This design comes from an exercise in tuning for small area and few clock cycles on the open sky130 flow, not from production work. RTL that was checked went through simulation tests only; none was proved equivalent to the original. The series may have gaps, and a smaller design here may also do less where the tests do not look. No functional check of the RTL was part of runs 2 to 4, 7 and 15. Power and IR drop assume default switching activity.

`flow/config.mk`:
```
export PLATFORM = sky130hd
export DESIGN_NAME = F
export DESIGN_NICKNAME = F
export VERILOG_FILES = /design/flow/design.v
export SDC_FILE = /design/flow/constraint.sdc
export NUM_CORES = 4
export LEC_CHECK = 0
export CAP_MARGIN = 20
export CORE_MARGIN = 2
export CORE_UTILIZATION = 40
export SLEW_MARGIN = 20
```
`flow/constraint.sdc`:
```
create_clock -name core_clock -period 8.0 [get_ports {clk}]
set_input_delay 1.6000 -clock core_clock [delete_from_list [all_inputs] [get_ports {clk}]]
set_output_delay 1.6000 -clock core_clock [all_outputs]
set_load 0.01 [all_outputs]
```
`flow/design.v`:
```
module BUFFER(input [DATA_WIDTH-1:0] data_in,
					input clk,
					input ce,
					input rst,
					output [DATA_WIDTH-1:0] data_out
);
parameter DATA_DEPTH = 4;
parameter DATA_WIDTH = 32;
reg [DATA_DEPTH-1:0] shift_reg [DATA_WIDTH-1:0];
genvar i;
generate
	for (i=0; i < DATA_WIDTH; i=i+1) begin: buffer
		always @(posedge clk) begin
			if (rst==1'b1) begin
				shift_reg[i] <= 0;
			end else begin
				if (ce) begin
					if (DATA_DEPTH<2) begin
						shift_reg[i] <= data_in[i];
					end else begin
						shift_reg[i] <= {shift_reg[i][DATA_DEPTH-2:0], data_in[i]};
					end
				end
			end
		end
		assign data_out[i] = shift_reg[i][DATA_DEPTH-1:DATA_DEPTH-1];
	end
endgenerate
endmodule
`timescale 1ns / 1ps
module F(
    input empty,
    input [15:0] iu,
    input [15:0] iv,
    input [15:0] offset,
    input [PRECISION-1:0] indatar,
    input [PRECISION-1:0] indatai,
    output read,
    output valid,
    output [15:0] gind,
    output [15:0] cind,
    output [PRECISION-1:0] outdatar,
    output [PRECISION-1:0] outdatai,
    input clk,
    input rst
    );
	parameter PRECISION = 32;
	parameter GSIZE = 32;
	parameter SUPPORT = 7;
	parameter SSIZE = 2*SUPPORT+1;
	reg [3:0] k;	 
	wire last = (k == SSIZE - 1);
	always @(posedge clk)
		if (rst)
			k <= 0;
		else if (!empty)
			k <= last ? 4'd0 : k + 4'd1;
	wire [34:0] prod = offset * 35'h8889;
	assign valid = !empty;
	assign read = !empty && last;
	assign gind = GSIZE * (iv + k) + iu - SUPPORT;
	assign cind = prod[34:19] + k;
	assign outdatar = indatar;
	assign outdatai = indatai;
endmodule
```
`flow/run.sh`:
```
#!/bin/bash
# synth_recipe.tcl (not shown) runs the flow's synth.tcl, then flattens the netlist and writes it again
# the make line also repeats each setting of config.mk as NAME=value (left out here)
make -C /OpenROAD-flow-scripts/flow DESIGN_CONFIG=/design/flow/config.mk WORK_HOME=/design/flow/orfs CLKGATE_MAP_FILE= SYNTH_SCRIPT=/design/flow/synth_recipe.tcl finish
```
==> impl_metrics.csv, run 1 <==
group,metric,value,unit
placement,placed_cell_area,5840,um^2
detailed_routing,num_vias,4193,
synthesis,synth_edf_count,0,
final_layout,dominant_cells,"multi-input combinational cells",
floorplan,ios,213,
clocking,cts_sinks,4,
power_and_ir_drop,powerComb,1.48,mW
worst_setup_path,worstSetupPathType,"in -> out",
floorplan,die_x,112,um
worst_setup_path,start_kind,"primary input",
sta,setup_viol,2,
final_layout,seq_share,1.26,%
final_layout,diodes,0,
clocking,cts_tree,"yes",
worst_setup_path,r2r-end,"k[3]",
power_and_ir_drop,switching_power,708,uW
synthesis,yosys_warnings,1,
final_layout,largest_registers,"k: 4 flops",
placement,place_hpwl,9520,um
synthesis,synth-compound-area-share,13.8,%
placement,place_ws,-1.20,ns
worst_hold_path,hold_end,"k[1]",
worst_setup_path,crit_start,"offset[1]",
synthesis,synth.cell_area,4650,um^2
final_layout,num-nonclk-buffers,175,
power_and_ir_drop,power,1.58,mW
final_layout,inverters,84,
clocking,hold_buffers,0,
worst_setup_path,max_stage_delay,0.52,ns
worst_setup_path,crit_required,6.40,ns
synthesis,synth_common_cells,"129 x ha_1, 84 x inv_1, 66 x buf_4",
clocking,cts.repair.resized,105,
worst_setup_path,worstRegToRegCells,4,
sta,fin_ws,-0.115,ns
final_layout,clock_area_share,1.18,%
clocking,cts.htree.levels,1,
synthesis,yosysTopAreaCell,"ha_1",
power_and_ir_drop,p_int,874,uW
power_and_ir_drop,ir_drop,178,uV
power_and_ir_drop,powerClk,80.0,uW
power_and_ir_drop,powerDensity,248,nW/um^2
final_layout,multi_input_area_share,66.3,%
outcome,status,"failed layout checks",
final_layout,layout-drive-gt1-share,29.7,%
detailed_routing,wl_met3,573,um
synthesis,synth_top_family_by_area,"adder cells",
detailed_routing,detail_route.first_pass.iterations,4,
worst_setup_path,worstSetupEndpoint,"cind[9]",
detailed_routing,drtIter0Drc,109,
floorplan,start_util,40.9,%
floorplan,rows,39,
floorplan,core,11400,um^2
global_route,grtUsageMet2,31.8,%
worst_hold_path,min_path_cells,2,
detailed_routing,wl,11300,um
synthesis,synth-simple-area-share,13.5,%
final_layout,nets,938,
worst_setup_path,rrSetupSlack,6.70,ns
worst_setup_path,path_buf_inv,6,
global_route,grt_max_degree,10,
global_route,overflow,0,
synthesis,synth.mux.area_fraction,1.10,%
sta,hold_slack,0.641,ns
synthesis,post_synth_num_cell_types,57,
detailed_routing,ant_nets,0,
synthesis,synth_area_leaders,"ha_1 35%, buf_4 11%, fa_1 9.0%",
final_layout,top_register,"k",
synthesis,synth.most_common_cell,"ha_1",
worst_setup_path,cp_max_fo,6,
detailed_routing,dr_wl_met2,5760,um
power_and_ir_drop,swShare,44.8,%
floorplan,chipHeight,112,um
global_route,grt_pass1_vias,4093,
power_and_ir_drop,seq_power_share,1.5,%
outcome,violations,"setup timing",
placement,port_buffers,77,
synthesis,synth-xor-area-share,7.92,%
synthesis,seq_area_frac_synth,1.72,%
final_layout,fillCellCount,1013,
final_layout,syn_to_final_growth,37.1,%
final_layout,seq_area,80.1,um^2
synthesis,ys_async_sr_fraction,0,%
detailed_routing,top_layer_used,"met4",
synthesis,avgSynthCellArea,8.24,um^2
worst_setup_path,r2r_start,"k[1]",
global_route,grtUsageMet3,2.01,%
synthesis,synth_seq_cells,4,
floorplan,taps,143,
clocking,cts_buffer_depth,2,
clocking,post_cts_buffers,13,
final_layout,layout_commonest_cell,"ha_1",
power_and_ir_drop,pg_seq,23.4,uW
final_layout,nonClkBufAreaFrac,23.5,%
final_layout,multi_input_area,4230,um^2
worst_setup_path,cp-end-kind,"output port",
synthesis,ys.flop_type,"dfxtp_1",
worst_setup_path,cp.depth,26,
power_and_ir_drop,top_power_group,"combinational cells",
global_route,grt_usage,17.2,%
final_layout,layoutNonFillerInstCount,814,
synthesis,synth_cells,564,
detailed_routing,via_per_inst,5.15,
clocking,cts_buffers,3,
worst_hold_path,min_path_type,"reg -> reg",
global_route,grt.busiest_layer,"met2",
detailed_routing,wl_per_cell,13.9,um
worst_setup_path,cp_top_family,"adder cells",
flow_run,maxCapViolations,0,
synthesis,synth_fa_ha_area_share,43.8,%
Testbench counts for the RTL of run 1, summed over its fixed seeds: cycles 21,630.
run_1/layers.png
Drawn at 4 px/um.
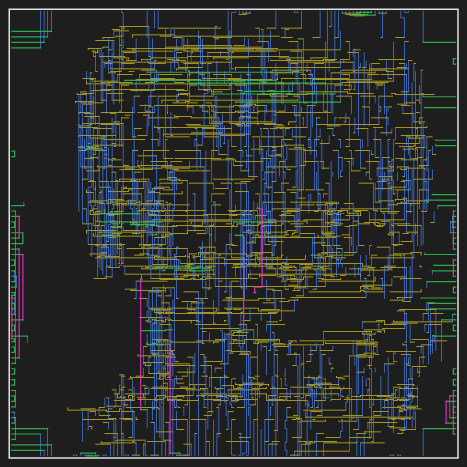
legend:
  M4:
    color: magenta
    wire_length: 250 um
  M3:
    color: green
    wire_length: 573 um
  M2:
    color: blue
    wire_length: 5760 um
  M1:
    color: yellow
    wire_length: 4710 um

run_1/cts.png
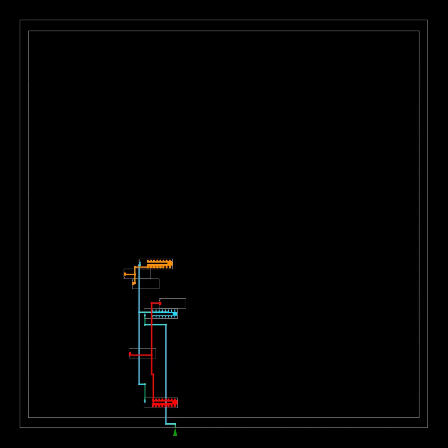
Root Buffer: clkbuf_16
Seq Cell Count: 4

run_1/clock_wires.png
Drawn at 6 px/um.
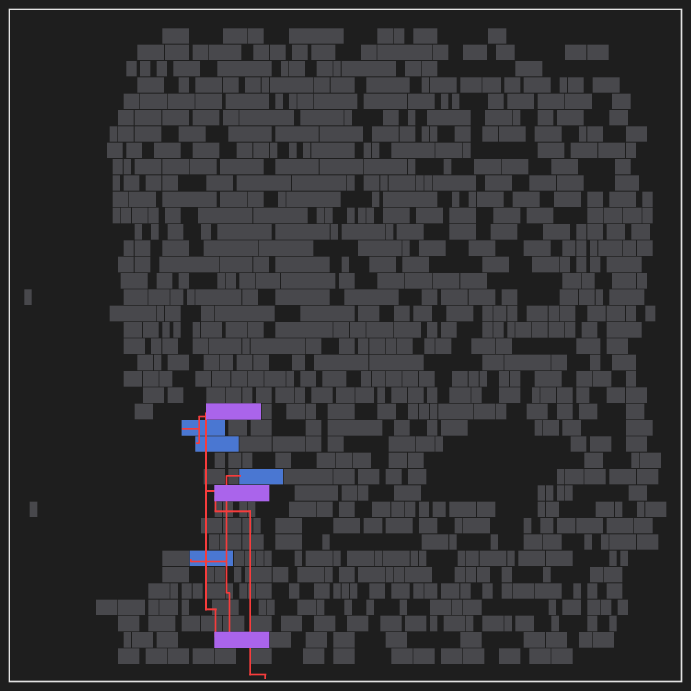
legend:
  clock wires:
    color: red
    length: 143 um
  flip-flops:
    color: blue
    count: 4
  clock-net drivers:
    color: purple
    count: 3
routed clock nets: 4
Final Skew: 0.00411 ns
Clock Latency Late Sink: 0.23 ns
power share of the clock group: 5.1%

==> run 1 -> run 2 <==
--- a/flow/design.v
+++ b/flow/design.v
@@ -55,11 +55,16 @@
 			k <= 0;
 		else if (!empty)
 			k <= last ? 4'd0 : k + 4'd1;
-	wire [34:0] prod = offset * 35'h8889;
+	wire [3:0] n0 = offset[3:0], n1 = offset[7:4], n2 = offset[11:8], n3 = offset[15:12];
+	wire [4:0] a = n2 + n3;
+	wire [5:0] b = n1 + a;
+	wire [5:0] s = n0 + b;		 
+	wire [2:0] c = (s >= 15) + (s >= 30) + (s >= 45) + (s >= 60);
+	wire [5:0] lo = b + c + k;	 
 	assign valid = !empty;
 	assign read = !empty && last;
 	assign gind = GSIZE * (iv + k) + iu - SUPPORT;
-	assign cind = prod[34:19] + k;
+	assign cind = {n3, 8'd0} + {a, 4'd0} + lo;
 	assign outdatar = indatar;
 	assign outdatai = indatai;
 endmodule
run_2/cts.png
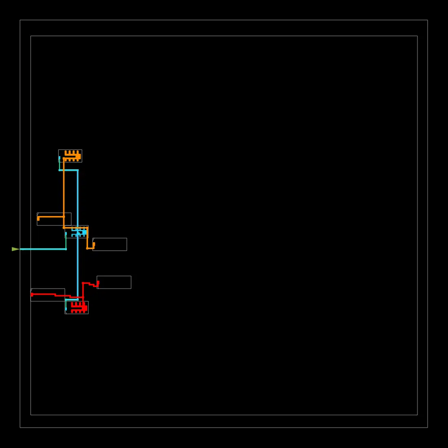
Root Buffer: clkbuf_8
# clock sinks: 4
CTS Buf Count: 3
# H-tree levels: 1

==> impl_metrics.csv, run 2 <==
group,metric,value,unit
final_layout,largest_registers,"k: 4 flops",
sta,fin_ws,-1.31,ns
final_layout,inverters,54,
synthesis,synth-simple-area-share,9.50,%
clocking,insertion_delay,0.22,ns
power_and_ir_drop,switching_power,469,uW
floorplan,ios,213,
placement,place_hpwl,6090,um
worst_setup_path,start_kind,"primary input",
final_layout,seq_share,2.07,%
final_layout,num-nonclk-buffers,128,
sta,setup_viol,11,
worst_setup_path,max_stage_delay,0.59,ns
power_and_ir_drop,pg_seq,23.5,uW
worst_setup_path,r2r_start,"k[1]",
synthesis,yosys_warnings,1,
clocking,cts_tree,"yes",
floorplan,core,6790,um^2
outcome,violations,"setup timing",
synthesis,synth.cell_area,2810,um^2
synthesis,synth.mux.area_fraction,0.758,%
global_route,grt_max_degree,10,
final_layout,top_register,"k",
synthesis,synth.most_common_cell,"buf_4",
floorplan,chipHeight,87.7,um
global_route,grtUsageMet2,32.9,%
worst_hold_path,min_path_type,"reg -> reg",
floorplan,taps,96,
synthesis,synth_seq_cells,4,
synthesis,synth-xor-area-share,14.0,%
clocking,cts_buffer_depth,2,
final_layout,seq_cells,4,
power_and_ir_drop,powerComb,1.05,mW
worst_setup_path,worstSetupPathType,"in -> out",
power_and_ir_drop,power_frac_clock,4.0,%
detailed_routing,detail_route.first_pass.iterations,4,
final_layout,seq_area,80.1,um^2
final_layout,nets,604,
clocking,hold_buffers,0,
worst_setup_path,cp_max_fo,4,
final_layout,layout_commonest_cell,"clkdlybuf4s50_1",
synthesis,synth_area_leaders,"ha_1 26%, buf_4 18%, xnor2_1 8.1%",
synthesis,avgSynthCellArea,7.88,um^2
synthesis,post_synth_num_cell_types,44,
worst_setup_path,crit_start,"offset[12]",
detailed_routing,ant_nets,0,
global_route,grt_usage,17.7,%
power_and_ir_drop,ir_drop,372,uV
synthesis,yosysTopAreaCell,"ha_1",
synthesis,synth_cells,356,
final_layout,multi_input_area,2300,um^2
outcome,status,"failed layout checks",
final_layout,dominant_cells,"multi-input combinational cells",
detailed_routing,top_layer_used,"met4",
power_and_ir_drop,p_int,650,uW
worst_setup_path,worstSetupEndpoint,"cind[10]",
power_and_ir_drop,powerDensity,289,nW/um^2
floorplan,die_x,87.7,um
placement,placed_cell_area,3510,um^2
power_and_ir_drop,power,1.12,mW
detailed_routing,wl_per_cell,13.9,um
worst_setup_path,cp-end-kind,"output port",
run_2/layers.png
Drawn at 6 px/um.
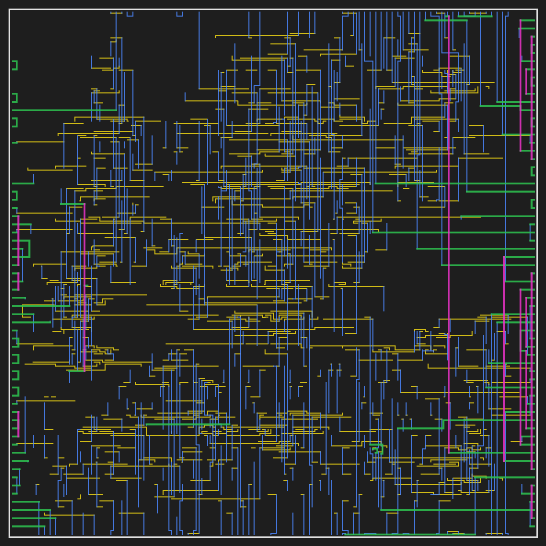
legend:
  M1:
    color: yellow
    wire_length: 2730 um
  M2:
    color: blue
    wire_length: 3680 um
  M4:
    color: magenta
    wire_length: 281 um
  M3:
    color: green
    wire_length: 491 um

==> run 2 -> run 3 <==
==> flow/flow/run.sh (new file) <==
#!/bin/bash
bash standard.sh > standard.log 2>&1
==> flow/standard.sh (new file) <==
#!/bin/bash
# synth_recipe.tcl (not shown) runs the flow's synth.tcl, then flattens the netlist and writes it again
# the make line also repeats each setting of config.mk as NAME=value (left out here)
make -C /OpenROAD-flow-scripts/flow DESIGN_CONFIG=/design/flow/config.mk WORK_HOME=/design/flow/orfs CLKGATE_MAP_FILE= SYNTH_SCRIPT=/design/flow/synth_recipe.tcl "${@:-finish}"
removed: flow/run.sh
run_3/m1.png
Drawn at 6 px/um. Supply wires on this layer in gray.
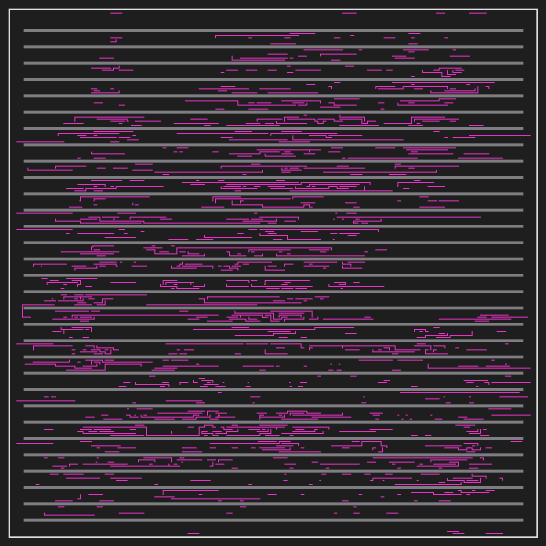
wire length on this layer: 2730 um
nets with wire on the layer: 496

==> impl_metrics.csv, run 3 <==
group,metric,value,unit
synthesis,synth.most_common_cell,"buf_4",
final_layout,syn_to_final_growth,38.0,%
final_layout,seq_cells,4,
synthesis,avgSynthCellArea,7.88,um^2
synthesis,ys.flop_type,"dfxtp_1",
final_layout,multi_input_area_share,59.6,%
worst_setup_path,r2r-end,"k[3]",
placement,gp_congestion,0.881,
synthesis,synth.cell_area,2810,um^2
synthesis,synth_cells,356,
floorplan,chipHeight,87.7,um
detailed_routing,top_layer_used,"met4",
placement,place_ws,-2.14,ns
synthesis,yosys_warnings,1,
final_layout,layout-drive-gt1-share,29.2,%
detailed_routing,wl_per_cell,13.9,um
power_and_ir_drop,seq_power_share,2.1,%
sta,tns,-11.15,ns
final_layout,seq_area,80.1,um^2
final_layout,clock_area_share,1.07,%
global_route,use_met1,19.7,%
synthesis,post_synth_num_cell_types,44,
floorplan,dieArea,7700,um^2
outcome,status,"failed layout checks",
global_route,grtUsageMet2,32.9,%
global_route,grt.busiest_layer,"met2",
worst_setup_path,r2r_start,"k[1]",
power_and_ir_drop,switching_power,469,uW
global_route,grt_pass1_wl,10800,um
clocking,cts.repair.resized,80,
clocking,insertion_delay,0.22,ns
worst_hold_path,hp-start,"k[1]",
detailed_routing,drc,0,
power_and_ir_drop,power_frac_clock,4.0,%
placement,placed_cells,491,
floorplan,ios,213,
sta,setup_viol,11,
synthesis,synth_edf_count,0,
sta,fin_ws,-1.31,ns
worst_setup_path,worstSetupEndpoint,"cind[10]",
final_layout,largest_registers,"k: 4 flops",
global_route,grt_max_degree,10,
detailed_routing,ant_nets,0,
global_route,overflow,0,
final_layout,seq_share,2.07,%
clocking,cts.htree.levels,1,
power_and_ir_drop,p_leak,1.90,nW
synthesis,synth_area_leaders,"ha_1 26%, buf_4 18%, xnor2_1 8.1%",
clocking,clkTransAtPathRegs,0.03,ns
floorplan,taps,96,
synthesis,synth-compound-area-share,15.8,%
worst_setup_path,cp_top_family,"adder cells",
worst_setup_path,worstSetupPathType,"in -> out",
detailed_routing,wl,7190,um
final_layout,nets,604,
sta,skew,0.00275,ns
global_route,grt_usage,17.7,%
detailed_routing,detail_route.first_pass.iterations,4,
worst_setup_path,cp-end-kind,"output port",
synthesis,synth-simple-area-share,9.50,%
floorplan,core,6790,um^2
worst_hold_path,min_path_type,"reg -> reg",
synthesis,synth_top_area_share,25.9,%
synthesis,synth_fa_ha_area_share,31.6,%
synthesis,synth.mux.area_fraction,0.758,%
final_layout,multi_input_area,2300,um^2
clocking,cts_sinks,4,
outcome,violations,"setup timing",
final_layout,largest_register_ffs,4,
final_layout,inverters,54,
final_layout,stdcell_area,3870,um^2
worst_setup_path,start_kind,"primary input",
final_layout,nonClkBufAreaFrac,29.0,%
placement,placed_cell_area,3510,um^2
final_layout,layout_commonest_cell,"clkdlybuf4s50_1",
final_layout,top_register,"k",
clocking,hold_buffers,0,
power_and_ir_drop,top_power_group,"combinational cells",
sta,fin_crit,9.31,ns
placement,place_hpwl,6090,um
final_layout,num-nonclk-buffers,128,
power_and_ir_drop,powerDensity,289,nW/um^2
power_and_ir_drop,ir_drop,372,uV
power_and_ir_drop,p_int,650,uW
power_and_ir_drop,power,1.12,mW
worst_setup_path,cp_max_fo,4,
detailed_routing,drt-met1-wl,2730,um
final_layout,dominant_cells,"multi-input combinational cells",
worst_setup_path,crit_start,"offset[12]",
synthesis,ys_async_sr_fraction,0,%
clocking,cts_buffers,3,
sta,slew_violations,0,
final_layout,fillCellCount,632,
sta,hold_slack,0.592,ns
synthesis,synth_seq_cells,4,
synthesis,synth-xor-area-share,14.0,%
clocking,cts_buffer_depth,2,
synthesis,yosysTopAreaCell,"ha_1",
worst_setup_path,path_buf_inv,6,
worst_setup_path,max_stage_delay,0.59,ns
floorplan,die_x,87.7,um
power_and_ir_drop,pg_seq,23.5,uW
worst_hold_path,min_path_cells,2,
power_and_ir_drop,powerComb,1.05,mW
power_and_ir_drop,swShare,41.9,%
worst_setup_path,arrival,7.71,ns
clocking,cts_tree,"yes",
clocking,cts_root_buffer,"clkbuf_8",
run_3/clock_wires.png
Drawn at 8 px/um.
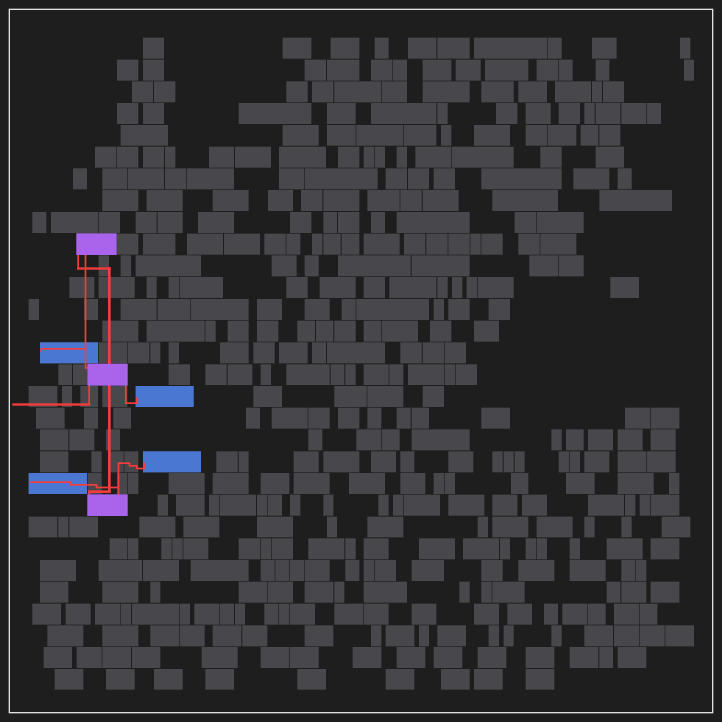
legend:
  clock wires:
    color: red
    length: 109 um
  clock-net drivers:
    color: purple
    count: 3
  flip-flops:
    color: blue
    count: 4
routed clock nets: 4

==> run 3 -> run 4 <==
--- a/flow/design.v
+++ b/flow/design.v
@@ -56,15 +56,13 @@
 		else if (!empty)
 			k <= last ? 4'd0 : k + 4'd1;
 	wire [3:0] n0 = offset[3:0], n1 = offset[7:4], n2 = offset[11:8], n3 = offset[15:12];
-	wire [4:0] a = n2 + n3;
-	wire [5:0] b = n1 + a;
-	wire [5:0] s = n0 + b;		 
+	wire [5:0] s = n0 + n1 + n2 + n3;	 
 	wire [2:0] c = (s >= 15) + (s >= 30) + (s >= 45) + (s >= 60);
-	wire [5:0] lo = b + c + k;	 
+	wire [12:0] base = {n3, 8'd0} + {n3, 4'd0} + {n2, 4'd0} + n3 + n2 + n1 + k;
+	assign cind = {3'd0, base + c};
 	assign valid = !empty;
 	assign read = !empty && last;
 	assign gind = GSIZE * (iv + k) + iu - SUPPORT;
-	assign cind = {n3, 8'd0} + {a, 4'd0} + lo;
 	assign outdatar = indatar;
 	assign outdatai = indatai;
 endmodule
==> flow/run.sh (new file) <==
#!/bin/bash
# synth_recipe.tcl (not shown) runs the flow's synth.tcl, then flattens the netlist and writes it again
# the make line also repeats each setting of config.mk as NAME=value (left out here)
make -C /OpenROAD-flow-scripts/flow DESIGN_CONFIG=/design/flow/config.mk WORK_HOME=/design/flow/orfs CLKGATE_MAP_FILE= SYNTH_SCRIPT=/design/flow/synth_recipe.tcl finish
removed: flow/flow/run.sh
removed: flow/standard.sh
run_4/class_map.png
Drawn at 4 px/um.
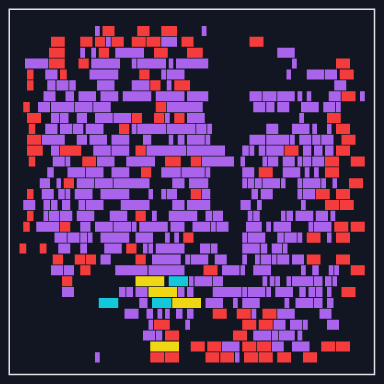
legend:
  clock-net drivers:
    color: cyan
    cells: 3
  registers:
    color: yellow
    cells: 4
  remaining buffers and delay cells:
    color: red
    cells: 105
  remaining logic cells:
    color: purple
    cells: 305

==> impl_metrics.csv, run 4 <==
group,metric,value,unit
placement,placed_cell_area,3630,um^2
synthesis,synth.most_common_cell,"buf_4",
synthesis,synth.cell_area,3020,um^2
synthesis,post_synth_num_cell_types,43,
worst_setup_path,crit_start,"offset[5]",
synthesis,synth-simple-area-share,9.44,%
worst_hold_path,min_path_type,"reg -> reg",
floorplan,dieArea,8270,um^2
global_route,grt_max_degree,10,
sta,slew_violations,0,
final_layout,clock_area_share,1.08,%
worst_setup_path,path_buf_inv,8,
worst_setup_path,arrival,6.96,ns
floorplan,chipHeight,90.9,um
power_and_ir_drop,powerDensity,262,nW/um^2
sta,skew,0.000154,ns
power_and_ir_drop,pg_seq,23.1,uW
final_layout,top_register,"k",
synthesis,ys.flop_type,"dfxtp_1",
final_layout,inverters,66,
detailed_routing,top_layer_used,"met4",
worst_setup_path,cp-end-kind,"output port",
synthesis,synth_area_leaders,"ha_1 26%, buf_4 17%, fa_1 13%",
worst_setup_path,max_stage_delay,0.54,ns
clocking,hold_buffers,0,
worst_setup_path,worstSetupEndpoint,"cind[6]",
synthesis,synth-compound-area-share,14.4,%
final_layout,seq_share,2.09,%
final_layout,syn_to_final_growth,27.0,%
worst_setup_path,r2r_start,"k[1]",
sta,hold_slack,0.530,ns
global_route,grtUsageMet2,26.9,%
global_route,grt_usage,15.2,%
synthesis,synth_seq_cells,4,
worst_setup_path,r2r-end,"k[3]",
global_route,overflow,0,
detailed_routing,ant_nets,0,
final_layout,layout-drive-gt1-share,21.8,%
outcome,status,"failed layout checks",
final_layout,multi_input_area_share,62.3,%
power_and_ir_drop,ir_drop,314,uV
synthesis,ys_async_sr_fraction,0,%
detailed_routing,drc,0,
final_layout,largest_register_ffs,4,
final_layout,seq_area,80.1,um^2
global_route,use_met1,18.8,%
clocking,cts_tree,"yes",
worst_setup_path,cp_max_fo,3,
final_layout,nonClkBufAreaFrac,24.6,%
synthesis,synth_top_area_share,25.7,%
power_and_ir_drop,top_power_group,"combinational cells",
worst_setup_path,cp_top_family,"adder cells",
placement,place_ws,-1.56,ns
final_layout,num-nonclk-buffers,105,
final_layout,dominant_cells,"multi-input combinational cells",
synthesis,synth_fa_ha_area_share,38.3,%
clocking,cts_sinks,4,
detailed_routing,wl_per_cell,12.8,um
power_and_ir_drop,powerComb,938,uW
final_layout,fillCellCount,722,
power_and_ir_drop,p_leak,1.91,nW
synthesis,synth_cells,375,
clocking,cts_root_buffer,"clkbuf_8",
placement,gp_congestion,0.785,
power_and_ir_drop,p_int,554,uW
clocking,cts.htree.levels,1,
synthesis,synth_edf_count,0,
power_and_ir_drop,power,1.00,mW
placement,placed_cells,505,
detailed_routing,wl,6630,um
global_route,grt_pass1_wl,10700,um
clocking,clkTransAtPathRegs,0.03,ns
detailed_routing,detail_route.first_pass.iterations,4,
synthesis,yosysTopAreaCell,"ha_1",
sta,fin_ws,-0.563,ns
power_and_ir_drop,switching_power,450,uW
clocking,cts_buffer_depth,2,
global_route,grt.busiest_layer,"met2",
sta,setup_viol,10,
sta,fin_crit,8.56,ns
final_layout,nets,615,
floorplan,die_x,90.9,um
worst_hold_path,min_path_cells,2,
power_and_ir_drop,seq_power_share,2.3,%
clocking,insertion_delay,0.22,ns
synthesis,yosys_warnings,1,
synthesis,avgSynthCellArea,8.06,um^2
outcome,violations,"setup timing",
synthesis,synth-xor-area-share,10.1,%
placement,place_hpwl,5560,um
power_and_ir_drop,power_frac_clock,4.3,%
floorplan,core,7290,um^2
final_layout,stdcell_area,3840,um^2
worst_hold_path,hp-start,"k[1]",
final_layout,seq_cells,4,
synthesis,synth.mux.area_fraction,0,%
floorplan,ios,213,
clocking,cts_buffers,3,
clocking,cts.repair.resized,99,
worst_setup_path,worstSetupPathType,"in -> out",
sta,tns,-3.52,ns
run_4/clock_wires.png
Drawn at 8 px/um.
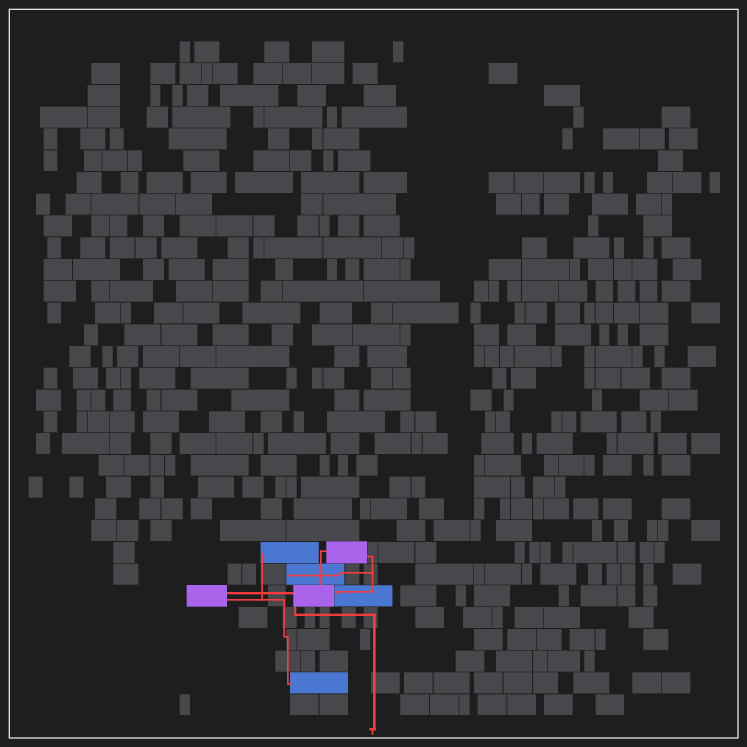
legend:
  clock wires:
    color: red
    length: 99.2 um
  flip-flops:
    color: blue
    count: 4
  clock-net drivers:
    color: purple
    count: 3
routed clock nets: 4

==> run 4 -> run 5 <==
--- a/flow/design.v
+++ b/flow/design.v
@@ -58,8 +58,8 @@
 	wire [3:0] n0 = offset[3:0], n1 = offset[7:4], n2 = offset[11:8], n3 = offset[15:12];
 	wire [5:0] s = n0 + n1 + n2 + n3;	 
 	wire [2:0] c = (s >= 15) + (s >= 30) + (s >= 45) + (s >= 60);
-	wire [12:0] base = {n3, 8'd0} + {n3, 4'd0} + {n2, 4'd0} + n3 + n2 + n1 + k;
-	assign cind = {3'd0, base + c};
+	wire [12:0] q = {n3, 8'd0} + {n3, 4'd0} + {n2, 4'd0} + n3 + n2 + n1 + k + c;
+	assign cind = {3'd0, q};
 	assign valid = !empty;
 	assign read = !empty && last;
 	assign gind = GSIZE * (iv + k) + iu - SUPPORT;
run_5/cts.png
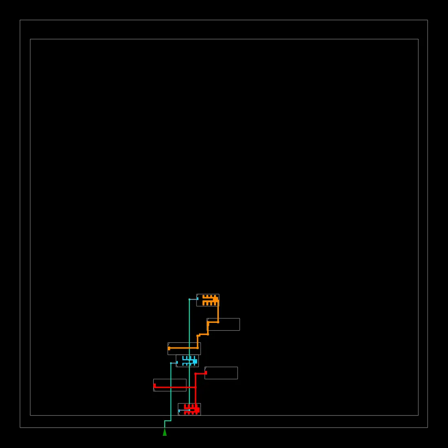

==> impl_metrics.csv, run 5 <==
group,metric,value,unit
sta,fmax,115,MHz
global_route,grtUsageMet2,28.9,%
outcome,status,"failed layout checks",
sta,setup_viol,11,
synthesis,yosysTopAreaCell,"ha_1",
worst_setup_path,cp_max_fo,4,
floorplan,ios,213,
worst_setup_path,worstSetupPathType,"in -> out",
detailed_routing,wl,6630,um
power_and_ir_drop,top_power_group,"combinational cells",
final_layout,top_register,"k",
detailed_routing,ant_nets,0,
final_layout,seq_cells,4,
synthesis,synth-compound-area-share,15.2,%
synthesis,synth_common_cells,"67 x buf_4, 66 x inv_1, 62 x ha_1",
detailed_routing,detail_route.first_pass.iterations,4,
worst_setup_path,max_stage_delay,0.57,ns
sta,hold_slack,0.539,ns
worst_setup_path,worstSetupEndpoint,"cind[12]",
sta,fin_ws,-0.685,ns
final_layout,num-nonclk-buffers,115,
global_route,grt_pass1_wl,11200,um
synthesis,synth_area_leaders,"ha_1 25%, buf_4 16%, fa_1 12%",
detailed_routing,wl_met3,362,um
floorplan,chipHeight,91.3,um
global_route,grt_usage,15.9,%
power_and_ir_drop,ir_drop,375,uV
worst_hold_path,min_path_type,"reg -> reg",
final_layout,inverters,66,
final_layout,seq_share,2.04,%
clocking,cts_buffers,3,
floorplan,die_x,91.3,um
placement,place_ws,-1.57,ns
synthesis,yosys_warnings,1,
power_and_ir_drop,swShare,44.0,%
final_layout,largest_register_ffs,4,
placement,placed_cells,508,
power_and_ir_drop,pg_seq,23.1,uW
clocking,clkTransAtPathRegs,0.03,ns
global_route,use_met1,19.1,%
global_route,grt_max_degree,10,
synthesis,synth_cells,373,
clocking,insertion_delay,0.21,ns
floorplan,core,7330,um^2
sta,tns,-6.19,ns
worst_setup_path,r2r-end,"k[3]",
detailed_routing,top_layer_used,"met4",
clocking,cts_tree,"yes",
final_layout,fillCellCount,707,
worst_hold_path,hold_end,"k[1]",
synthesis,synth_edf_count,0,
power_and_ir_drop,seq_power_share,2.2,%
power_and_ir_drop,p_int,592,uW
power_and_ir_drop,power,1.06,mW
synthesis,synth-simple-area-share,9.93,%
power_and_ir_drop,powerDensity,269,nW/um^2
power_and_ir_drop,power_frac_clock,4.0,%
floorplan,dieArea,8340,um^2
sta,slew_violations,0,
final_layout,dominant_cells,"multi-input combinational cells",
worst_setup_path,start_kind,"primary input",
detailed_routing,drc,0,
synthesis,ys_async_sr_fraction,0,%
final_layout,nonClkBufAreaFrac,25.8,%
final_layout,layout-drive-gt1-share,25.9,%
clocking,cts_sinks,4,
worst_hold_path,hp-start,"k[1]",
synthesis,synth_fa_ha_area_share,37.9,%
outcome,violations,"setup timing",
final_layout,clock_area_share,1.05,%
worst_setup_path,path_buf_inv,7,
worst_setup_path,cp-end-kind,"output port",
global_route,grt.busiest_layer,"met2",
power_and_ir_drop,switching_power,465,uW
final_layout,seq_area,80.1,um^2
clocking,hold_buffers,0,
clocking,cts.htree.levels,1,
worst_setup_path,arrival,7.09,ns
placement,place_hpwl,5560,um
synthesis,avgSynthCellArea,8.18,um^2
power_and_ir_drop,pwr-share-comb,93.8,%
synthesis,synth.most_common_cell,"buf_4",
power_and_ir_drop,powerComb,992,uW
synthesis,synth_seq_cells,4,
placement,gp_congestion,0.875,
global_route,overflow,0,
clocking,cts.repair.resized,101,
worst_setup_path,r2r_start,"k[1]",
clocking,cts_root_buffer,"clkbuf_8",
synthesis,synth.mux.area_fraction,0,%
detailed_routing,wl_per_cell,12.7,um
final_layout,syn_to_final_growth,28.7,%
synthesis,synth_top_area_share,25.4,%
floorplan,rows,31,
worst_setup_path,crit_start,"offset[1]",
synthesis,ys.flop_type,"dfxtp_1",
global_route,grt_pass1_vias,2550,
worst_setup_path,cp_top_family,"adder cells",
final_layout,nets,623,
synthesis,synth-xor-area-share,9.47,%
power_and_ir_drop,p_leak,1.98,nW
worst_hold_path,min_path_cells,2,
sta,fin_crit,8.69,ns
synthesis,synth.cell_area,3050,um^2
clocking,cts_buffer_depth,2,
sta,skew,0.00128,ns
Testbench counts for the RTL of run 5, summed over its fixed seeds: cycles 21,630.
run_5/layers.png
Drawn at 6 px/um.
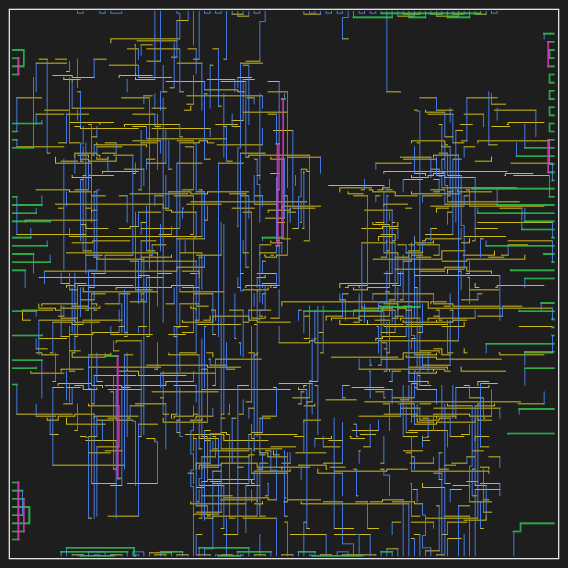
legend:
  M3:
    color: green
    wire_length: 362 um
  M4:
    color: magenta
    wire_length: 87.7 um
  M2:
    color: blue
    wire_length: 3310 um
  M1:
    color: yellow
    wire_length: 2880 um

==> run 5 -> run 6 <==
--- a/flow/config.mk
+++ b/flow/config.mk
@@ -5,6 +5,7 @@
 export SDC_FILE = /design/flow/constraint.sdc
 export NUM_CORES = 4
 export LEC_CHECK = 0
+export ABC_AREA = 1
 export CAP_MARGIN = 20
 export CORE_MARGIN = 2
 export CORE_UTILIZATION = 40
run_6/class_map.png
Drawn at 4 px/um.
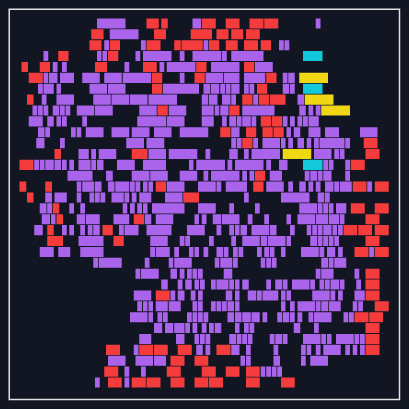
legend:
  registers:
    color: yellow
    cells: 4
  remaining buffers and delay cells:
    color: red
    cells: 109
  clock-net drivers:
    color: cyan
    cells: 3
  remaining logic cells:
    color: purple
    cells: 470
num rows: 34
Seq area share: 1.86%

==> impl_metrics.csv, run 6 <==
group,metric,value,unit
outcome,status,"failed layout checks",
outcome,violations,"setup timing",
worst_setup_path,path_buf_inv,6,
power_and_ir_drop,top_power_group,"combinational cells",
final_layout,nets,784,
final_layout,fillCellCount,866,
sta,fmax,122,MHz
power_and_ir_drop,swShare,50.5,%
synthesis,avgSynthCellArea,6.45,um^2
clocking,insertion_delay,0.22,ns
placement,place_hpwl,7570,um
clocking,cts_buffer_depth,2,
worst_setup_path,max_stage_delay,0.54,ns
detailed_routing,wl,8800,um
clocking,cts_buffers,3,
worst_hold_path,min_path_cells,2,
worst_setup_path,cp_top_family,"adder cells",
global_route,grt_pass1_vias,3318,
power_and_ir_drop,pg_seq,22.4,uW
synthesis,synth_seq_cells,4,
detailed_routing,wl_met3,503,um
sta,fin_ws,-0.226,ns
power_and_ir_drop,powerDensity,230,nW/um^2
floorplan,die_x,97.2,um
floorplan,dieArea,9450,um^2
worst_setup_path,r2r-end,"k[0]",
sta,fin_crit,8.23,ns
worst_setup_path,start_kind,"primary input",
power_and_ir_drop,power,988,uW
power_and_ir_drop,ir_drop,213,uV
worst_setup_path,cp_max_fo,3,
synthesis,yosys_warnings,1,
floorplan,core,8550,um^2
global_route,grt_max_degree,8,
detailed_routing,detail_route.first_pass.iterations,4,
clocking,hold_buffers,0,
sta,setup_viol,8,
clocking,cts.repair.resized,104,
sta,slew_violations,0,
worst_setup_path,cp-end-kind,"output port",
worst_setup_path,arrival,6.63,ns
synthesis,synth_top_area_share,22.3,%
final_layout,syn_to_final_growth,23.6,%
clocking,cts_root_buffer,"clkbuf_8",
synthesis,synth.most_common_cell,"nand2_1",
placement,gp_congestion,0.911,
worst_setup_path,worstSetupPathType,"in -> out",
floorplan,chipHeight,97.2,um
synthesis,synth-xor-area-share,4.54,%
run_6/layers.png
Drawn at 6 px/um.
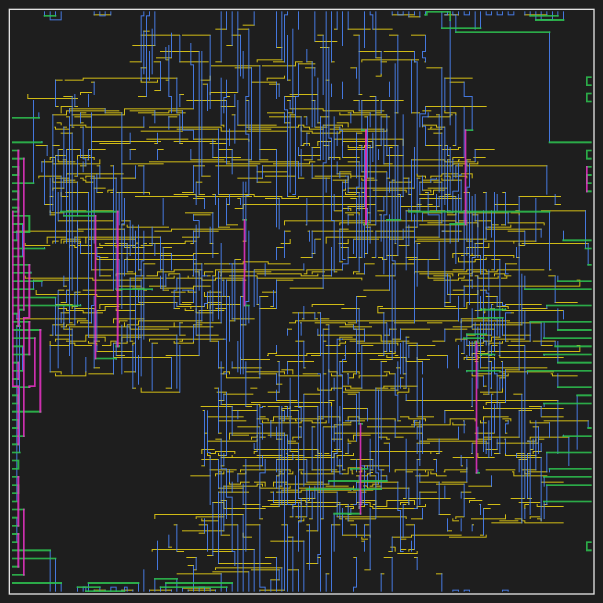
legend:
  M2:
    color: blue
    wire_length: 4300 um
  M4:
    color: magenta
    wire_length: 312 um
  M3:
    color: green
    wire_length: 503 um
  M1:
    color: yellow
    wire_length: 3680 um

==> run 6 -> run 7 <==
--- a/flow/design.v
+++ b/flow/design.v
@@ -56,13 +56,15 @@
 		else if (!empty)
 			k <= last ? 4'd0 : k + 4'd1;
 	wire [3:0] n0 = offset[3:0], n1 = offset[7:4], n2 = offset[11:8], n3 = offset[15:12];
-	wire [5:0] s = n0 + n1 + n2 + n3;	 
+	wire [4:0] a = n2 + n3;
+	wire [5:0] b = n1 + a;
+	wire [5:0] s = n0 + b;		 
 	wire [2:0] c = (s >= 15) + (s >= 30) + (s >= 45) + (s >= 60);
-	wire [12:0] q = {n3, 8'd0} + {n3, 4'd0} + {n2, 4'd0} + n3 + n2 + n1 + k + c;
-	assign cind = {3'd0, q};
+	wire [5:0] lo = b + c + k;	 
 	assign valid = !empty;
 	assign read = !empty && last;
 	assign gind = GSIZE * (iv + k) + iu - SUPPORT;
+	assign cind = {n3, 8'd0} + {a, 4'd0} + lo;
 	assign outdatar = indatar;
 	assign outdatai = indatai;
 endmodule
==> flow/flow/run.sh (new file) <==
#!/bin/bash
# Standard layout, but synthesis keeps adders as plain gates for ABC (no
# full/half-adder cells) and uses ABC's area script.
bash standard.sh ADDER_MAP_FILE= ABC_AREA=1 finish > standard.log 2>&1
==> flow/standard.sh (new file) <==
#!/bin/bash
# synth_recipe.tcl (not shown) runs the flow's synth.tcl, then flattens the netlist and writes it again
# the make line also repeats each setting of config.mk as NAME=value (left out here)
make -C /OpenROAD-flow-scripts/flow DESIGN_CONFIG=/design/flow/config.mk WORK_HOME=/design/flow/orfs CLKGATE_MAP_FILE= SYNTH_SCRIPT=/design/flow/synth_recipe.tcl "${@:-finish}"
--- a/flow/config.mk
+++ b/flow/config.mk
@@ -5,7 +5,6 @@
 export SDC_FILE = /design/flow/constraint.sdc
 export NUM_CORES = 4
 export LEC_CHECK = 0
-export ABC_AREA = 1
 export CAP_MARGIN = 20
 export CORE_MARGIN = 2
 export CORE_UTILIZATION = 40
removed: flow/run.sh
run_7/clock_wires.png
Drawn at 8 px/um.
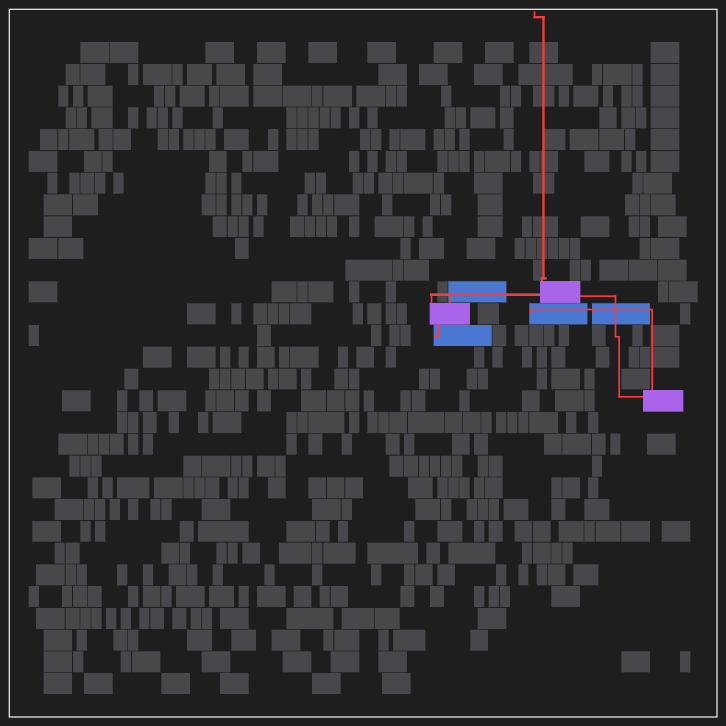
legend:
  clock-net drivers:
    color: purple
    count: 3
  flip-flops:
    color: blue
    count: 4
  clock wires:
    color: red
    length: 116 um
routed clock nets: 4

==> impl_metrics.csv, run 7 <==
group,metric,value,unit
worst_hold_path,hp-start,"k[2]",
floorplan,die_x,88.3,um
floorplan,ios,213,
power_and_ir_drop,ir_drop,53.2,uV
synthesis,avgSynthCellArea,5.55,um^2
power_and_ir_drop,power,485,uW
detailed_routing,wl_met3,475,um
final_layout,diodes,0,
detailed_routing,detail_route.first_pass.iterations,4,
synthesis,synth-xor-area-share,11.1,%
power_and_ir_drop,swShare,48.1,%
power_and_ir_drop,top_power_group,"combinational cells",
sta,fin_ws,0.550,ns
clocking,cts_buffers,3,
worst_hold_path,min_path_cells,2,
worst_setup_path,worstSetupPathType,"in -> out",
worst_setup_path,cp.depth,31,
placement,place_hpwl,5540,um
global_route,grt_max_degree,10,
final_layout,fillCellCount,766,
sta,slew_violations,0,
worst_setup_path,max_stage_delay,0.59,ns
floorplan,chipHeight,88.3,um
worst_setup_path,path_buf_inv,3,
floorplan,dieArea,7790,um^2
global_route,grt_pass1_vias,2422,
synthesis,synth_top_area_share,17.7,%
power_and_ir_drop,powerDensity,149,nW/um^2
sta,setup_viol,0,
sta,fin_crit,7.45,ns
floorplan,rows,30,
worst_setup_path,cp_max_fo,6,
final_layout,nets,641,
power_and_ir_drop,pg_seq,22.3,uW
sta,fmax,134,MHz
worst_setup_path,cp_top_family,"simple AND/OR/NAND/NOR gates",
clocking,hold_buffers,0,
worst_setup_path,arrival,5.85,ns
synthesis,synth_seq_cells,4,
floorplan,core,6830,um^2
outcome,status,"no timing/DRC/antenna violations",
final_layout,syn_to_final_growth,14.7,%
global_route,grtUsageMet2,26.7,%
flow_run,maxCapViolations,0,
placement,gp_congestion,0.829,
worst_setup_path,cp-end-kind,"output port",
placement,port_buffers,76,
worst_setup_path,r2r-end,"k[2]",
synthesis,synth.most_common_cell,"nand2_1",
run_7/m1.png
Drawn at 6 px/um. Supply wires on this layer in gray.
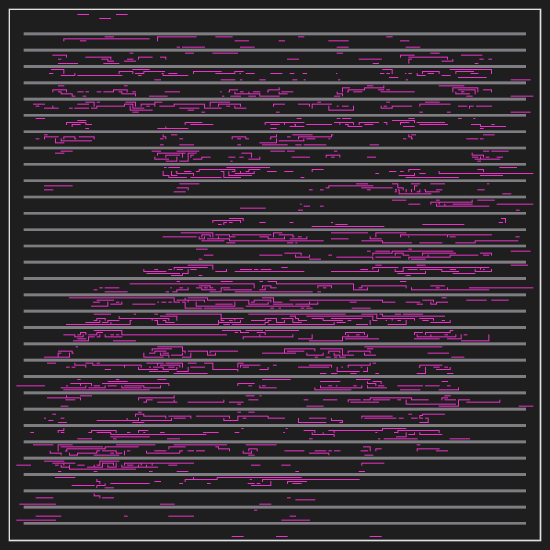
share of all routed wire: 41%
main direction: horizontal
wire length on this layer: 2550 um
nets with wire on the layer: 524
longest straight run: 20.7 um
wirelength, routed: 6140 um
M1 GR Usage: 17.8%
Vias: 2776

==> run 7 -> run 8 <==
--- a/flow/design.v
+++ b/flow/design.v
@@ -56,15 +56,17 @@
 		else if (!empty)
 			k <= last ? 4'd0 : k + 4'd1;
 	wire [3:0] n0 = offset[3:0], n1 = offset[7:4], n2 = offset[11:8], n3 = offset[15:12];
-	wire [4:0] a = n2 + n3;
-	wire [5:0] b = n1 + a;
-	wire [5:0] s = n0 + b;		 
-	wire [2:0] c = (s >= 15) + (s >= 30) + (s >= 45) + (s >= 60);
-	wire [5:0] lo = b + c + k;	 
+	wire [5:0] t = n1 + n2 + n3;		 
+	wire [5:0] s = t + n0;			 
+	wire [1:0] sh = s[5:4];
+	wire [3:0] sl = s[3:0];
+	wire e = (sl + sh >= 15);
+	wire [5:0] l = t + k + sh + e;		 
+	wire [8:0] u = {n3, n3} + n2;		 
+	assign cind = {3'd0, u + l[5:4], l[3:0]};
 	assign valid = !empty;
 	assign read = !empty && last;
 	assign gind = GSIZE * (iv + k) + iu - SUPPORT;
-	assign cind = {n3, 8'd0} + {a, 4'd0} + lo;
 	assign outdatar = indatar;
 	assign outdatai = indatai;
 endmodule
run_8/layers.png
Drawn at 6 px/um.
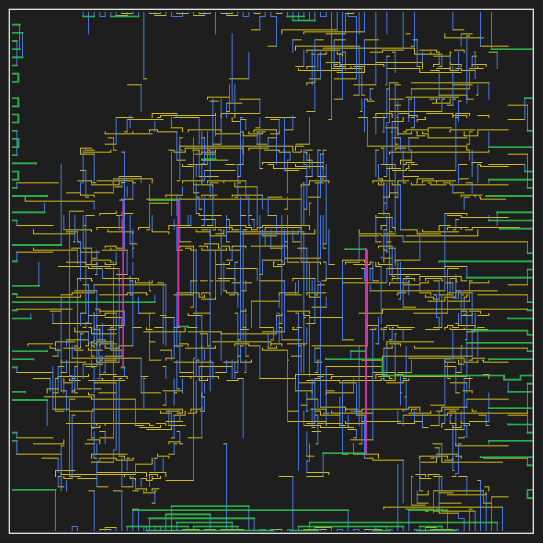
legend:
  M4:
    color: magenta
    wire_length: 83.0 um
  M1:
    color: yellow
    wire_length: 2680 um
  M3:
    color: green
    wire_length: 524 um
  M2:
    color: blue
    wire_length: 2610 um

==> impl_metrics.csv, run 8 <==
group,metric,value,unit
floorplan,chipHeight,87.1,um
final_layout,largest_registers,"k: 4 flops",
synthesis,avgSynthCellArea,5.39,um^2
clocking,post_cts_buffers,0,
synthesis,synth-xor-area-share,10.7,%
worst_setup_path,arrival,5.41,ns
detailed_routing,drtIter0Drc,36,
power_and_ir_drop,top_power_group,"combinational cells",
worst_setup_path,rrSetupSlack,6.59,ns
power_and_ir_drop,pg_seq,22.0,uW
clocking,cts_root_buffer,"clkbuf_8",
worst_hold_path,hp-start,"k[0]",
worst_hold_path,min_path_type,"reg -> reg",
sta,fmax,143,MHz
worst_setup_path,path_buf_inv,3,
worst_hold_path,hold_end,"k[0]",
global_route,grt_pass1_vias,2544,
clocking,cts_buffers,3,
final_layout,stdcell_area,3170,um^2
final_layout,nets,644,
worst_setup_path,cp_max_fo,4,
final_layout,syn_to_final_growth,14.7,%
clocking,cts_sinks,4,
detailed_routing,detail_route.first_pass.iterations,4,
clocking,cts_buffer_depth,2,
power_and_ir_drop,ir_drop,98.3,uV
sta,fin_ws,0.992,ns
final_layout,multi_input_area,1840,um^2
sta,worst_slew_pin_slew,0.579,ns
sta,hold_viol,0,
worst_hold_path,min_path_cells,2,
clocking,cts.htree.levels,1,
placement,gp_congestion,0.808,
final_layout,multi_input_area_share,58.0,%
power_and_ir_drop,powerDensity,143,nW/um^2
final_layout,diodes,0,
sta,slew_violations,0,
detailed_routing,dr_wl_met2,2610,um
global_route,grt_max_degree,8,
global_route,grt.busiest_layer,"met2",
synthesis,yosysTopAreaCell,"nand2_1",
detailed_routing,drc,0,
final_layout,layout-drive-gt1-share,12.1,%
worst_setup_path,r2r-end,"k[2]",
power_and_ir_drop,seq_power_share,4.9,%
detailed_routing,wl_per_cell,9.72,um
placement,placed_cells,604,
synthesis,synth_fa_ha_area_share,0,%
final_layout,top_register,"k",
worst_setup_path,crit_required,6.40,ns
final_layout,clock_area_share,1.30,%
sta,setup_viol,0,
synthesis,synth.cell_area,2760,um^2
worst_setup_path,max_stage_delay,0.53,ns
global_route,grtUsageMet2,27.8,%
detailed_routing,top_layer_used,"met4",
clocking,hold_buffers,0,
final_layout,largest_register_ffs,4,
placement,port_buffers,76,
floorplan,start_util,40.9,%
floorplan,ios,213,
synthesis,ys_async_sr_fraction,0,%
floorplan,die_x,87.1,um
detailed_routing,wl,5900,um
synthesis,synth.mux.area_fraction,0,%
detailed_routing,num_vias,2774,
placement,place_ws,0.948,ns
global_route,antenna_found_initial,0,
power_and_ir_drop,p_leak,1.79,nW
placement,place_hpwl,5180,um
synthesis,synth_seq_cells,4,
final_layout,seq_cells,4,
synthesis,synth_cells,513,
flow_run,maxCapViolations,0,
global_route,grt_pass1_wl,10100,um
final_layout,utilization,46.9,%
final_layout,layoutNonFillerInstCount,607,
floorplan,dieArea,7590,um^2
sta,fin_crit,7.01,ns
power_and_ir_drop,swShare,48.0,%
synthesis,synth_top_area_share,19.3,%
worst_setup_path,cp_top_family,"simple AND/OR/NAND/NOR gates",
floorplan,core,6760,um^2
final_layout,layout_commonest_cell,"nand2_1",
worst_setup_path,cp.depth,28,
worst_setup_path,worstSetupPathType,"in -> out",
detailed_routing,wl_met3,523,um
synthesis,synth_top_family_by_area,"simple AND/OR/NAND/NOR gates",
worst_setup_path,start_kind,"primary input",
synthesis,seq_area_frac_synth,2.90,%
synthesis,synth-simple-area-share,48.0,%
synthesis,synth.most_common_cell,"nand2_1",
clocking,insertion_delay,0.23,ns
floorplan,rows,30,
sta,skew,0.00612,ns
power_and_ir_drop,power,452,uW
outcome,status,"no timing/DRC/antenna violations",
detailed_routing,ant_nets,0,
final_layout,fillCellCount,753,
placement,placed_cell_area,3130,um^2
worst_setup_path,crit_start,"offset[12]",
final_layout,num-nonclk-buffers,76,
worst_setup_path,cp-end-kind,"output port",
global_route,use_met1,18.3,%
Testbench counts for the RTL of run 8, summed over its fixed seeds: cycles 21,630.
run_8/m1.png
Drawn at 6 px/um. Supply wires on this layer in gray.
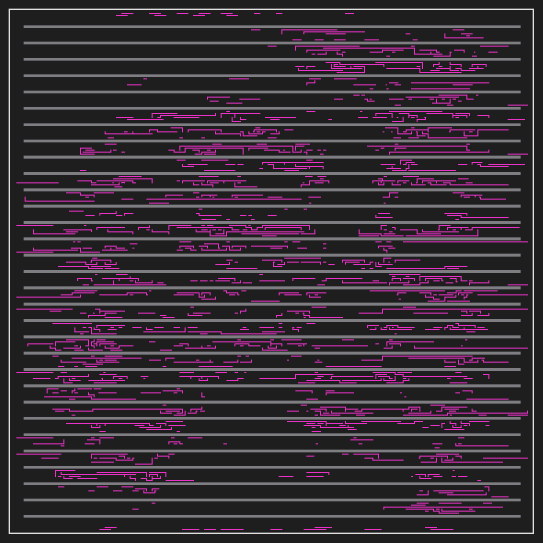
wire length on this layer: 2680 um
longest straight run: 25.8 um

==> run 8 -> run 9 <==
--- a/flow/design.v
+++ b/flow/design.v
@@ -55,18 +55,39 @@
 			k <= 0;
 		else if (!empty)
 			k <= last ? 4'd0 : k + 4'd1;
+	function [16:0] radd(input [15:0] a, input [15:0] b, input ci);
+		integer i;
+		reg c;
+		begin
+			c = ci;
+			for (i = 0; i < 16; i = i + 1) begin
+				radd[i] = a[i] ^ b[i] ^ c;
+				c = (a[i] & b[i]) | (c & (a[i] ^ b[i]));
+			end
+			radd[16] = c;
+		end
+	endfunction
+	function [31:0] csa(input [15:0] a, input [15:0] b, input [15:0] c);
+		csa = {(a & b) | (a & c) | (b & c), a ^ b ^ c};
+	endfunction
 	wire [3:0] n0 = offset[3:0], n1 = offset[7:4], n2 = offset[11:8], n3 = offset[15:12];
-	wire [5:0] t = n1 + n2 + n3;		 
-	wire [5:0] s = t + n0;			 
+	wire [31:0] tc = csa(n1, n2, n3);
+	wire [16:0] t = radd(tc[15:0], {tc[30:16], 1'b0}, 1'b0);	 
+	wire [16:0] s = radd(t, n0, 1'b0);				 
 	wire [1:0] sh = s[5:4];
 	wire [3:0] sl = s[3:0];
-	wire e = (sl + sh >= 15);
-	wire [5:0] l = t + k + sh + e;		 
-	wire [8:0] u = {n3, n3} + n2;		 
-	assign cind = {3'd0, u + l[5:4], l[3:0]};
+	wire e = (sl == 15) || (sl >= 14 && sh != 0) || (sl >= 13 && sh[1]) || (sl >= 12 && sh == 3);
+	wire [31:0] lc = csa(t[5:0], k, sh);
+	wire [16:0] l = radd(lc[5:0], {lc[20:16], 1'b0}, e);		 
+	wire [16:0] u = radd({n3, n3}, n2, 1'b0);			 
+	wire [16:0] h = radd(u[8:0], l[5:4], 1'b0);
+	assign cind = {3'd0, h[8:0], l[3:0]};
 	assign valid = !empty;
 	assign read = !empty && last;
-	assign gind = GSIZE * (iv + k) + iu - SUPPORT;
+	wire [16:0] gl = radd(iu[4:0], 5'd25, 1'b0);
+	wire [31:0] gc = csa(iv[10:0], iu[15:5], k);
+	wire [16:0] gh = radd(gc[10:0], {gc[25:16], 1'b0}, gl[5]);
+	assign gind = {gh[10:0] - 11'd1, gl[4:0]};
 	assign outdatar = indatar;
 	assign outdatai = indatai;
 endmodule
==> flow/flow/run.sh (replaced) <==
#!/bin/bash
# Standard layout with two changes to synthesis: adders stay plain gates
# (no full/half-adder cells) and ABC maps with flow/abc.script.
# Each tool's output goes to a log file in the work folder.
set -e
W=$(pwd)
cat flow/abc_proc.tcl synth_recipe.tcl > own_synth.tcl
export MY_ABC_SCRIPT=$W/flow/abc.script MY_ABC_D=4000
bash standard.sh ADDER_MAP_FILE= SYNTH_SCRIPT=$W/own_synth.tcl BUFFER_PORTS_ARGS="-buffer_cell sky130_fd_sc_hd__buf_1" finish > standard.log 2>&1
==> flow/flow/abc.script (new file) <==
strash; dc2; dch; amap; topo; stime -c
==> flow/flow/abc_proc.tcl (new file) <==
# Own ABC script for technology mapping: synth.tcl calls abc with its
# -script and -D; this replaces the script with flow/abc.script and the
# delay target with ABC_D_PS (in ps).
proc abc {args} {
  set out {}
  for {set i 0} {$i < [llength $args]} {incr i} {
    set a [lindex $args $i]
    if {$a eq "-script"} { incr i; lappend out -script $::env(MY_ABC_SCRIPT); continue }
    if {$a eq "-D"} { incr i; continue }
    lappend out $a
  }
  yosys abc -D $::env(MY_ABC_D) {*}$out
}
run_9/layers.png
Drawn at 8 px/um.
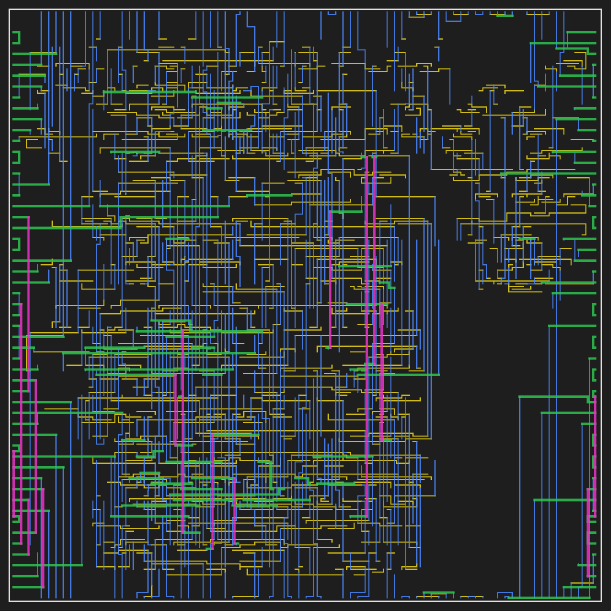
legend:
  M3:
    color: green
    wire_length: 667 um
  M1:
    color: yellow
    wire_length: 2700 um
  M4:
    color: magenta
    wire_length: 285 um
  M2:
    color: blue
    wire_length: 4100 um
GRT Total Usage: 22.3%
wirelength, routed: 7760 um
Avg WL per Cell: 14.5 um
Vias: 2814

==> impl_metrics.csv, run 9 <==
group,metric,value,unit
outcome,status,"failed layout checks",
outcome,violations,"setup timing",
final_layout,nets,583,
synthesis,synth.most_common_cell,"buf_4",
power_and_ir_drop,p_leak,1.24,nW
worst_setup_path,crit_start,"offset[13]",
clocking,cts.htree.levels,1,
final_layout,layout-drive-gt1-share,36.9,%
worst_hold_path,hp-start,"k[0]",
sta,worst_slew_pin_slew,0.558,ns
clocking,cts_root_buffer,"clkbuf_8",
power_and_ir_drop,powerDensity,165,nW/um^2
power_and_ir_drop,ir_drop,115,uV
clocking,hold_buffers,0,
final_layout,seq_cells,4,
sta,hold_viol,0,
detailed_routing,ant_nets,0,
worst_setup_path,start_kind,"primary input",
synthesis,synth.cell_area,1950,um^2
floorplan,die_x,73.8,um
worst_setup_path,arrival,6.70,ns
final_layout,multi_input_area_share,55.3,%
power_and_ir_drop,top_power_group,"combinational cells",
synthesis,avgSynthCellArea,5.32,um^2
global_route,antenna_found_initial,0,
floorplan,ios,213,
worst_setup_path,max_stage_delay,0.24,ns
final_layout,layoutNonFillerInstCount,533,
power_and_ir_drop,pg_seq,22.2,uW
detailed_routing,wl_met3,666,um
synthesis,synth-xor-area-share,0.449,%
detailed_routing,top_layer_used,"met4",
synthesis,synth_seq_cells,4,
synthesis,synth.mux.area_fraction,0,%
final_layout,largest_registers,"k: 4 flops",
detailed_routing,dr_wl_met2,4100,um
clocking,cts_buffer_depth,2,
floorplan,start_util,41.3,%
worst_setup_path,cp-end-kind,"output port",
worst_hold_path,hold_end,"k[0]",
sta,fmax,120,MHz
clocking,cts_buffers,3,
synthesis,yosysTopAreaCell,"buf_4",
global_route,use_met1,21.7,%
synthesis,synth_cells,367,
final_layout,fillCellCount,393,
global_route,grt_pass1_vias,2296,
sta,skew,0.00165,ns
flow_run,maxCapViolations,0,
clocking,post_cts_buffers,37,
power_and_ir_drop,swShare,47.2,%
synthesis,synth_top_family_by_area,"compound AO/OA/AOI/OAI gates",
power_and_ir_drop,seq_power_share,4.6,%
global_route,grt_pass1_wl,9660,um
sta,slew_violations,0,
synthesis,synth_top_area_share,25.8,%
synthesis,synth-simple-area-share,28.1,%
detailed_routing,detail_route.first_pass.iterations,5,
final_layout,top_register,"k",
placement,placed_cells,491,
worst_setup_path,rrSetupSlack,6.54,ns
final_layout,utilization,62.7,%
final_layout,largest_register_ffs,4,
sta,setup_viol,5,
detailed_routing,drc,0,
final_layout,stdcell_area,2960,um^2
global_route,grtUsageMet2,44.0,%
placement,placed_cell_area,2170,um^2
floorplan,dieArea,5450,um^2
synthesis,seq_area_frac_synth,4.11,%
worst_hold_path,min_path_type,"reg -> reg",
worst_setup_path,r2r-end,"k[2]",
final_layout,clock_area_share,1.39,%
placement,gp_congestion,0.783,
detailed_routing,drtIter0Drc,116,
floorplan,chipHeight,73.8,um
placement,place_ws,-0.695,ns
final_layout,diodes,0,
floorplan,rows,25,
worst_setup_path,crit_required,6.40,ns
worst_setup_path,path_buf_inv,15,
sta,fin_crit,8.30,ns
sta,fin_ws,-0.300,ns
worst_setup_path,cp_top_family,"simple AND/OR/NAND/NOR gates",
clocking,cts_sinks,4,
worst_setup_path,cp.depth,42,
final_layout,layout_commonest_cell,"buf_4",
global_route,grt.busiest_layer,"met2",
worst_hold_path,min_path_cells,2,
synthesis,synth_fa_ha_area_share,0,%
Testbench counts for the RTL of run 9, summed over its fixed seeds: cycles 21,630.
run_9/clock_wires.png
Drawn at 10 px/um.
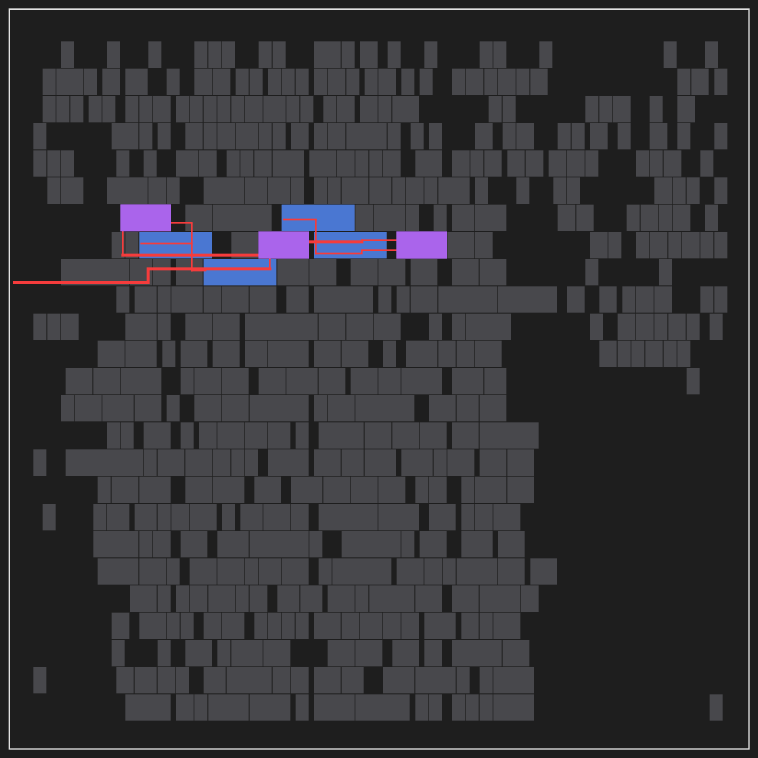
legend:
  clock wires:
    color: red
    length: 95.9 um
  clock-net drivers:
    color: purple
    count: 3
  flip-flops:
    color: blue
    count: 4
routed clock nets: 4

==> run 9 -> run 10 <==
==> flow/flow/abc.script (replaced) <==
strash; dch; amap; topo; stime -c; buffer -c; upsize -c; dnsize -c
run_10/layers.png
Drawn at 8 px/um.
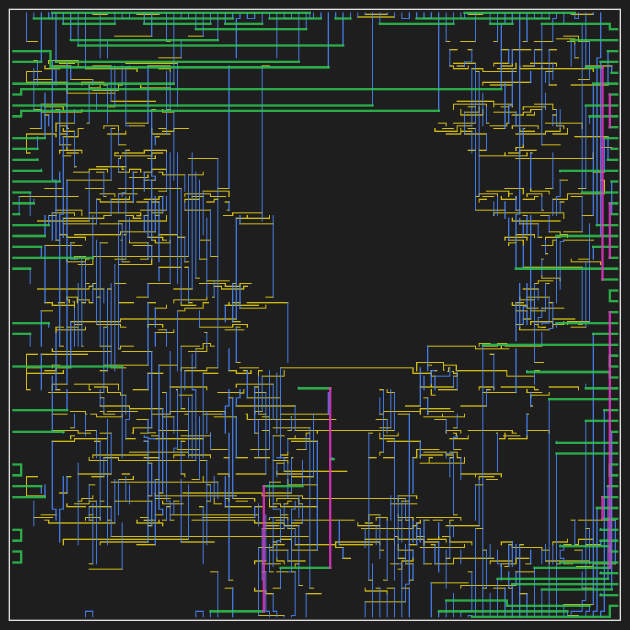
legend:
  M1:
    color: yellow
    wire_length: 1890 um
  M2:
    color: blue
    wire_length: 2630 um
  M3:
    color: green
    wire_length: 861 um
  M4:
    color: magenta
    wire_length: 110 um
wirelength, routed: 5500 um
Avg WL per Cell: 11.8 um
GRT Total Usage: 17.3%
Vias: 2292

==> impl_metrics.csv, run 10 <==
group,metric,value,unit
detailed_routing,ant_nets,0,
floorplan,chipHeight,76.2,um
floorplan,start_util,41.1,%
final_layout,num-nonclk-buffers,96,
sta,hold_viol,0,
global_route,grt_pass1_vias,1917,
worst_hold_path,min_path_type,"reg -> reg",
worst_setup_path,cp-end-kind,"output port",
power_and_ir_drop,switching_power,172,uW
sta,slew_violations,0,
final_layout,layoutNonFillerInstCount,466,
synthesis,synth_cells,363,
final_layout,layout-drive-gt1-share,20.5,%
final_layout,top_register,"k",
worst_setup_path,path_buf_inv,7,
clocking,cts.htree.levels,1,
detailed_routing,top_layer_used,"met4",
global_route,antenna_found_initial,0,
placement,placed_cells,443,
sta,setup_viol,0,
worst_setup_path,worstSetupPathType,"in -> out",
final_layout,layout_commonest_cell,"buf_1",
sta,fmax,129,MHz
synthesis,synth-xor-area-share,0,%
final_layout,syn_to_final_growth,9.66,%
clocking,cts_root_buffer,"clkbuf_8",
power_and_ir_drop,seq_power_share,6.5,%
final_layout,seq_cells,4,
final_layout,largest_register_ffs,4,
final_layout,utilization,45.0,%
worst_setup_path,r2r-end,"k[2]",
floorplan,rows,26,
detailed_routing,detail_route.first_pass.iterations,5,
detailed_routing,drc,0,
synthesis,synth.mux.area_fraction,0,%
synthesis,synth.most_common_cell,"buf_4",
placement,placed_cell_area,1960,um^2
global_route,grtUsageMet2,30.5,%
detailed_routing,wl_met3,860,um
final_layout,multi_input_area_share,64.8,%
worst_setup_path,crit_required,6.40,ns
floorplan,die_x,76.2,um
final_layout,clock_area_share,1.81,%
power_and_ir_drop,top_power_group,"combinational cells",
clocking,cts_buffer_depth,2,
synthesis,yosys_warnings,1,
synthesis,synth_top_family_by_area,"compound AO/OA/AOI/OAI gates",
final_layout,fillCellCount,559,
worst_setup_path,crit_start,"offset[14]",
clocking,cts_buffers,3,
sta,worst_slew_pin_slew,0.517,ns
worst_hold_path,hold_end,"k[1]",
clocking,post_cts_buffers,0,
floorplan,dieArea,5800,um^2
worst_setup_path,max_stage_delay,0.31,ns
synthesis,seq_area_frac_synth,3.84,%
worst_hold_path,min_path_cells,2,
power_and_ir_drop,p_leak,0.986,nW
final_layout,diodes,0,
floorplan,ios,213,
power_and_ir_drop,ir_drop,128,uV
worst_hold_path,hp-start,"k[1]",
synthesis,avgSynthCellArea,5.74,um^2
synthesis,synth.cell_area,2080,um^2
final_layout,largest_registers,"k: 4 flops",
worst_setup_path,arrival,6.14,ns
synthesis,synth_common_cells,"67 x buf_4, 54 x nand2_1, 50 x o21ai_0",
power_and_ir_drop,pg_seq,21.9,uW
worst_setup_path,cp_top_family,"compound AO/OA/AOI/OAI gates",
final_layout,nets,513,
sta,fin_ws,0.259,ns
detailed_routing,drt-met1-wl,1890,um
worst_setup_path,rrSetupSlack,6.62,ns
global_route,grt_pass1_wl,8380,um
global_route,grt.busiest_layer,"met2",
power_and_ir_drop,p_int,164,uW
detailed_routing,drtIter0Drc,32,
clocking,hold_buffers,0,
sta,fin_crit,7.74,ns
power_and_ir_drop,swShare,51.1,%
synthesis,synth_seq_cells,4,
worst_setup_path,start_kind,"primary input",
synthesis,synth_top_area_share,24.1,%
outcome,status,"no timing/DRC/antenna violations",
placement,place_ws,0.126,ns
synthesis,synth-simple-area-share,26.5,%
synthesis,synth_fa_ha_area_share,0,%
worst_setup_path,cp.depth,40,
flow_run,maxCapViolations,0,
power_and_ir_drop,powerDensity,147,nW/um^2
final_layout,stdcell_area,2290,um^2
clocking,cts_tree,"yes",
detailed_routing,dr_wl_met2,2630,um
synthesis,yosysTopAreaCell,"buf_4",
sta,skew,0.00167,ns
placement,gp_congestion,0.795,
clocking,cts_sinks,4,
run_10/m1.png
Drawn at 6 px/um. Supply wires on this layer in gray.
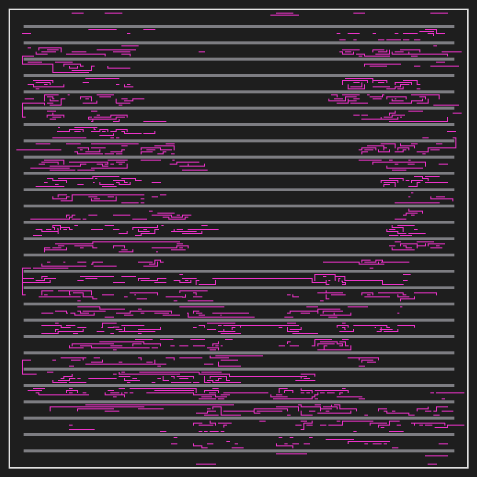
share of all routed wire: 34%
longest straight run: 24.6 um
M1 GR Usage: 15.9%

==> run 10 -> run 11 <==
--- a/flow/config.mk
+++ b/flow/config.mk
@@ -7,5 +7,6 @@
 export LEC_CHECK = 0
 export CAP_MARGIN = 20
 export CORE_MARGIN = 2
-export CORE_UTILIZATION = 40
+export CORE_UTILIZATION = 70
+export CTS_BUF_LIST = sky130_fd_sc_hd__clkbuf_1
 export SLEW_MARGIN = 20
==> impl_metrics.csv, run 11 <==
group,metric,value,unit
outcome,status,"did not finish",
outcome,stop_stage,"I/O pin placement (3_2_place_iop)",
outcome,tool.error,"[ERROR PPL-0024] Number of IO pins (213) exceeds maximum number of available positions (202). Increase the die perimeter from 234.28um to 289.68um.",
synthesis,synth-compound-area-share,38.7,%
synthesis,ys_async_sr_fraction,0,%
synthesis,synth_fa_ha_area_share,0,%
synthesis,synth_cells,363,
synthesis,seq_area_frac_synth,3.84,%
synthesis,avgSynthCellArea,5.74,um^2
synthesis,synth.cell_area,2080,um^2
synthesis,synth_edf_count,0,
synthesis,synth_common_cells,"67 x buf_4, 54 x nand2_1, 50 x o21ai_0",
synthesis,synth-xor-area-share,0,%
synthesis,post_synth_num_cell_types,35,
floorplan,rows,19,
synthesis,ys.flop_type,"dfxtp_1",
synthesis,synth_top_area_share,24.1,%
synthesis,yosysTopAreaCell,"buf_4",
synthesis,synth_area_leaders,"buf_4 24%, o21ai_0 12%, nand2_1 9.7%",
synthesis,synth_seq_cells,4,
synthesis,synth.most_common_cell,"buf_4",
floorplan,start_util,74.9,%
synthesis,synth-simple-area-share,26.5,%
floorplan,chipHeight,58.6,um
synthesis,yosys_warnings,1,
synthesis,synth.mux.area_fraction,0,%
floorplan,die_x,58.6,um
synthesis,synth_top_family_by_area,"compound AO/OA/AOI/OAI gates",
==> run 11 -> run 12 <==
==> flow/flow/run.sh (replaced) <==
#!/bin/bash
# Standard layout with two changes to synthesis: adders stay plain gates
# (no full/half-adder cells) and ABC maps with flow/abc.script.
# Each tool's output goes to a log file in the work folder.
set -e
W=$(pwd)
{ head -n 1 synth_recipe.tcl; cat flow/abc_proc.tcl; tail -n +2 synth_recipe.tcl; } > own_synth.tcl
export MY_ABC_SCRIPT=$W/flow/abc.script MY_ABC_D=4300
bash standard.sh ADDER_MAP_FILE= SYNTH_SCRIPT=$W/own_synth.tcl BUFFER_PORTS_ARGS="-buffer_cell sky130_fd_sc_hd__buf_1" finish > standard.log 2>&1
==> flow/flow/abc.script (replaced) <==
strash; dch; amap; topo; stime -c; upsize -c -D {D}; dnsize -c -D {D}
==> flow/flow/abc_proc.tcl (replaced) <==
# Own ABC script for technology mapping: synth.tcl calls abc with its
# -script and -D; this replaces the script with $MY_ABC_SCRIPT, in which
# {D} stands for the delay target $MY_ABC_D (ps).
proc abc {args} {
  set f [open $::env(MY_ABC_SCRIPT) r]
  set s [string map [list "{D}" $::env(MY_ABC_D)] [read $f]]
  close $f
  set script $::env(OBJECTS_DIR)/own_abc.script
  set f [open $script w]
  puts $f $s
  close $f
  set out {}
  for {set i 0} {$i < [llength $args]} {incr i} {
    set a [lindex $args $i]
    if {$a eq "-script"} { incr i; lappend out -script $script; continue }
    if {$a eq "-D"} { incr i; continue }
    lappend out $a
  }
  yosys abc {*}$out
}
--- a/flow/config.mk
+++ b/flow/config.mk
@@ -7,6 +7,6 @@
 export LEC_CHECK = 0
 export CAP_MARGIN = 20
 export CORE_MARGIN = 2
-export CORE_UTILIZATION = 70
-export CTS_BUF_LIST = sky130_fd_sc_hd__clkbuf_1
+export CORE_UTILIZATION = 55
+export CTS_BUF_LIST = sky130_fd_sc_hd__clkbuf_2
 export SLEW_MARGIN = 20
run_12/clock_wires.png
Drawn at 12 px/um.
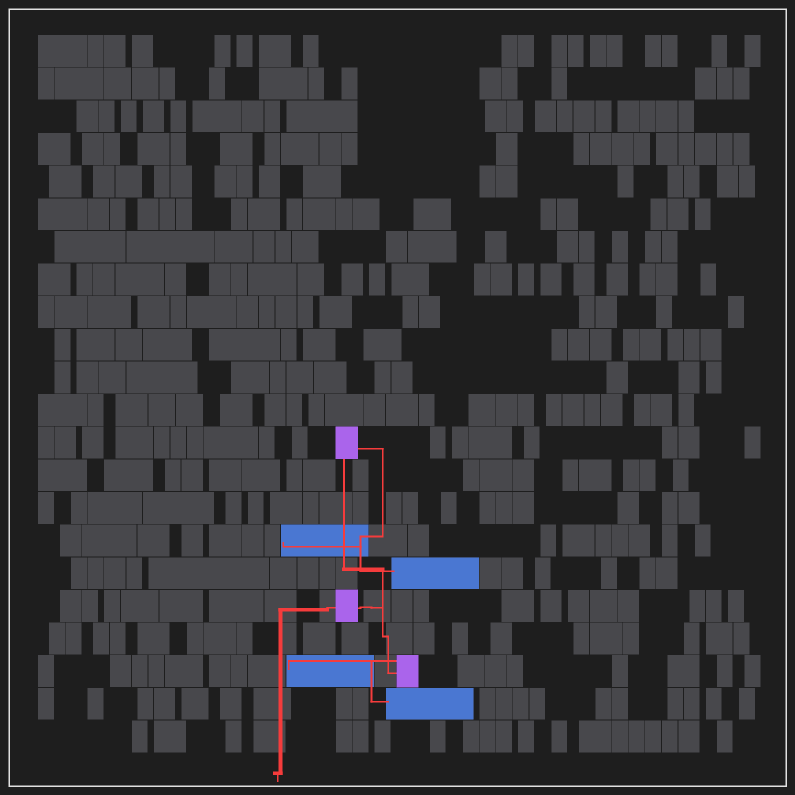
legend:
  clock-net drivers:
    color: purple
    count: 3
  flip-flops:
    color: blue
    count: 4
  clock wires:
    color: red
    length: 86.3 um
routed clock nets: 4
clock network power: 19.3 uW
Clock Latency Late Sink: 0.21 ns
Final Skew: 0.00294 ns
power share of the clock group: 6.0%

==> impl_metrics.csv, run 12 <==
group,metric,value,unit
global_route,use_met1,26.3,%
final_layout,diodes,0,
floorplan,taps,48,
worst_setup_path,max_stage_delay,0.33,ns
synthesis,ys_async_sr_fraction,0,%
clocking,cts.htree.levels,1,
sta,slew_headroom,64.8,%
detailed_routing,wl,6810,um
power_and_ir_drop,pwr-share-comb,87.2,%
floorplan,die_x,64.6,um
synthesis,post_synth_num_cell_types,33,
synthesis,synth_edf_count,0,
flow_run,maxCapViolations,0,
power_and_ir_drop,powerDensity,143,nW/um^2
synthesis,synth_cells,362,
worst_setup_path,crit_required,6.40,ns
global_route,antenna_found_initial,0,
final_layout,nets,513,
final_layout,largest_register_ffs,4,
final_layout,seq_area,80.1,um^2
final_layout,final_cell_mix,"67 x buf_1, 54 x nand2_1, 46 x o21ai_0, 38 x nor2_1, 32 x a21oi_1",
final_layout,stdcell_area,2250,um^2
floorplan,chipHeight,64.6,um
final_layout,fillCellCount,361,
synthesis,synth-compound-area-share,38.8,%
synthesis,synth_top_area_share,24.9,%
synthesis,synth.cell_area,2020,um^2
floorplan,rows,22,
worst_setup_path,worstRegToRegCells,4,
worst_setup_path,worstSetupPathType,"in -> out",
final_layout,inverters,36,
synthesis,synth_top_family_by_area,"compound AO/OA/AOI/OAI gates",
synthesis,avgSynthCellArea,5.58,um^2
detailed_routing,drt-met1-wl,2040,um
sta,hold_slack,0.563,ns
synthesis,synth_common_cells,"67 x buf_4, 59 x nand2_1, 53 x o21ai_0",
clocking,cts_buffer_depth,2,
clocking,cts_tree,"yes",
sta,fmax,127,MHz
power_and_ir_drop,powerComb,281,uW
synthesis,synth_seq_cells,4,
synthesis,yosysTopAreaCell,"buf_4",
final_layout,layoutNonFillerInstCount,444,
global_route,grt_pass1_wl,9230,um
worst_setup_path,cp_max_fo,6,
synthesis,synth-xor-area-share,0,%
final_layout,seq_cells,4,
synthesis,synth-simple-area-share,25.5,%
synthesis,synth.most_common_cell,"buf_4",
power_and_ir_drop,top_power_group,"combinational cells",
synthesis,ys.flop_type,"dfxtp_1",
sta,fin_crit_sh,98.4,%
power_and_ir_drop,power,322,uW
synthesis,synth.mux.area_fraction,0,%
detailed_routing,detail_route.first_pass.iterations,5,
clocking,clkTransAtPathRegs,0.05,ns
placement,place_ws,-0.00713,ns
power_and_ir_drop,swShare,54.8,%
synthesis,synth_area_leaders,"buf_4 25%, o21ai_0 13%, nand2_1 11%",
power_and_ir_drop,seq_power_share,6.8,%
placement,port_buffers,76,
synthesis,seq_area_frac_synth,3.96,%
sta,setup_viol,0,
final_layout,clock_area_share,0.668,%
placement,placed_cells,424,
synthesis,synth_fa_ha_area_share,0,%
worst_hold_path,min_path_cells,2,
sta,fin_ws,0.126,ns
final_layout,seq_share,3.56,%
worst_setup_path,r2r_start,"k[0]",
power_and_ir_drop,p_leak,0.867,nW
detailed_routing,drc,0,
worst_setup_path,rrSetupSlack,6.39,ns
worst_hold_path,min_path_type,"reg -> reg",
detailed_routing,num_vias,2354,
worst_setup_path,arrival,6.27,ns
detailed_routing,ant_nets,0,
final_layout,num-multi-input-gates,257,
floorplan,ios,213,
floorplan,dieArea,4180,um^2
detailed_routing,drtIter0Drc,111,
placement,place_hpwl,5660,um
power_and_ir_drop,pg_seq,21.8,uW
worst_hold_path,hold_end,"k[1]",
synthesis,yosys_warnings,1,
placement,gp_congestion,0.866,
floorplan,start_util,56.0,%
final_layout,layout_commonest_cell,"buf_1",
sta,slew_violations,0,
final_layout,multi_input_area_share,66.0,%
worst_setup_path,cp_top_family,"compound AO/OA/AOI/OAI gates",
clocking,cts.repair.resized,2,
power_and_ir_drop,switching_power,176,uW
global_route,grtUsageMet2,48.6,%
power_and_ir_drop,p_int,145,uW
outcome,status,"no timing/DRC/antenna violations",
clocking,cts_buffers,3,
detailed_routing,dr_wl_met2,3280,um
final_layout,utilization,62.3,%
worst_setup_path,crit_start,"offset[13]",
final_layout,syn_to_final_growth,11.2,%
global_route,grt_pass1_vias,1820,
worst_setup_path,path_buf_inv,6,
final_layout,num-nonclk-buffers,96,
global_route,overflow,0,
power_and_ir_drop,ir_drop,99.3,uV
global_route,grt_max_degree,9,
final_layout,top_register,"k",
worst_setup_path,slowest_stage,"a2111oi_4",
worst_setup_path,cp-end-kind,"output port",
run_12/cts.png
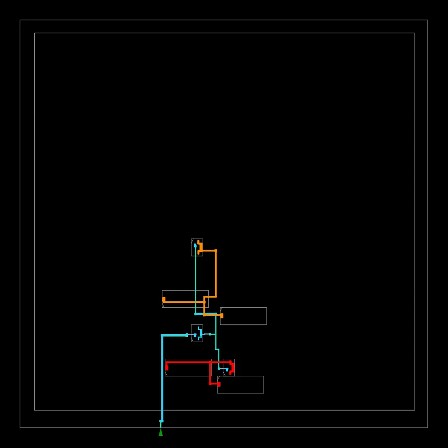
Root Buffer: clkbuf_2

==> run 12 -> run 13 <==
--- a/flow/flow/run.sh
+++ b/flow/flow/run.sh
@@ -5,5 +5,5 @@
 set -e
 W=$(pwd)
 { head -n 1 synth_recipe.tcl; cat flow/abc_proc.tcl; tail -n +2 synth_recipe.tcl; } > own_synth.tcl
-export MY_ABC_SCRIPT=$W/flow/abc.script MY_ABC_D=4300
+export MY_ABC_SCRIPT=$W/flow/abc.script MY_ABC_D=4500
 bash standard.sh ADDER_MAP_FILE= SYNTH_SCRIPT=$W/own_synth.tcl BUFFER_PORTS_ARGS="-buffer_cell sky130_fd_sc_hd__buf_1" finish > standard.log 2>&1
--- a/flow/config.mk
+++ b/flow/config.mk
@@ -9,4 +9,5 @@
 export CORE_MARGIN = 2
 export CORE_UTILIZATION = 55
 export CTS_BUF_LIST = sky130_fd_sc_hd__clkbuf_2
+export PLACE_DENSITY = 0.9
 export SLEW_MARGIN = 20
run_13/clock_wires.png
Drawn at 12 px/um.
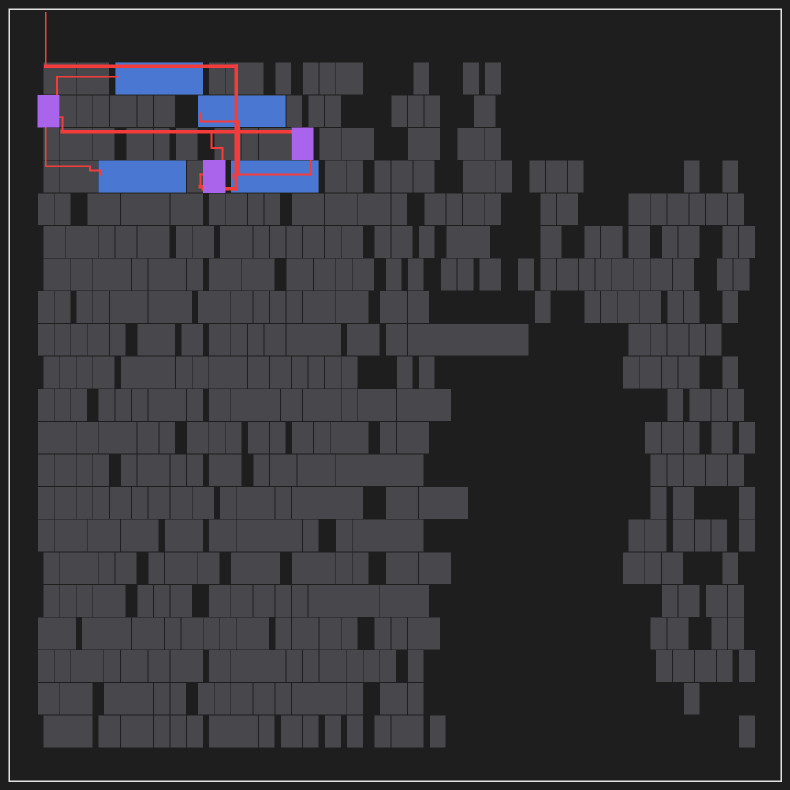
legend:
  clock wires:
    color: red
    length: 97.9 um
  clock-net drivers:
    color: purple
    count: 3
  flip-flops:
    color: blue
    count: 4
flops lie: north-west

==> impl_metrics.csv, run 13 <==
group,metric,value,unit
final_layout,stdcell_area,2240,um^2
detailed_routing,detail_route.first_pass.iterations,5,
worst_hold_path,min_path_type,"reg -> reg",
synthesis,ys.flop_type,"dfxtp_1",
worst_setup_path,cp_top_family,"compound AO/OA/AOI/OAI gates",
sta,fin_ws,-0.113,ns
global_route,grt_pass1_vias,1979,
global_route,grt_pass1_wl,8510,um
synthesis,synth-xor-area-share,0,%
detailed_routing,drtIter0Drc,206,
worst_setup_path,max_stage_delay,0.55,ns
detailed_routing,num_vias,2612,
sta,setup_viol,4,
synthesis,synth_cells,362,
floorplan,die_x,64.2,um
worst_setup_path,rrSetupSlack,6.33,ns
synthesis,ys_async_sr_fraction,0,%
global_route,grt_max_degree,9,
placement,port_buffers,76,
detailed_routing,wl,7050,um
final_layout,fillCellCount,278,
final_layout,final_cell_mix,"69 x buf_1, 57 x nand2_1, 47 x o21ai_0, 41 x nor2_1, 31 x a21oi_1",
power_and_ir_drop,powerComb,298,uW
final_layout,seq_share,3.58,%
detailed_routing,drc,0,
detailed_routing,ant_nets,0,
global_route,grtUsageMet2,42.7,%
outcome,violations,"setup timing",
synthesis,seq_area_frac_synth,4.02,%
worst_setup_path,path_buf_inv,5,
power_and_ir_drop,p_leak,0.870,nW
synthesis,synth.most_common_cell,"buf_4",
worst_hold_path,hold_end,"k[1]",
flow_run,maxCapViolations,0,
final_layout,multi_input_area_share,64.9,%
synthesis,synth.cell_area,1990,um^2
outcome,status,"failed layout checks",
final_layout,num-nonclk-buffers,100,
final_layout,utilization,65.6,%
clocking,cts_root_buffer,"clkbuf_2",
worst_setup_path,cp_max_fo,5,
final_layout,seq_area,80.1,um^2
detailed_routing,drt-met1-wl,2350,um
synthesis,synth_edf_count,0,
floorplan,start_util,58.4,%
global_route,use_met1,25.3,%
run_13/m1.png
Drawn at 8 px/um. Supply wires on this layer in gray.
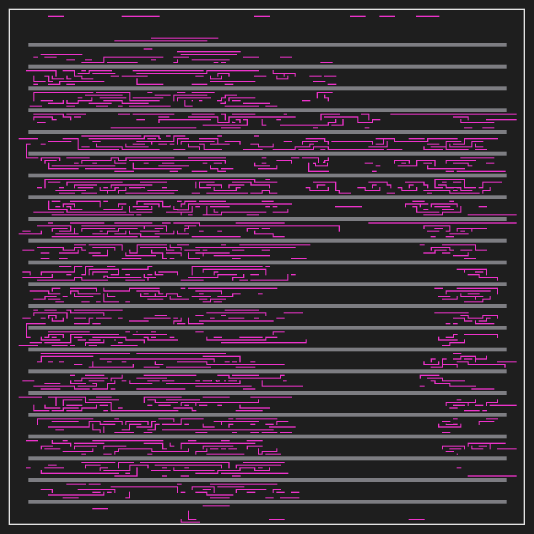
wire length on this layer: 2350 um
longest straight run: 26.2 um
main direction: horizontal
share of all routed wire: 33%
nets with wire on the layer: 421

==> run 13 -> run 14 <==
--- a/flow/config.mk
+++ b/flow/config.mk
@@ -9,5 +9,4 @@
 export CORE_MARGIN = 2
 export CORE_UTILIZATION = 55
 export CTS_BUF_LIST = sky130_fd_sc_hd__clkbuf_2
-export PLACE_DENSITY = 0.9
 export SLEW_MARGIN = 20
run_14/cts.png
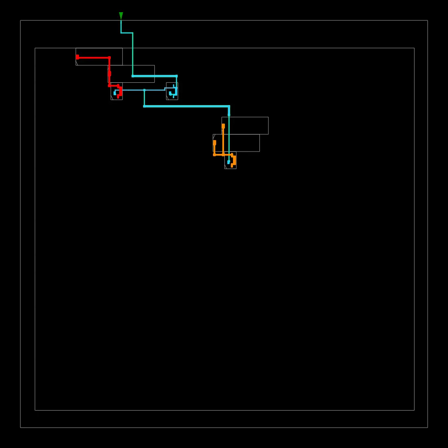

==> impl_metrics.csv, run 14 <==
group,metric,value,unit
synthesis,ys.flop_type,"dfxtp_1",
power_and_ir_drop,p_leak,0.849,nW
worst_hold_path,min_path_type,"reg -> reg",
detailed_routing,ant_nets,0,
worst_setup_path,max_stage_delay,0.33,ns
power_and_ir_drop,seq_power_share,6.9,%
final_layout,utilization,64.3,%
worst_setup_path,cp_top_family,"compound AO/OA/AOI/OAI gates",
floorplan,die_x,64.2,um
worst_setup_path,crit_required,6.40,ns
sta,fin_crit,7.73,ns
clocking,cts_root_buffer,"clkbuf_2",
global_route,use_met1,25.8,%
final_layout,nClkBuffers,3,
global_route,grt_pass1_wl,7760,um
floorplan,rows,21,
final_layout,inverters,36,
power_and_ir_drop,powerComb,276,uW
final_layout,num-nonclk-buffers,100,
power_and_ir_drop,pwr-share-comb,87.3,%
synthesis,ys_async_sr_fraction,0,%
detailed_routing,drtIter0Drc,73,
final_layout,seq_cells,4,
detailed_routing,detail_route.first_pass.iterations,6,
synthesis,seq_area_frac_synth,4.02,%
final_layout,final_cell_mix,"69 x buf_1, 56 x nand2_1, 47 x o21ai_0, 39 x nor2_1, 33 x a21oi_1",
final_layout,multi_input_area_share,64.7,%
detailed_routing,drt-met1-wl,2090,um
global_route,grtUsageMet3,14.8,%
detailed_routing,wl,5210,um
synthesis,synth_cells,362,
worst_hold_path,hold_end,"k[1]",
worst_setup_path,cp_max_fo,4,
global_route,grt_pass1_vias,1855,
placement,port_buffers,76,
final_layout,diodes,0,
synthesis,synth-xor-area-share,0,%
global_route,grt_max_degree,9,
synthesis,synth_edf_count,0,
outcome,status,"no timing/DRC/antenna violations",
synthesis,yosys_warnings,1,
sta,setup_viol,0,
final_layout,fillCellCount,363,
synthesis,synth.cell_area,1990,um^2
global_route,grtUsageMet2,37.0,%
final_layout,clock_area_share,0.684,%
detailed_routing,drc,0,
floorplan,start_util,58.4,%
final_layout,stdcell_area,2200,um^2
run_14/m1.png
Drawn at 8 px/um. Supply wires on this layer in gray.
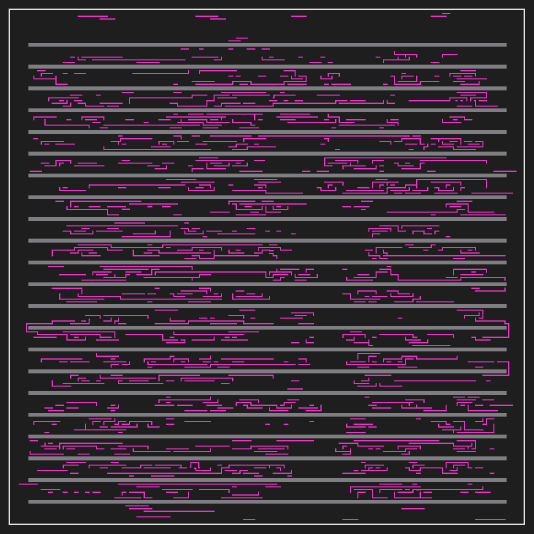
longest straight run: 19.8 um
wire length on this layer: 2090 um
nets with wire on the layer: 413
share of all routed wire: 40%
main direction: horizontal

==> run 14 -> run 15 <==
--- a/flow/design.v
+++ b/flow/design.v
@@ -70,24 +70,38 @@
 	function [31:0] csa(input [15:0] a, input [15:0] b, input [15:0] c);
 		csa = {(a & b) | (a & c) | (b & c), a ^ b ^ c};
 	endfunction
+	function [15:0] inc(input [15:0] a, input ci);
+		integer i;
+		reg p;
+		begin
+			p = 1'b1;
+			for (i = 0; i < 16; i = i + 1) begin
+				inc[i] = a[i] ^ (ci & p);
+				p = p & a[i];
+			end
+		end
+	endfunction
 	wire [3:0] n0 = offset[3:0], n1 = offset[7:4], n2 = offset[11:8], n3 = offset[15:12];
 	wire [31:0] tc = csa(n1, n2, n3);
-	wire [16:0] t = radd(tc[15:0], {tc[30:16], 1'b0}, 1'b0);	 
-	wire [16:0] s = radd(t, n0, 1'b0);				 
+	wire [31:0] sc = csa(tc[3:0], {tc[19:16], 1'b0}, n0);
+	wire [16:0] s = radd(sc[4:0], {sc[20:16], 1'b0}, 1'b0);	 
 	wire [1:0] sh = s[5:4];
 	wire [3:0] sl = s[3:0];
 	wire e = (sl == 15) || (sl >= 14 && sh != 0) || (sl >= 13 && sh[1]) || (sl >= 12 && sh == 3);
-	wire [31:0] lc = csa(t[5:0], k, sh);
-	wire [16:0] l = radd(lc[5:0], {lc[20:16], 1'b0}, e);		 
-	wire [16:0] u = radd({n3, n3}, n2, 1'b0);			 
-	wire [16:0] h = radd(u[8:0], l[5:4], 1'b0);
+	wire [31:0] mc = csa(tc[3:0], {tc[19:16], 1'b0}, k);
+	wire [16:0] m = radd(mc[4:0], {mc[20:16], 1'b0}, 1'b0);	 
+	wire [16:0] l2 = radd(m[1:0], sh, e);
+	wire [15:0] l = {inc(m[5:2], l2[2]), l2[1:0]};		 
+	wire [16:0] u = radd({n3, n3}, n2, 1'b0);		 
+	wire [16:0] h2 = radd(u[1:0], l[5:4], 1'b0);
+	wire [15:0] h = {inc(u[8:2], h2[2]), h2[1:0]};
 	assign cind = {3'd0, h[8:0], l[3:0]};
 	assign valid = !empty;
 	assign read = !empty && last;
-	wire [16:0] gl = radd(iu[4:0], 5'd25, 1'b0);
-	wire [31:0] gc = csa(iv[10:0], iu[15:5], k);
-	wire [16:0] gh = radd(gc[10:0], {gc[25:16], 1'b0}, gl[5]);
-	assign gind = {gh[10:0] - 11'd1, gl[4:0]};
+	wire [15:0] iu7 = iu - SUPPORT;
+	wire [31:0] gc = csa(iv[10:0], iu7[15:5], k);
+	wire [16:0] gh = radd(gc[10:0], {gc[25:16], 1'b0}, 1'b0);
+	assign gind = {gh[10:0], iu7[4:0]};
 	assign outdatar = indatar;
 	assign outdatai = indatai;
 endmodule
--- a/flow/flow/run.sh
+++ b/flow/flow/run.sh
@@ -5,5 +5,5 @@
 set -e
 W=$(pwd)
 { head -n 1 synth_recipe.tcl; cat flow/abc_proc.tcl; tail -n +2 synth_recipe.tcl; } > own_synth.tcl
-export MY_ABC_SCRIPT=$W/flow/abc.script MY_ABC_D=4500
+export MY_ABC_SCRIPT=$W/flow/abc.script MY_ABC_D=4000
 bash standard.sh ADDER_MAP_FILE= SYNTH_SCRIPT=$W/own_synth.tcl BUFFER_PORTS_ARGS="-buffer_cell sky130_fd_sc_hd__buf_1" finish > standard.log 2>&1
==> flow/flow/abc.script (replaced) <==
strash; dch -f; amap -A 2; topo; stime -c
run_15/m1.png
Drawn at 8 px/um. Supply wires on this layer in gray.
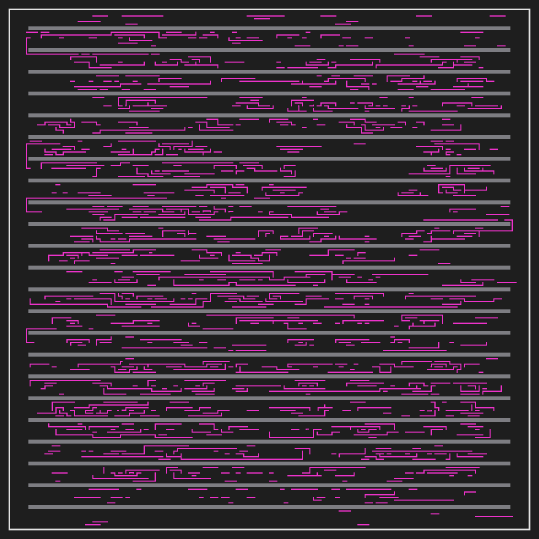
share of all routed wire: 33%
longest straight run: 18.4 um
Vias: 2620
M1 GR Usage: 24.9%
wirelength, routed: 6780 um

==> impl_metrics.csv, run 15 <==
group,metric,value,unit
worst_hold_path,hold_end,"k[2]",
synthesis,avgSynthCellArea,5.30,um^2
final_layout,num-nonclk-buffers,133,
final_layout,clock_area_share,0.567,%
detailed_routing,detail_route.first_pass.iterations,4,
global_route,grtUsageMet2,46.1,%
global_route,grt_max_degree,9,
synthesis,seq_area_frac_synth,3.93,%
power_and_ir_drop,p_leak,1.10,nW
worst_setup_path,crit_required,6.40,ns
final_layout,final_cell_mix,"68 x nor2_1, 66 x buf_1, 56 x buf_4, 42 x nand2_1, 38 x o21ai_0",
final_layout,dominant_cells,"multi-input combinational cells",
placement,port_buffers,76,
global_route,grt_pass1_vias,1984,
synthesis,synth_edf_count,0,
synthesis,ys_async_sr_fraction,0,%
power_and_ir_drop,pwr-share-comb,88.0,%
worst_hold_path,min_path_type,"reg -> reg",
clocking,cts_sinks,4,
outcome,status,"no timing/DRC/antenna violations",
power_and_ir_drop,powerComb,307,uW
final_layout,nClkBuffers,3,
clocking,cts_root_buffer,"clkbuf_2",
detailed_routing,drc,0,
sta,setup_viol,0,
detailed_routing,drt-met1-wl,2250,um
final_layout,inverters,32,
power_and_ir_drop,seq_power_share,6.4,%
detailed_routing,drtIter0Drc,63,
power_and_ir_drop,powerClk,19.5,uW
worst_setup_path,cp_top_family,"simple AND/OR/NAND/NOR gates",
final_layout,diodes,0,
worst_setup_path,cp_max_fo,3,
global_route,grt_pass1_wl,8810,um
global_route,antenna_found_initial,0,
sta,slew_headroom,56.9,%
floorplan,rows,22,
worst_setup_path,max_stage_delay,0.28,ns
final_layout,utilization,73.4,%
final_layout,multi_input_area_share,62.1,%
worst_hold_path,min_path_cells,2,
floorplan,start_util,56.5,%
synthesis,synth.cell_area,2040,um^2
synthesis,synth_cells,384,
synthesis,ys.flop_type,"dfxtp_1",
global_route,grtUsageMet3,17.4,%
final_layout,seq_cells,4,
worst_setup_path,worstSetupPathType,"in -> out",
floorplan,die_x,64.8,um
sta,fin_crit,7.83,ns
run_15/layers.png
Drawn at 10 px/um.
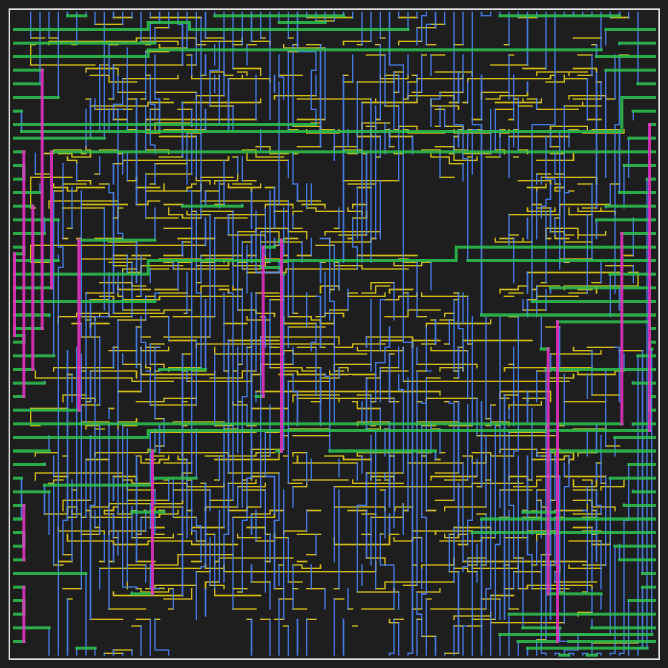
legend:
  M4:
    color: magenta
    wire_length: 273 um
  M2:
    color: blue
    wire_length: 3310 um
  M1:
    color: yellow
    wire_length: 2250 um
  M3:
    color: green
    wire_length: 957 um
Avg WL per Cell: 13.5 um
GRT Total Usage: 27.0%

==> run 15 -> run 16 <==
==> flow/design.v (replaced) <==
module BUFFER(input [DATA_WIDTH-1:0] data_in,
					input clk,
					input ce,
					input rst,
					output [DATA_WIDTH-1:0] data_out
);
parameter DATA_DEPTH = 4;
parameter DATA_WIDTH = 32;
reg [DATA_DEPTH-1:0] shift_reg [DATA_WIDTH-1:0];
genvar i;
generate
	for (i=0; i < DATA_WIDTH; i=i+1) begin: buffer
		always @(posedge clk) begin
			if (rst==1'b1) begin
				shift_reg[i] <= 0;
			end else begin
				if (ce) begin
					if (DATA_DEPTH<2) begin
						shift_reg[i] <= data_in[i];
					end else begin
						shift_reg[i] <= {shift_reg[i][DATA_DEPTH-2:0], data_in[i]};
					end
				end
			end
		end
		assign data_out[i] = shift_reg[i][DATA_DEPTH-1:DATA_DEPTH-1];
	end
endgenerate
endmodule
`timescale 1ns / 1ps
module F(
    input empty,
    input [15:0] iu,
    input [15:0] iv,
    input [15:0] offset,
    input [PRECISION-1:0] indatar,
    input [PRECISION-1:0] indatai,
    output read,
    output valid,
    output [15:0] gind,
    output [15:0] cind,
    output [PRECISION-1:0] outdatar,
    output [PRECISION-1:0] outdatai,
    input clk,
    input rst
    );
	parameter PRECISION = 32;
	parameter GSIZE = 32;
	parameter SUPPORT = 7;
	parameter SSIZE = 2*SUPPORT+1;
	reg [3:0] k;	 
	wire last = (k == SSIZE - 1);
	always @(posedge clk)
		if (rst)
			k <= 0;
		else if (!empty)
			k <= last ? 4'd0 : k + 4'd1;
	function [31:0] csa(input [15:0] a, input [15:0] b, input [15:0] c);
		csa = {(a & b) | (a & c) | (b & c), a ^ b ^ c};
	endfunction
	function [16:0] padd(input [15:0] a, input [15:0] b, input ci);
		reg [15:0] g, p, gg, pp;
		integer i, j, l;
		begin
			g = a & b;
			p = a ^ b;
			gg = g;
			pp = p;
			gg[0] = g[0] | (p[0] & ci);
			for (l = 0; l < 4; l = l + 1)
				for (i = 0; i < 16; i = i + 1)
					if ((i >> l) & 1) begin
						j = ((i >> (l + 1)) << (l + 1)) + (1 << l) - 1;
						gg[i] = gg[i] | (pp[i] & gg[j]);
						pp[i] = pp[i] & pp[j];
					end
			padd = {gg[15], p ^ {gg[14:0], ci}};
		end
	endfunction
	wire [3:0] n0 = offset[3:0], n1 = offset[7:4], n2 = offset[11:8], n3 = offset[15:12];
	wire [31:0] t = csa(n1, n2, n3);			 
	wire [31:0] sc = csa(t[3:0], {t[19:16], 1'b0}, n0);
	wire [16:0] s = padd(sc[4:0], {sc[20:16], 1'b0}, 1'b0);	 
	reg [2:0] c;
	always @(*)
		case (s[5:0])
			0, 1, 2, 3, 4, 5, 6, 7, 8, 9, 10, 11, 12, 13, 14: c = 3'd0;
			15, 16, 17, 18, 19, 20, 21, 22, 23, 24, 25, 26, 27, 28, 29: c = 3'd1;
			30, 31, 32, 33, 34, 35, 36, 37, 38, 39, 40, 41, 42, 43, 44: c = 3'd2;
			45, 46, 47, 48, 49, 50, 51, 52, 53, 54, 55, 56, 57, 58, 59: c = 3'd3;
			default: c = 3'd4;
		endcase
	wire [31:0] dc = csa(t[3:0], {t[19:16], 1'b0}, k);
	wire [16:0] d = padd(dc[4:0], {dc[20:16], 1'b0}, 1'b0);	 
	wire [16:0] u = padd({n3, n3}, n2, 1'b0);		 
	wire [16:0] bh = padd(u[8:0], d[5:4], 1'b0);
	wire [16:0] q = padd({bh[8:0], d[3:0]}, c, 1'b0);
	assign cind = {3'd0, q[12:0]};
	assign valid = !empty;
	assign read = !empty && last;
	wire [16:0] iu7 = padd(iu, 16'hfff9, 1'b0);
	wire [31:0] gc = csa(iv[10:0], iu7[15:5], k);
	wire [16:0] gh = padd(gc[10:0], {gc[25:16], 1'b0}, 1'b0);
	assign gind = {gh[10:0], iu7[4:0]};
	assign outdatar = indatar;
	assign outdatai = indatai;
endmodule
--- a/flow/flow/run.sh
+++ b/flow/flow/run.sh
@@ -5,5 +5,5 @@
 set -e
 W=$(pwd)
 { head -n 1 synth_recipe.tcl; cat flow/abc_proc.tcl; tail -n +2 synth_recipe.tcl; } > own_synth.tcl
-export MY_ABC_SCRIPT=$W/flow/abc.script MY_ABC_D=4000
+export MY_ABC_SCRIPT=$W/flow/abc.script MY_ABC_D=4500
 bash standard.sh ADDER_MAP_FILE= SYNTH_SCRIPT=$W/own_synth.tcl BUFFER_PORTS_ARGS="-buffer_cell sky130_fd_sc_hd__buf_1" finish > standard.log 2>&1
==> flow/flow/abc.script (replaced) <==
strash; dc2; dc2; dch -f; amap; topo; stime -c
run_16/m1.png
Drawn at 8 px/um. Supply wires on this layer in gray.
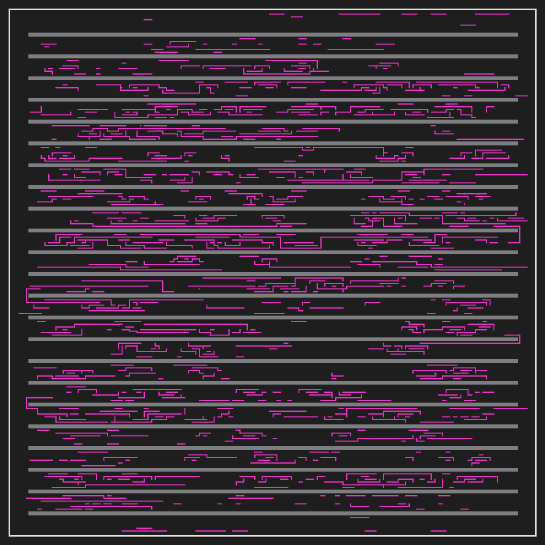
wire length on this layer: 2200 um
main direction: horizontal
longest straight run: 23.0 um
share of all routed wire: 41%
Vias: 2323
M1 GR Usage: 26.8%

==> impl_metrics.csv, run 16 <==
group,metric,value,unit
outcome,status,"no timing/DRC/antenna violations",
sta,fin_crit_sh,93.4,%
synthesis,avgSynthCellArea,5.34,um^2
clocking,clkTransAtPathRegs,0.04,ns
synthesis,synth.cell_area,2090,um^2
clocking,hold_buffers,0,
power_and_ir_drop,swShare,54.8,%
floorplan,start_util,57.1,%
detailed_routing,detail_route.first_pass.iterations,4,
floorplan,taps,48,
power_and_ir_drop,power_frac_clock,7.2,%
sta,skew,0.00552,ns
synthesis,synth.most_common_cell,"nand2_1",
synthesis,synth_edf_count,0,
worst_setup_path,worstSetupPathType,"in -> out",
placement,gp_congestion,0.831,
worst_hold_path,hold_end,"k[3]",
worst_setup_path,path_buf_inv,3,
synthesis,yosys_warnings,1,
final_layout,inverters,22,
final_layout,nClkBuffers,3,
synthesis,synth_common_cells,"73 x nand2_1, 72 x nor2_1, 67 x buf_4",
detailed_routing,drt-met1-wl,2200,um
power_and_ir_drop,powerComb,227,uW
synthesis,synth_area_leaders,"buf_4 24%, o21ai_0 14%, nand2_1 13%",
power_and_ir_drop,ir_drop,95.9,uV
clocking,cts_root_buffer,"clkbuf_2",
final_layout,num-multi-input-gates,300,
power_and_ir_drop,powerClk,19.5,uW
floorplan,die_x,65.6,um
final_layout,multi_input_area,1530,um^2
final_layout,num-nonclk-buffers,85,
worst_setup_path,r2r_start,"k[1]",
sta,fin_ws,0.529,ns
power_and_ir_drop,seq_power_share,8.3,%
sta,fin_crit,7.47,ns
worst_setup_path,max_stage_delay,0.24,ns
detailed_routing,wl_met3,522,um
worst_setup_path,r2r-end,"k[0]",
final_layout,stdcell_area,2120,um^2
final_layout,seq_share,3.78,%
placement,port_buffers,76,
final_layout,largest_register_ffs,4,
worst_hold_path,min_path_cells,2,
sta,hold_viol,0,
clocking,cts_sinks,4,
sta,setup_viol,0,
global_route,grt_max_degree,8,
synthesis,synth-compound-area-share,35.4,%
final_layout,nonClkBufAreaFrac,16.7,%
final_layout,diodes,0,
worst_setup_path,cp_max_fo,5,
power_and_ir_drop,power,269,uW
final_layout,top_register,"k",
detailed_routing,drc,0,
power_and_ir_drop,top_power_group,"combinational cells",
flow_run,maxCapViolations,0,
synthesis,seq_area_frac_synth,3.83,%
final_layout,seq_cells,4,
detailed_routing,drtIter0Drc,85,
synthesis,ys_async_sr_fraction,0,%
placement,placed_cells,457,
final_layout,utilization,57.9,%
synthesis,synth_top_family_by_area,"compound AO/OA/AOI/OAI gates",
global_route,grtUsageMet3,9.76,%
detailed_routing,ant_nets,0,
power_and_ir_drop,pwr-share-comb,84.5,%
synthesis,synth_cells,391,
sta,worst_slew_pin_slew,0.707,ns
worst_setup_path,cp_top_family,"simple AND/OR/NAND/NOR gates",
final_layout,final_cell_mix,"75 x buf_1, 73 x nand2_1, 67 x nor2_1, 52 x o21ai_0, 28 x a21oi_1",
placement,placed_cell_area,1990,um^2
clocking,cts_tree,"yes",
final_layout,largest_registers,"k: 4 flops",
global_route,antenna_found_initial,0,
placement,place_ws,0.152,ns
sta,slew_headroom,52.4,%
power_and_ir_drop,switching_power,147,uW
worst_hold_path,min_path_type,"reg -> reg",
global_route,grtUsageMet2,45.1,%
final_layout,dominant_cells,"multi-input combinational cells",
power_and_ir_drop,p_leak,0.813,nW
sta,fmax,134,MHz
floorplan,rows,22,
placement,place_hpwl,4690,um
final_layout,clock_area_share,0.708,%
synthesis,ys.flop_type,"dfxtp_1",
global_route,grt_pass1_wl,8420,um
synthesis,synth_fa_ha_area_share,0,%
final_layout,multi_input_area_share,72.1,%
worst_setup_path,crit_required,6.40,ns
clocking,cts.htree.levels,1,
global_route,grt_pass1_vias,1951,
Testbench counts for the RTL of run 16, summed over its fixed seeds: cycles 21,630.
run_16/layers.png
Drawn at 8 px/um.
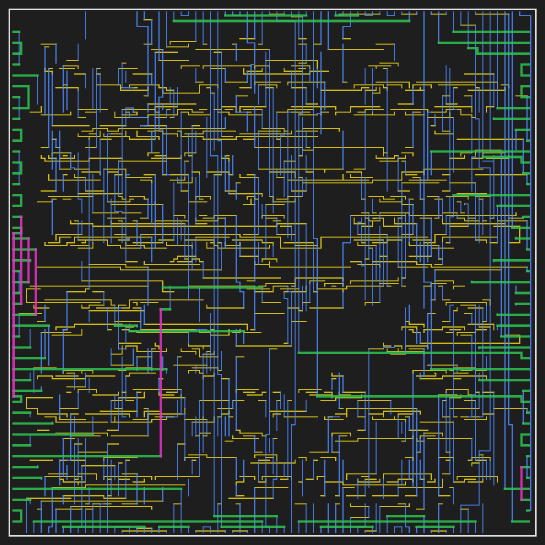
legend:
  M2:
    color: blue
    wire_length: 2590 um
  M1:
    color: yellow
    wire_length: 2200 um
  M4:
    color: magenta
    wire_length: 67.3 um
  M3:
    color: green
    wire_length: 523 um
Avg WL per Cell: 11.6 um
wirelength, routed: 5380 um
GRT Total Usage: 24.8%

==> run 16 -> run 17 <==
==> flow/flow/abc.script (replaced) <==
strash; dch; amap; topo; stime -c
run_17/clock_wires.png
Drawn at 12 px/um.
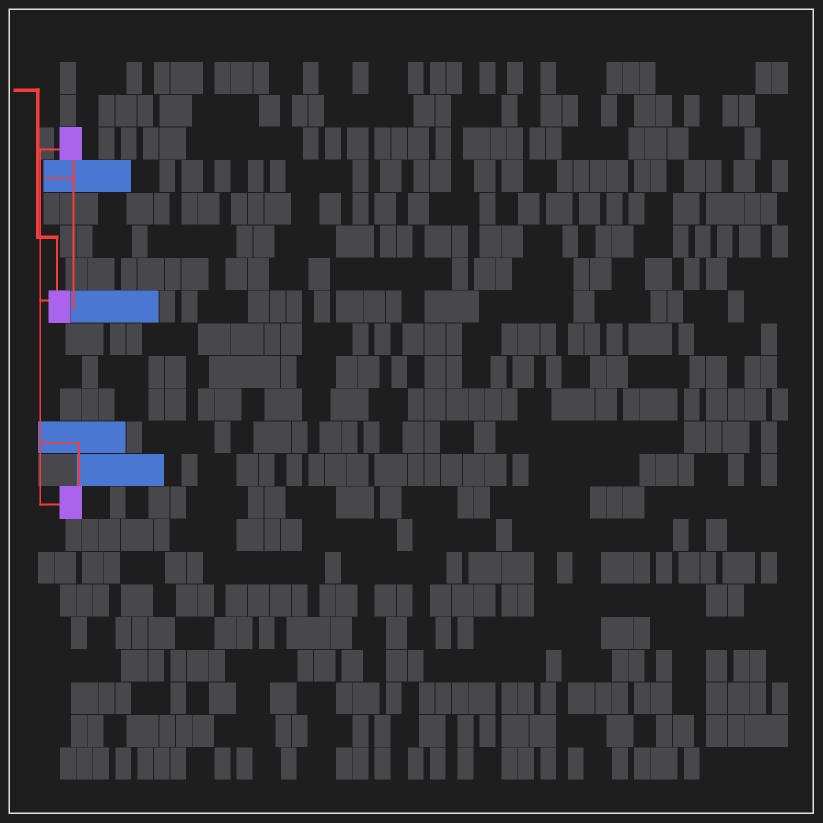
legend:
  clock wires:
    color: red
    length: 82.3 um
  clock-net drivers:
    color: purple
    count: 3
  flip-flops:
    color: blue
    count: 4
routed clock nets: 4
flops lie: west
Final Skew: 0.00488 ns
clock network power: 18.3 uW
power share of the clock group: 7.1%

==> impl_metrics.csv, run 17 <==
group,metric,value,unit
synthesis,ys.flop_type,"dfxtp_1",
sta,fmax,134,MHz
synthesis,synth.most_common_cell,"nand2_1",
worst_setup_path,worstSetupEndpoint,"cind[9]",
worst_setup_path,crit_top_cell,"nand2_1",
clocking,hold_buffers,0,
worst_setup_path,cp_max_fo,5,
worst_setup_path,crit_start,"offset[13]",
outcome,status,"no timing/DRC/antenna violations",
detailed_routing,drtIter0Drc,100,
sta,hold_viol,0,
synthesis,synth_top_area_share,23.1,%
final_layout,num-nonclk-buffers,76,
global_route,grtUsageMet2,49.6,%
final_layout,dominant_cells,"multi-input combinational cells",
detailed_routing,ant_nets,0,
synthesis,avgSynthCellArea,5.30,um^2
power_and_ir_drop,powerComb,218,uW
floorplan,rows,22,
global_route,grtUsageMet3,29.2,%
worst_setup_path,cp_top_family,"simple AND/OR/NAND/NOR gates",
global_route,grt_usage,33.3,%
worst_setup_path,worstSetupPathType,"in -> out",
global_route,grt.busiest_layer,"met2",
sta,hold_slack,0.584,ns
sta,setup_viol,0,
synthesis,synth-xor-area-share,0.403,%
synthesis,synth-simple-area-share,33.9,%
detailed_routing,num_vias,2494,
floorplan,die_x,66.9,um
placement,placed_cells,469,
placement,place_ws,0.373,ns
worst_setup_path,start_kind,"primary input",
power_and_ir_drop,swShare,57.8,%
global_route,grt_pass1_vias,2120,
power_and_ir_drop,ir_drop,116,uV
power_and_ir_drop,seq_power_share,8.3,%
final_layout,top_register,"k",
power_and_ir_drop,switching_power,149,uW
synthesis,synth_top_family_by_area,"simple AND/OR/NAND/NOR gates",
placement,port_buffers,76,
detailed_routing,wl_met3,1450,um
detailed_routing,drc,0,
sta,worst_slew_pin_slew,0.628,ns
detailed_routing,via_per_inst,5.28,
clocking,cts_tree,"yes",
global_route,use_met1,24.9,%
final_layout,diodes,0,
final_layout,multi_input_area,1510,um^2
detailed_routing,wl_per_cell,15.7,um
synthesis,yosys_warnings,1,
global_route,grt_max_degree,10,
floorplan,core,3740,um^2
final_layout,inverters,30,
sta,slew_headroom,58.1,%
worst_hold_path,min_path_type,"reg -> reg",
synthesis,ys_async_sr_fraction,0,%
final_layout,seq_cells,4,
clocking,cts.htree.levels,1,
sta,fin_ws,0.555,ns
detailed_routing,wl,7420,um
synthesis,synth_cells,410,
synthesis,seq_area_frac_synth,3.68,%
detailed_routing,drt-met1-wl,2060,um
power_and_ir_drop,p_leak,0.786,nW
power_and_ir_drop,top_power_group,"combinational cells",
final_layout,largest_registers,"k: 4 flops",
worst_setup_path,r2r-end,"k[2]",
global_route,antenna_found_initial,0,
placement,gp_congestion,0.853,
synthesis,synth_fa_ha_area_share,0,%
sta,fin_crit,7.44,ns
synthesis,synth_area_leaders,"buf_4 23%, nand2_1 13%, nor2_1 13%",
flow_run,maxCapViolations,0,
final_layout,multi_input_area_share,73.2,%
sta,fin_crit_sh,93.1,%
final_layout,largest_register_ffs,4,
final_layout,stdcell_area,2060,um^2
floorplan,start_util,58.1,%
final_layout,nClkBuffers,3,
final_layout,nonClkBufAreaFrac,13.9,%
clocking,clkTransAtPathRegs,0.04,ns
final_layout,clock_area_share,0.727,%
worst_hold_path,min_path_cells,2,
detailed_routing,detail_route.first_pass.iterations,4,
worst_setup_path,r2r_start,"k[0]",
synthesis,synth_common_cells,"76 x nand2_1, 74 x nor2_1, 67 x buf_4",
synthesis,synth.cell_area,2170,um^2
final_layout,layoutNonFillerInstCount,472,
final_layout,num-multi-input-gates,311,
synthesis,synth-compound-area-share,33.5,%
clocking,post_cts_buffers,0,
final_layout,final_cell_mix,"76 x nand2_1, 75 x buf_1, 73 x nor2_1, 50 x o21ai_0, 42 x a21oi_1",
floorplan,taps,48,
power_and_ir_drop,pwr-share-comb,84.6,%
worst_setup_path,max_stage_delay,0.40,ns
power_and_ir_drop,power,258,uW
worst_setup_path,path_buf_inv,4,
synthesis,synth_seq_cells,4,
sta,slew_violations,0,
worst_setup_path,crit_required,6.40,ns
placement,place_hpwl,6660,um
placement,placed_cell_area,2020,um^2
final_layout,utilization,55.1,%
clocking,cts_root_buffer,"clkbuf_2",
worst_hold_path,hold_end,"k[3]",
synthesis,synth_edf_count,0,
final_layout,seq_share,3.88,%
global_route,grt_pass1_wl,10700,um
clocking,cts_sinks,4,
run_17/cts.png
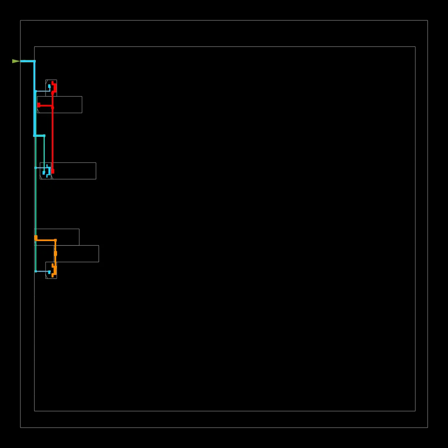


==> notes/layouts.md <==
Pictures saved along the way, in no particular order.

Metal layers overlaid.
panel A
Drawn at 8 px/um.
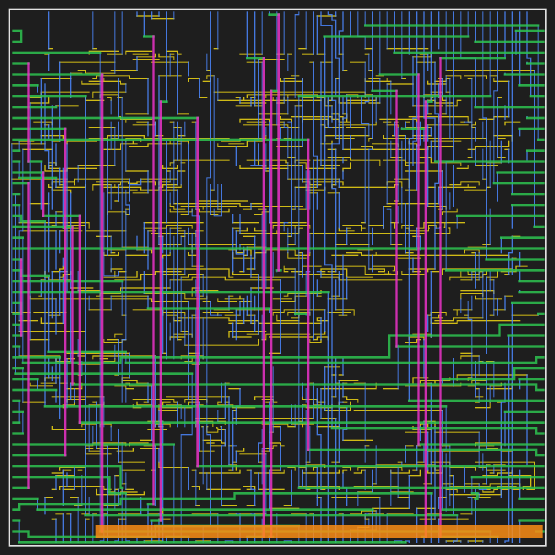
panel B
Drawn at 10 px/um.
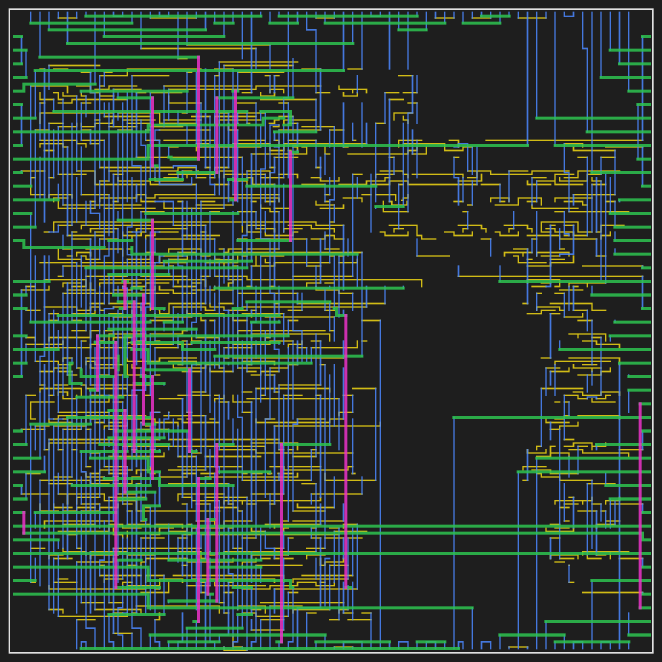
panel C
Drawn at 6 px/um.
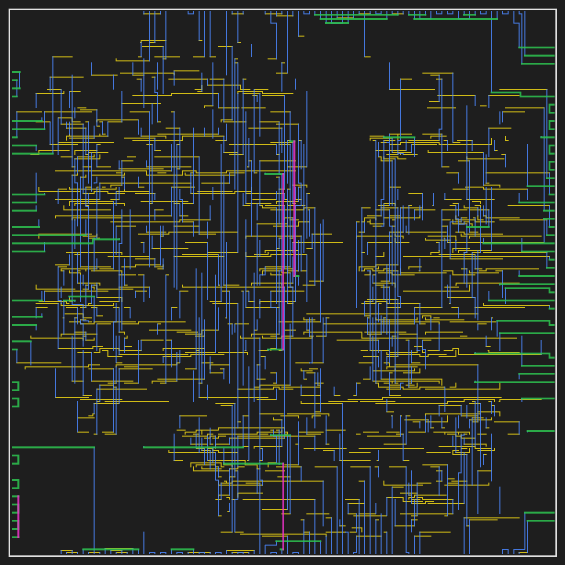
panel D
Drawn at 10 px/um.
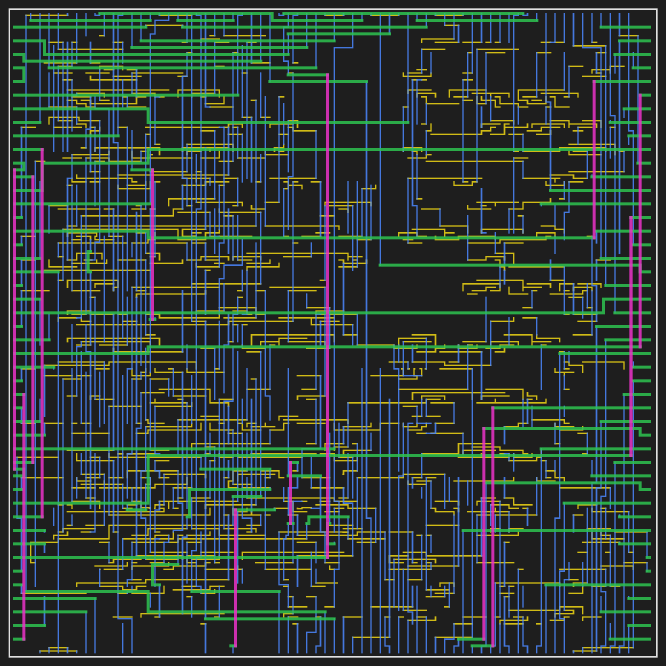
panel E
Drawn at 10 px/um.
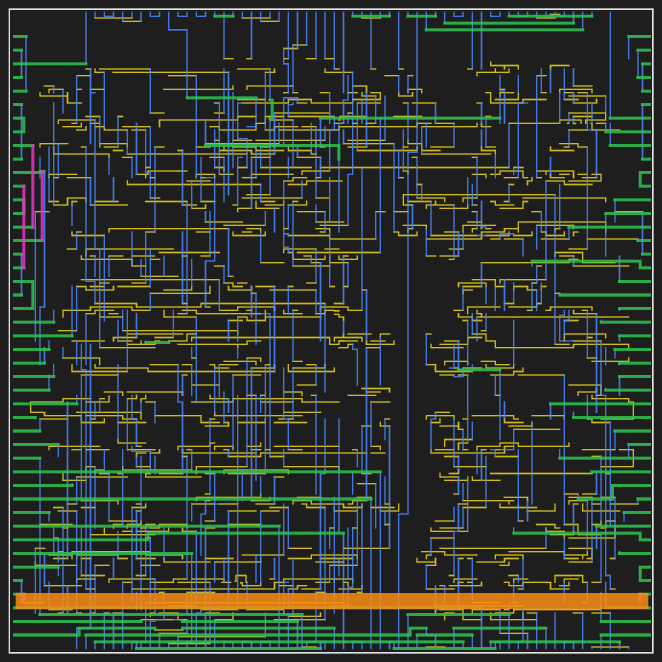
panel F
Drawn at 6 px/um.
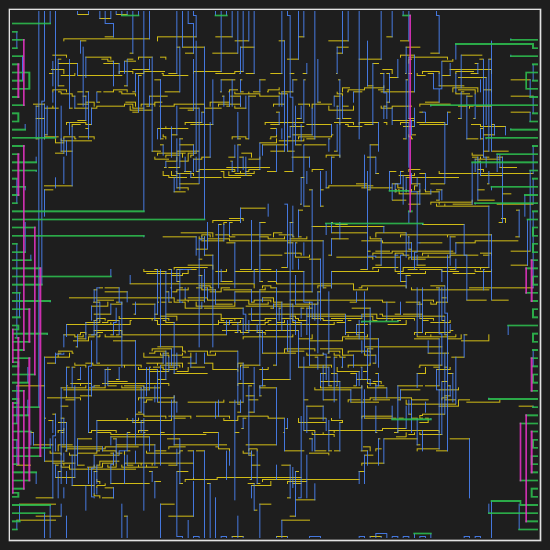
- least wire: panel E
run 17: panel A
run 14: panel E
run 7: panel F
run 12: panel D
run 4: panel C
run 13: panel B


==> gallery <==
Clock wires, drivers and flops.
(a)
Drawn at 12 px/um.
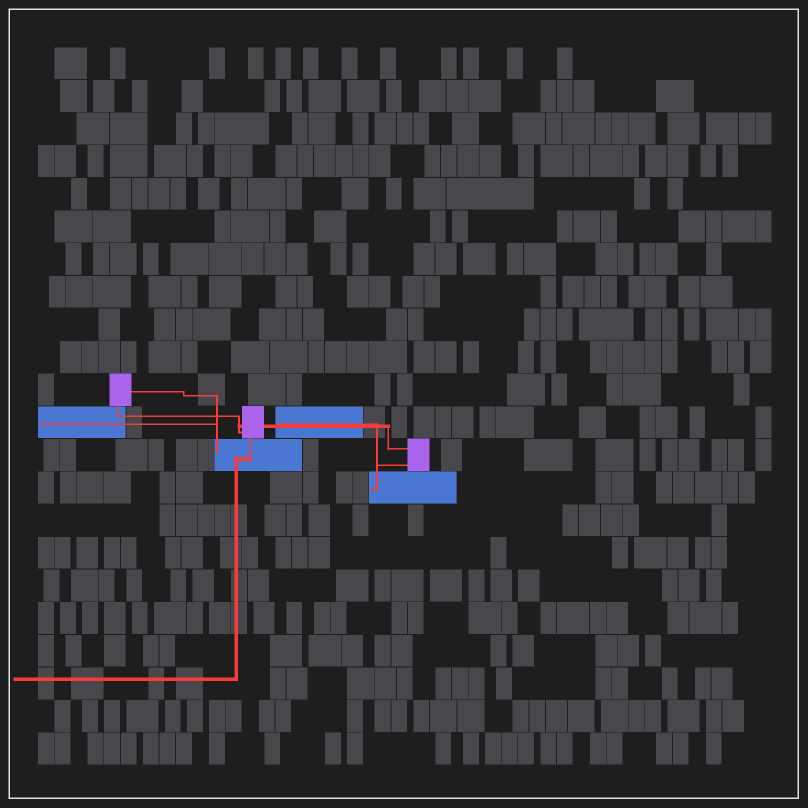
(b)
Drawn at 10 px/um.
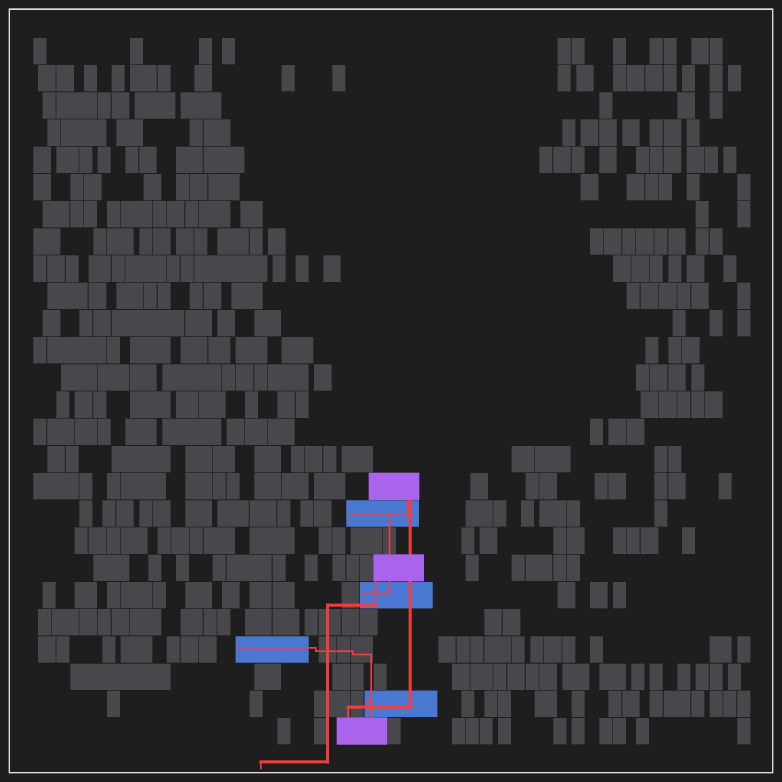
(c)
Drawn at 12 px/um.
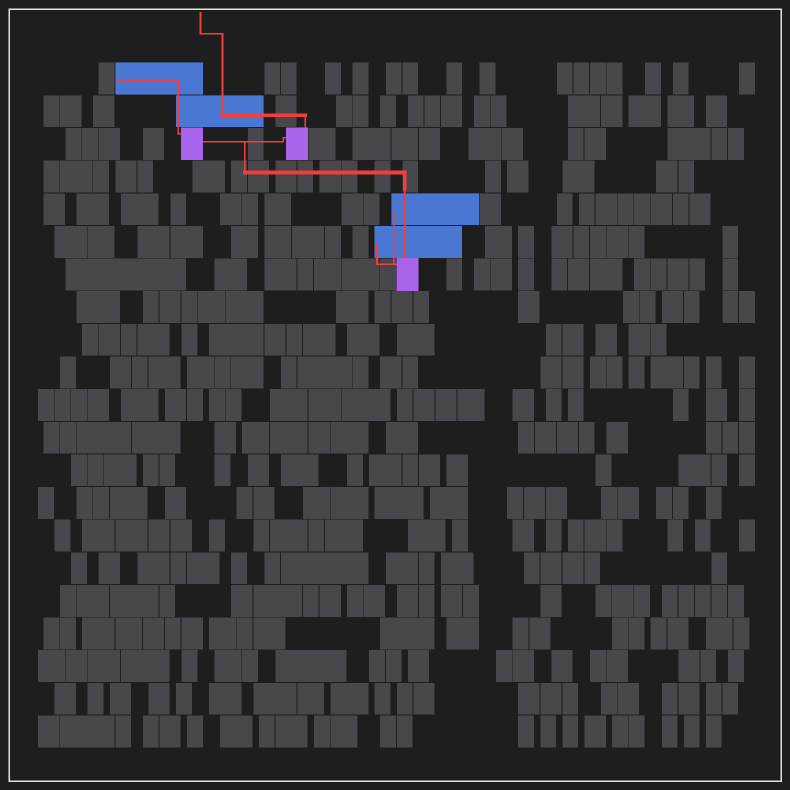
(d)
Drawn at 12 px/um.
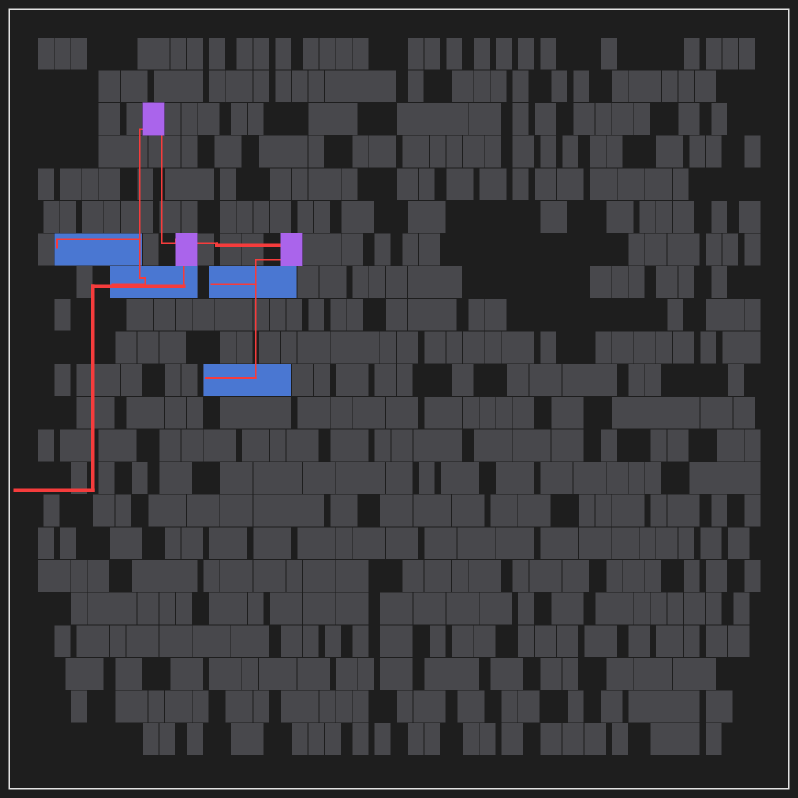
Of these, largest die: (b)
For run 16, see (a).
For run 15, see (d).
For run 14, see (c).
For run 10, see (b).

Key to (c):
legend:
  clock wires:
    color: red
    length: 76.1 um
  clock-net drivers:
    color: purple
    count: 3
  flip-flops:
    color: blue
    count: 4
routed clock nets: 4

port drivers added, routing unchanged:
How much do the figures lean on ideal ports? The routed layouts below were timed once more, with nothing changed but the port constraints.
Step 1 assumes that a clkbuf_16 drives the clock port and a buf_2 every other input.
Step 2 times the ports against the registers' clock, not the clock port: input delays grow and output delays shrink by t, the midpoint of the rising clock arrivals with the driver on.
a / b / c = no drivers / after step 1 / after step 2; a / b = the first two.
| run | t, ns | setup slack, ns |
|---|---|---|
| run 1 | 0.256 | -0.115 / -0.154 / -0.154 |
| run 2 | 0.240 | -1.306 / -1.345 / -1.345 |
| run 3 | 0.240 | -1.306 / -1.345 / -1.345 |
| run 4 | 0.236 | -0.563 / -0.621 / -0.621 |
| run 5 | 0.233 | -0.685 / -0.737 / -0.737 |
| run 6 | 0.237 | -0.226 / -0.281 / -0.281 |
| run 7 | 0.239 | 0.550 / 0.529 / 0.529 |
| run 8 | 0.248 | 0.992 / 0.967 / 0.967 |
| run 9 | 0.238 | -0.300 / -0.332 / -0.332 |
| run 10 | 0.239 | 0.259 / 0.238 / 0.238 |
| run 12 | 0.226 | 0.126 / 0.100 / 0.100 |
| run 13 | 0.234 | -0.113 / -0.164 / -0.164 |
| run 14 | 0.225 | 0.274 / 0.251 / 0.251 |
| run 15 | 0.229 | 0.169 / 0.146 / 0.146 |
| run 16 | 0.233 | 0.529 / 0.505 / 0.505 |
| run 17 | 0.225 | 0.555 / 0.531 / 0.531 |
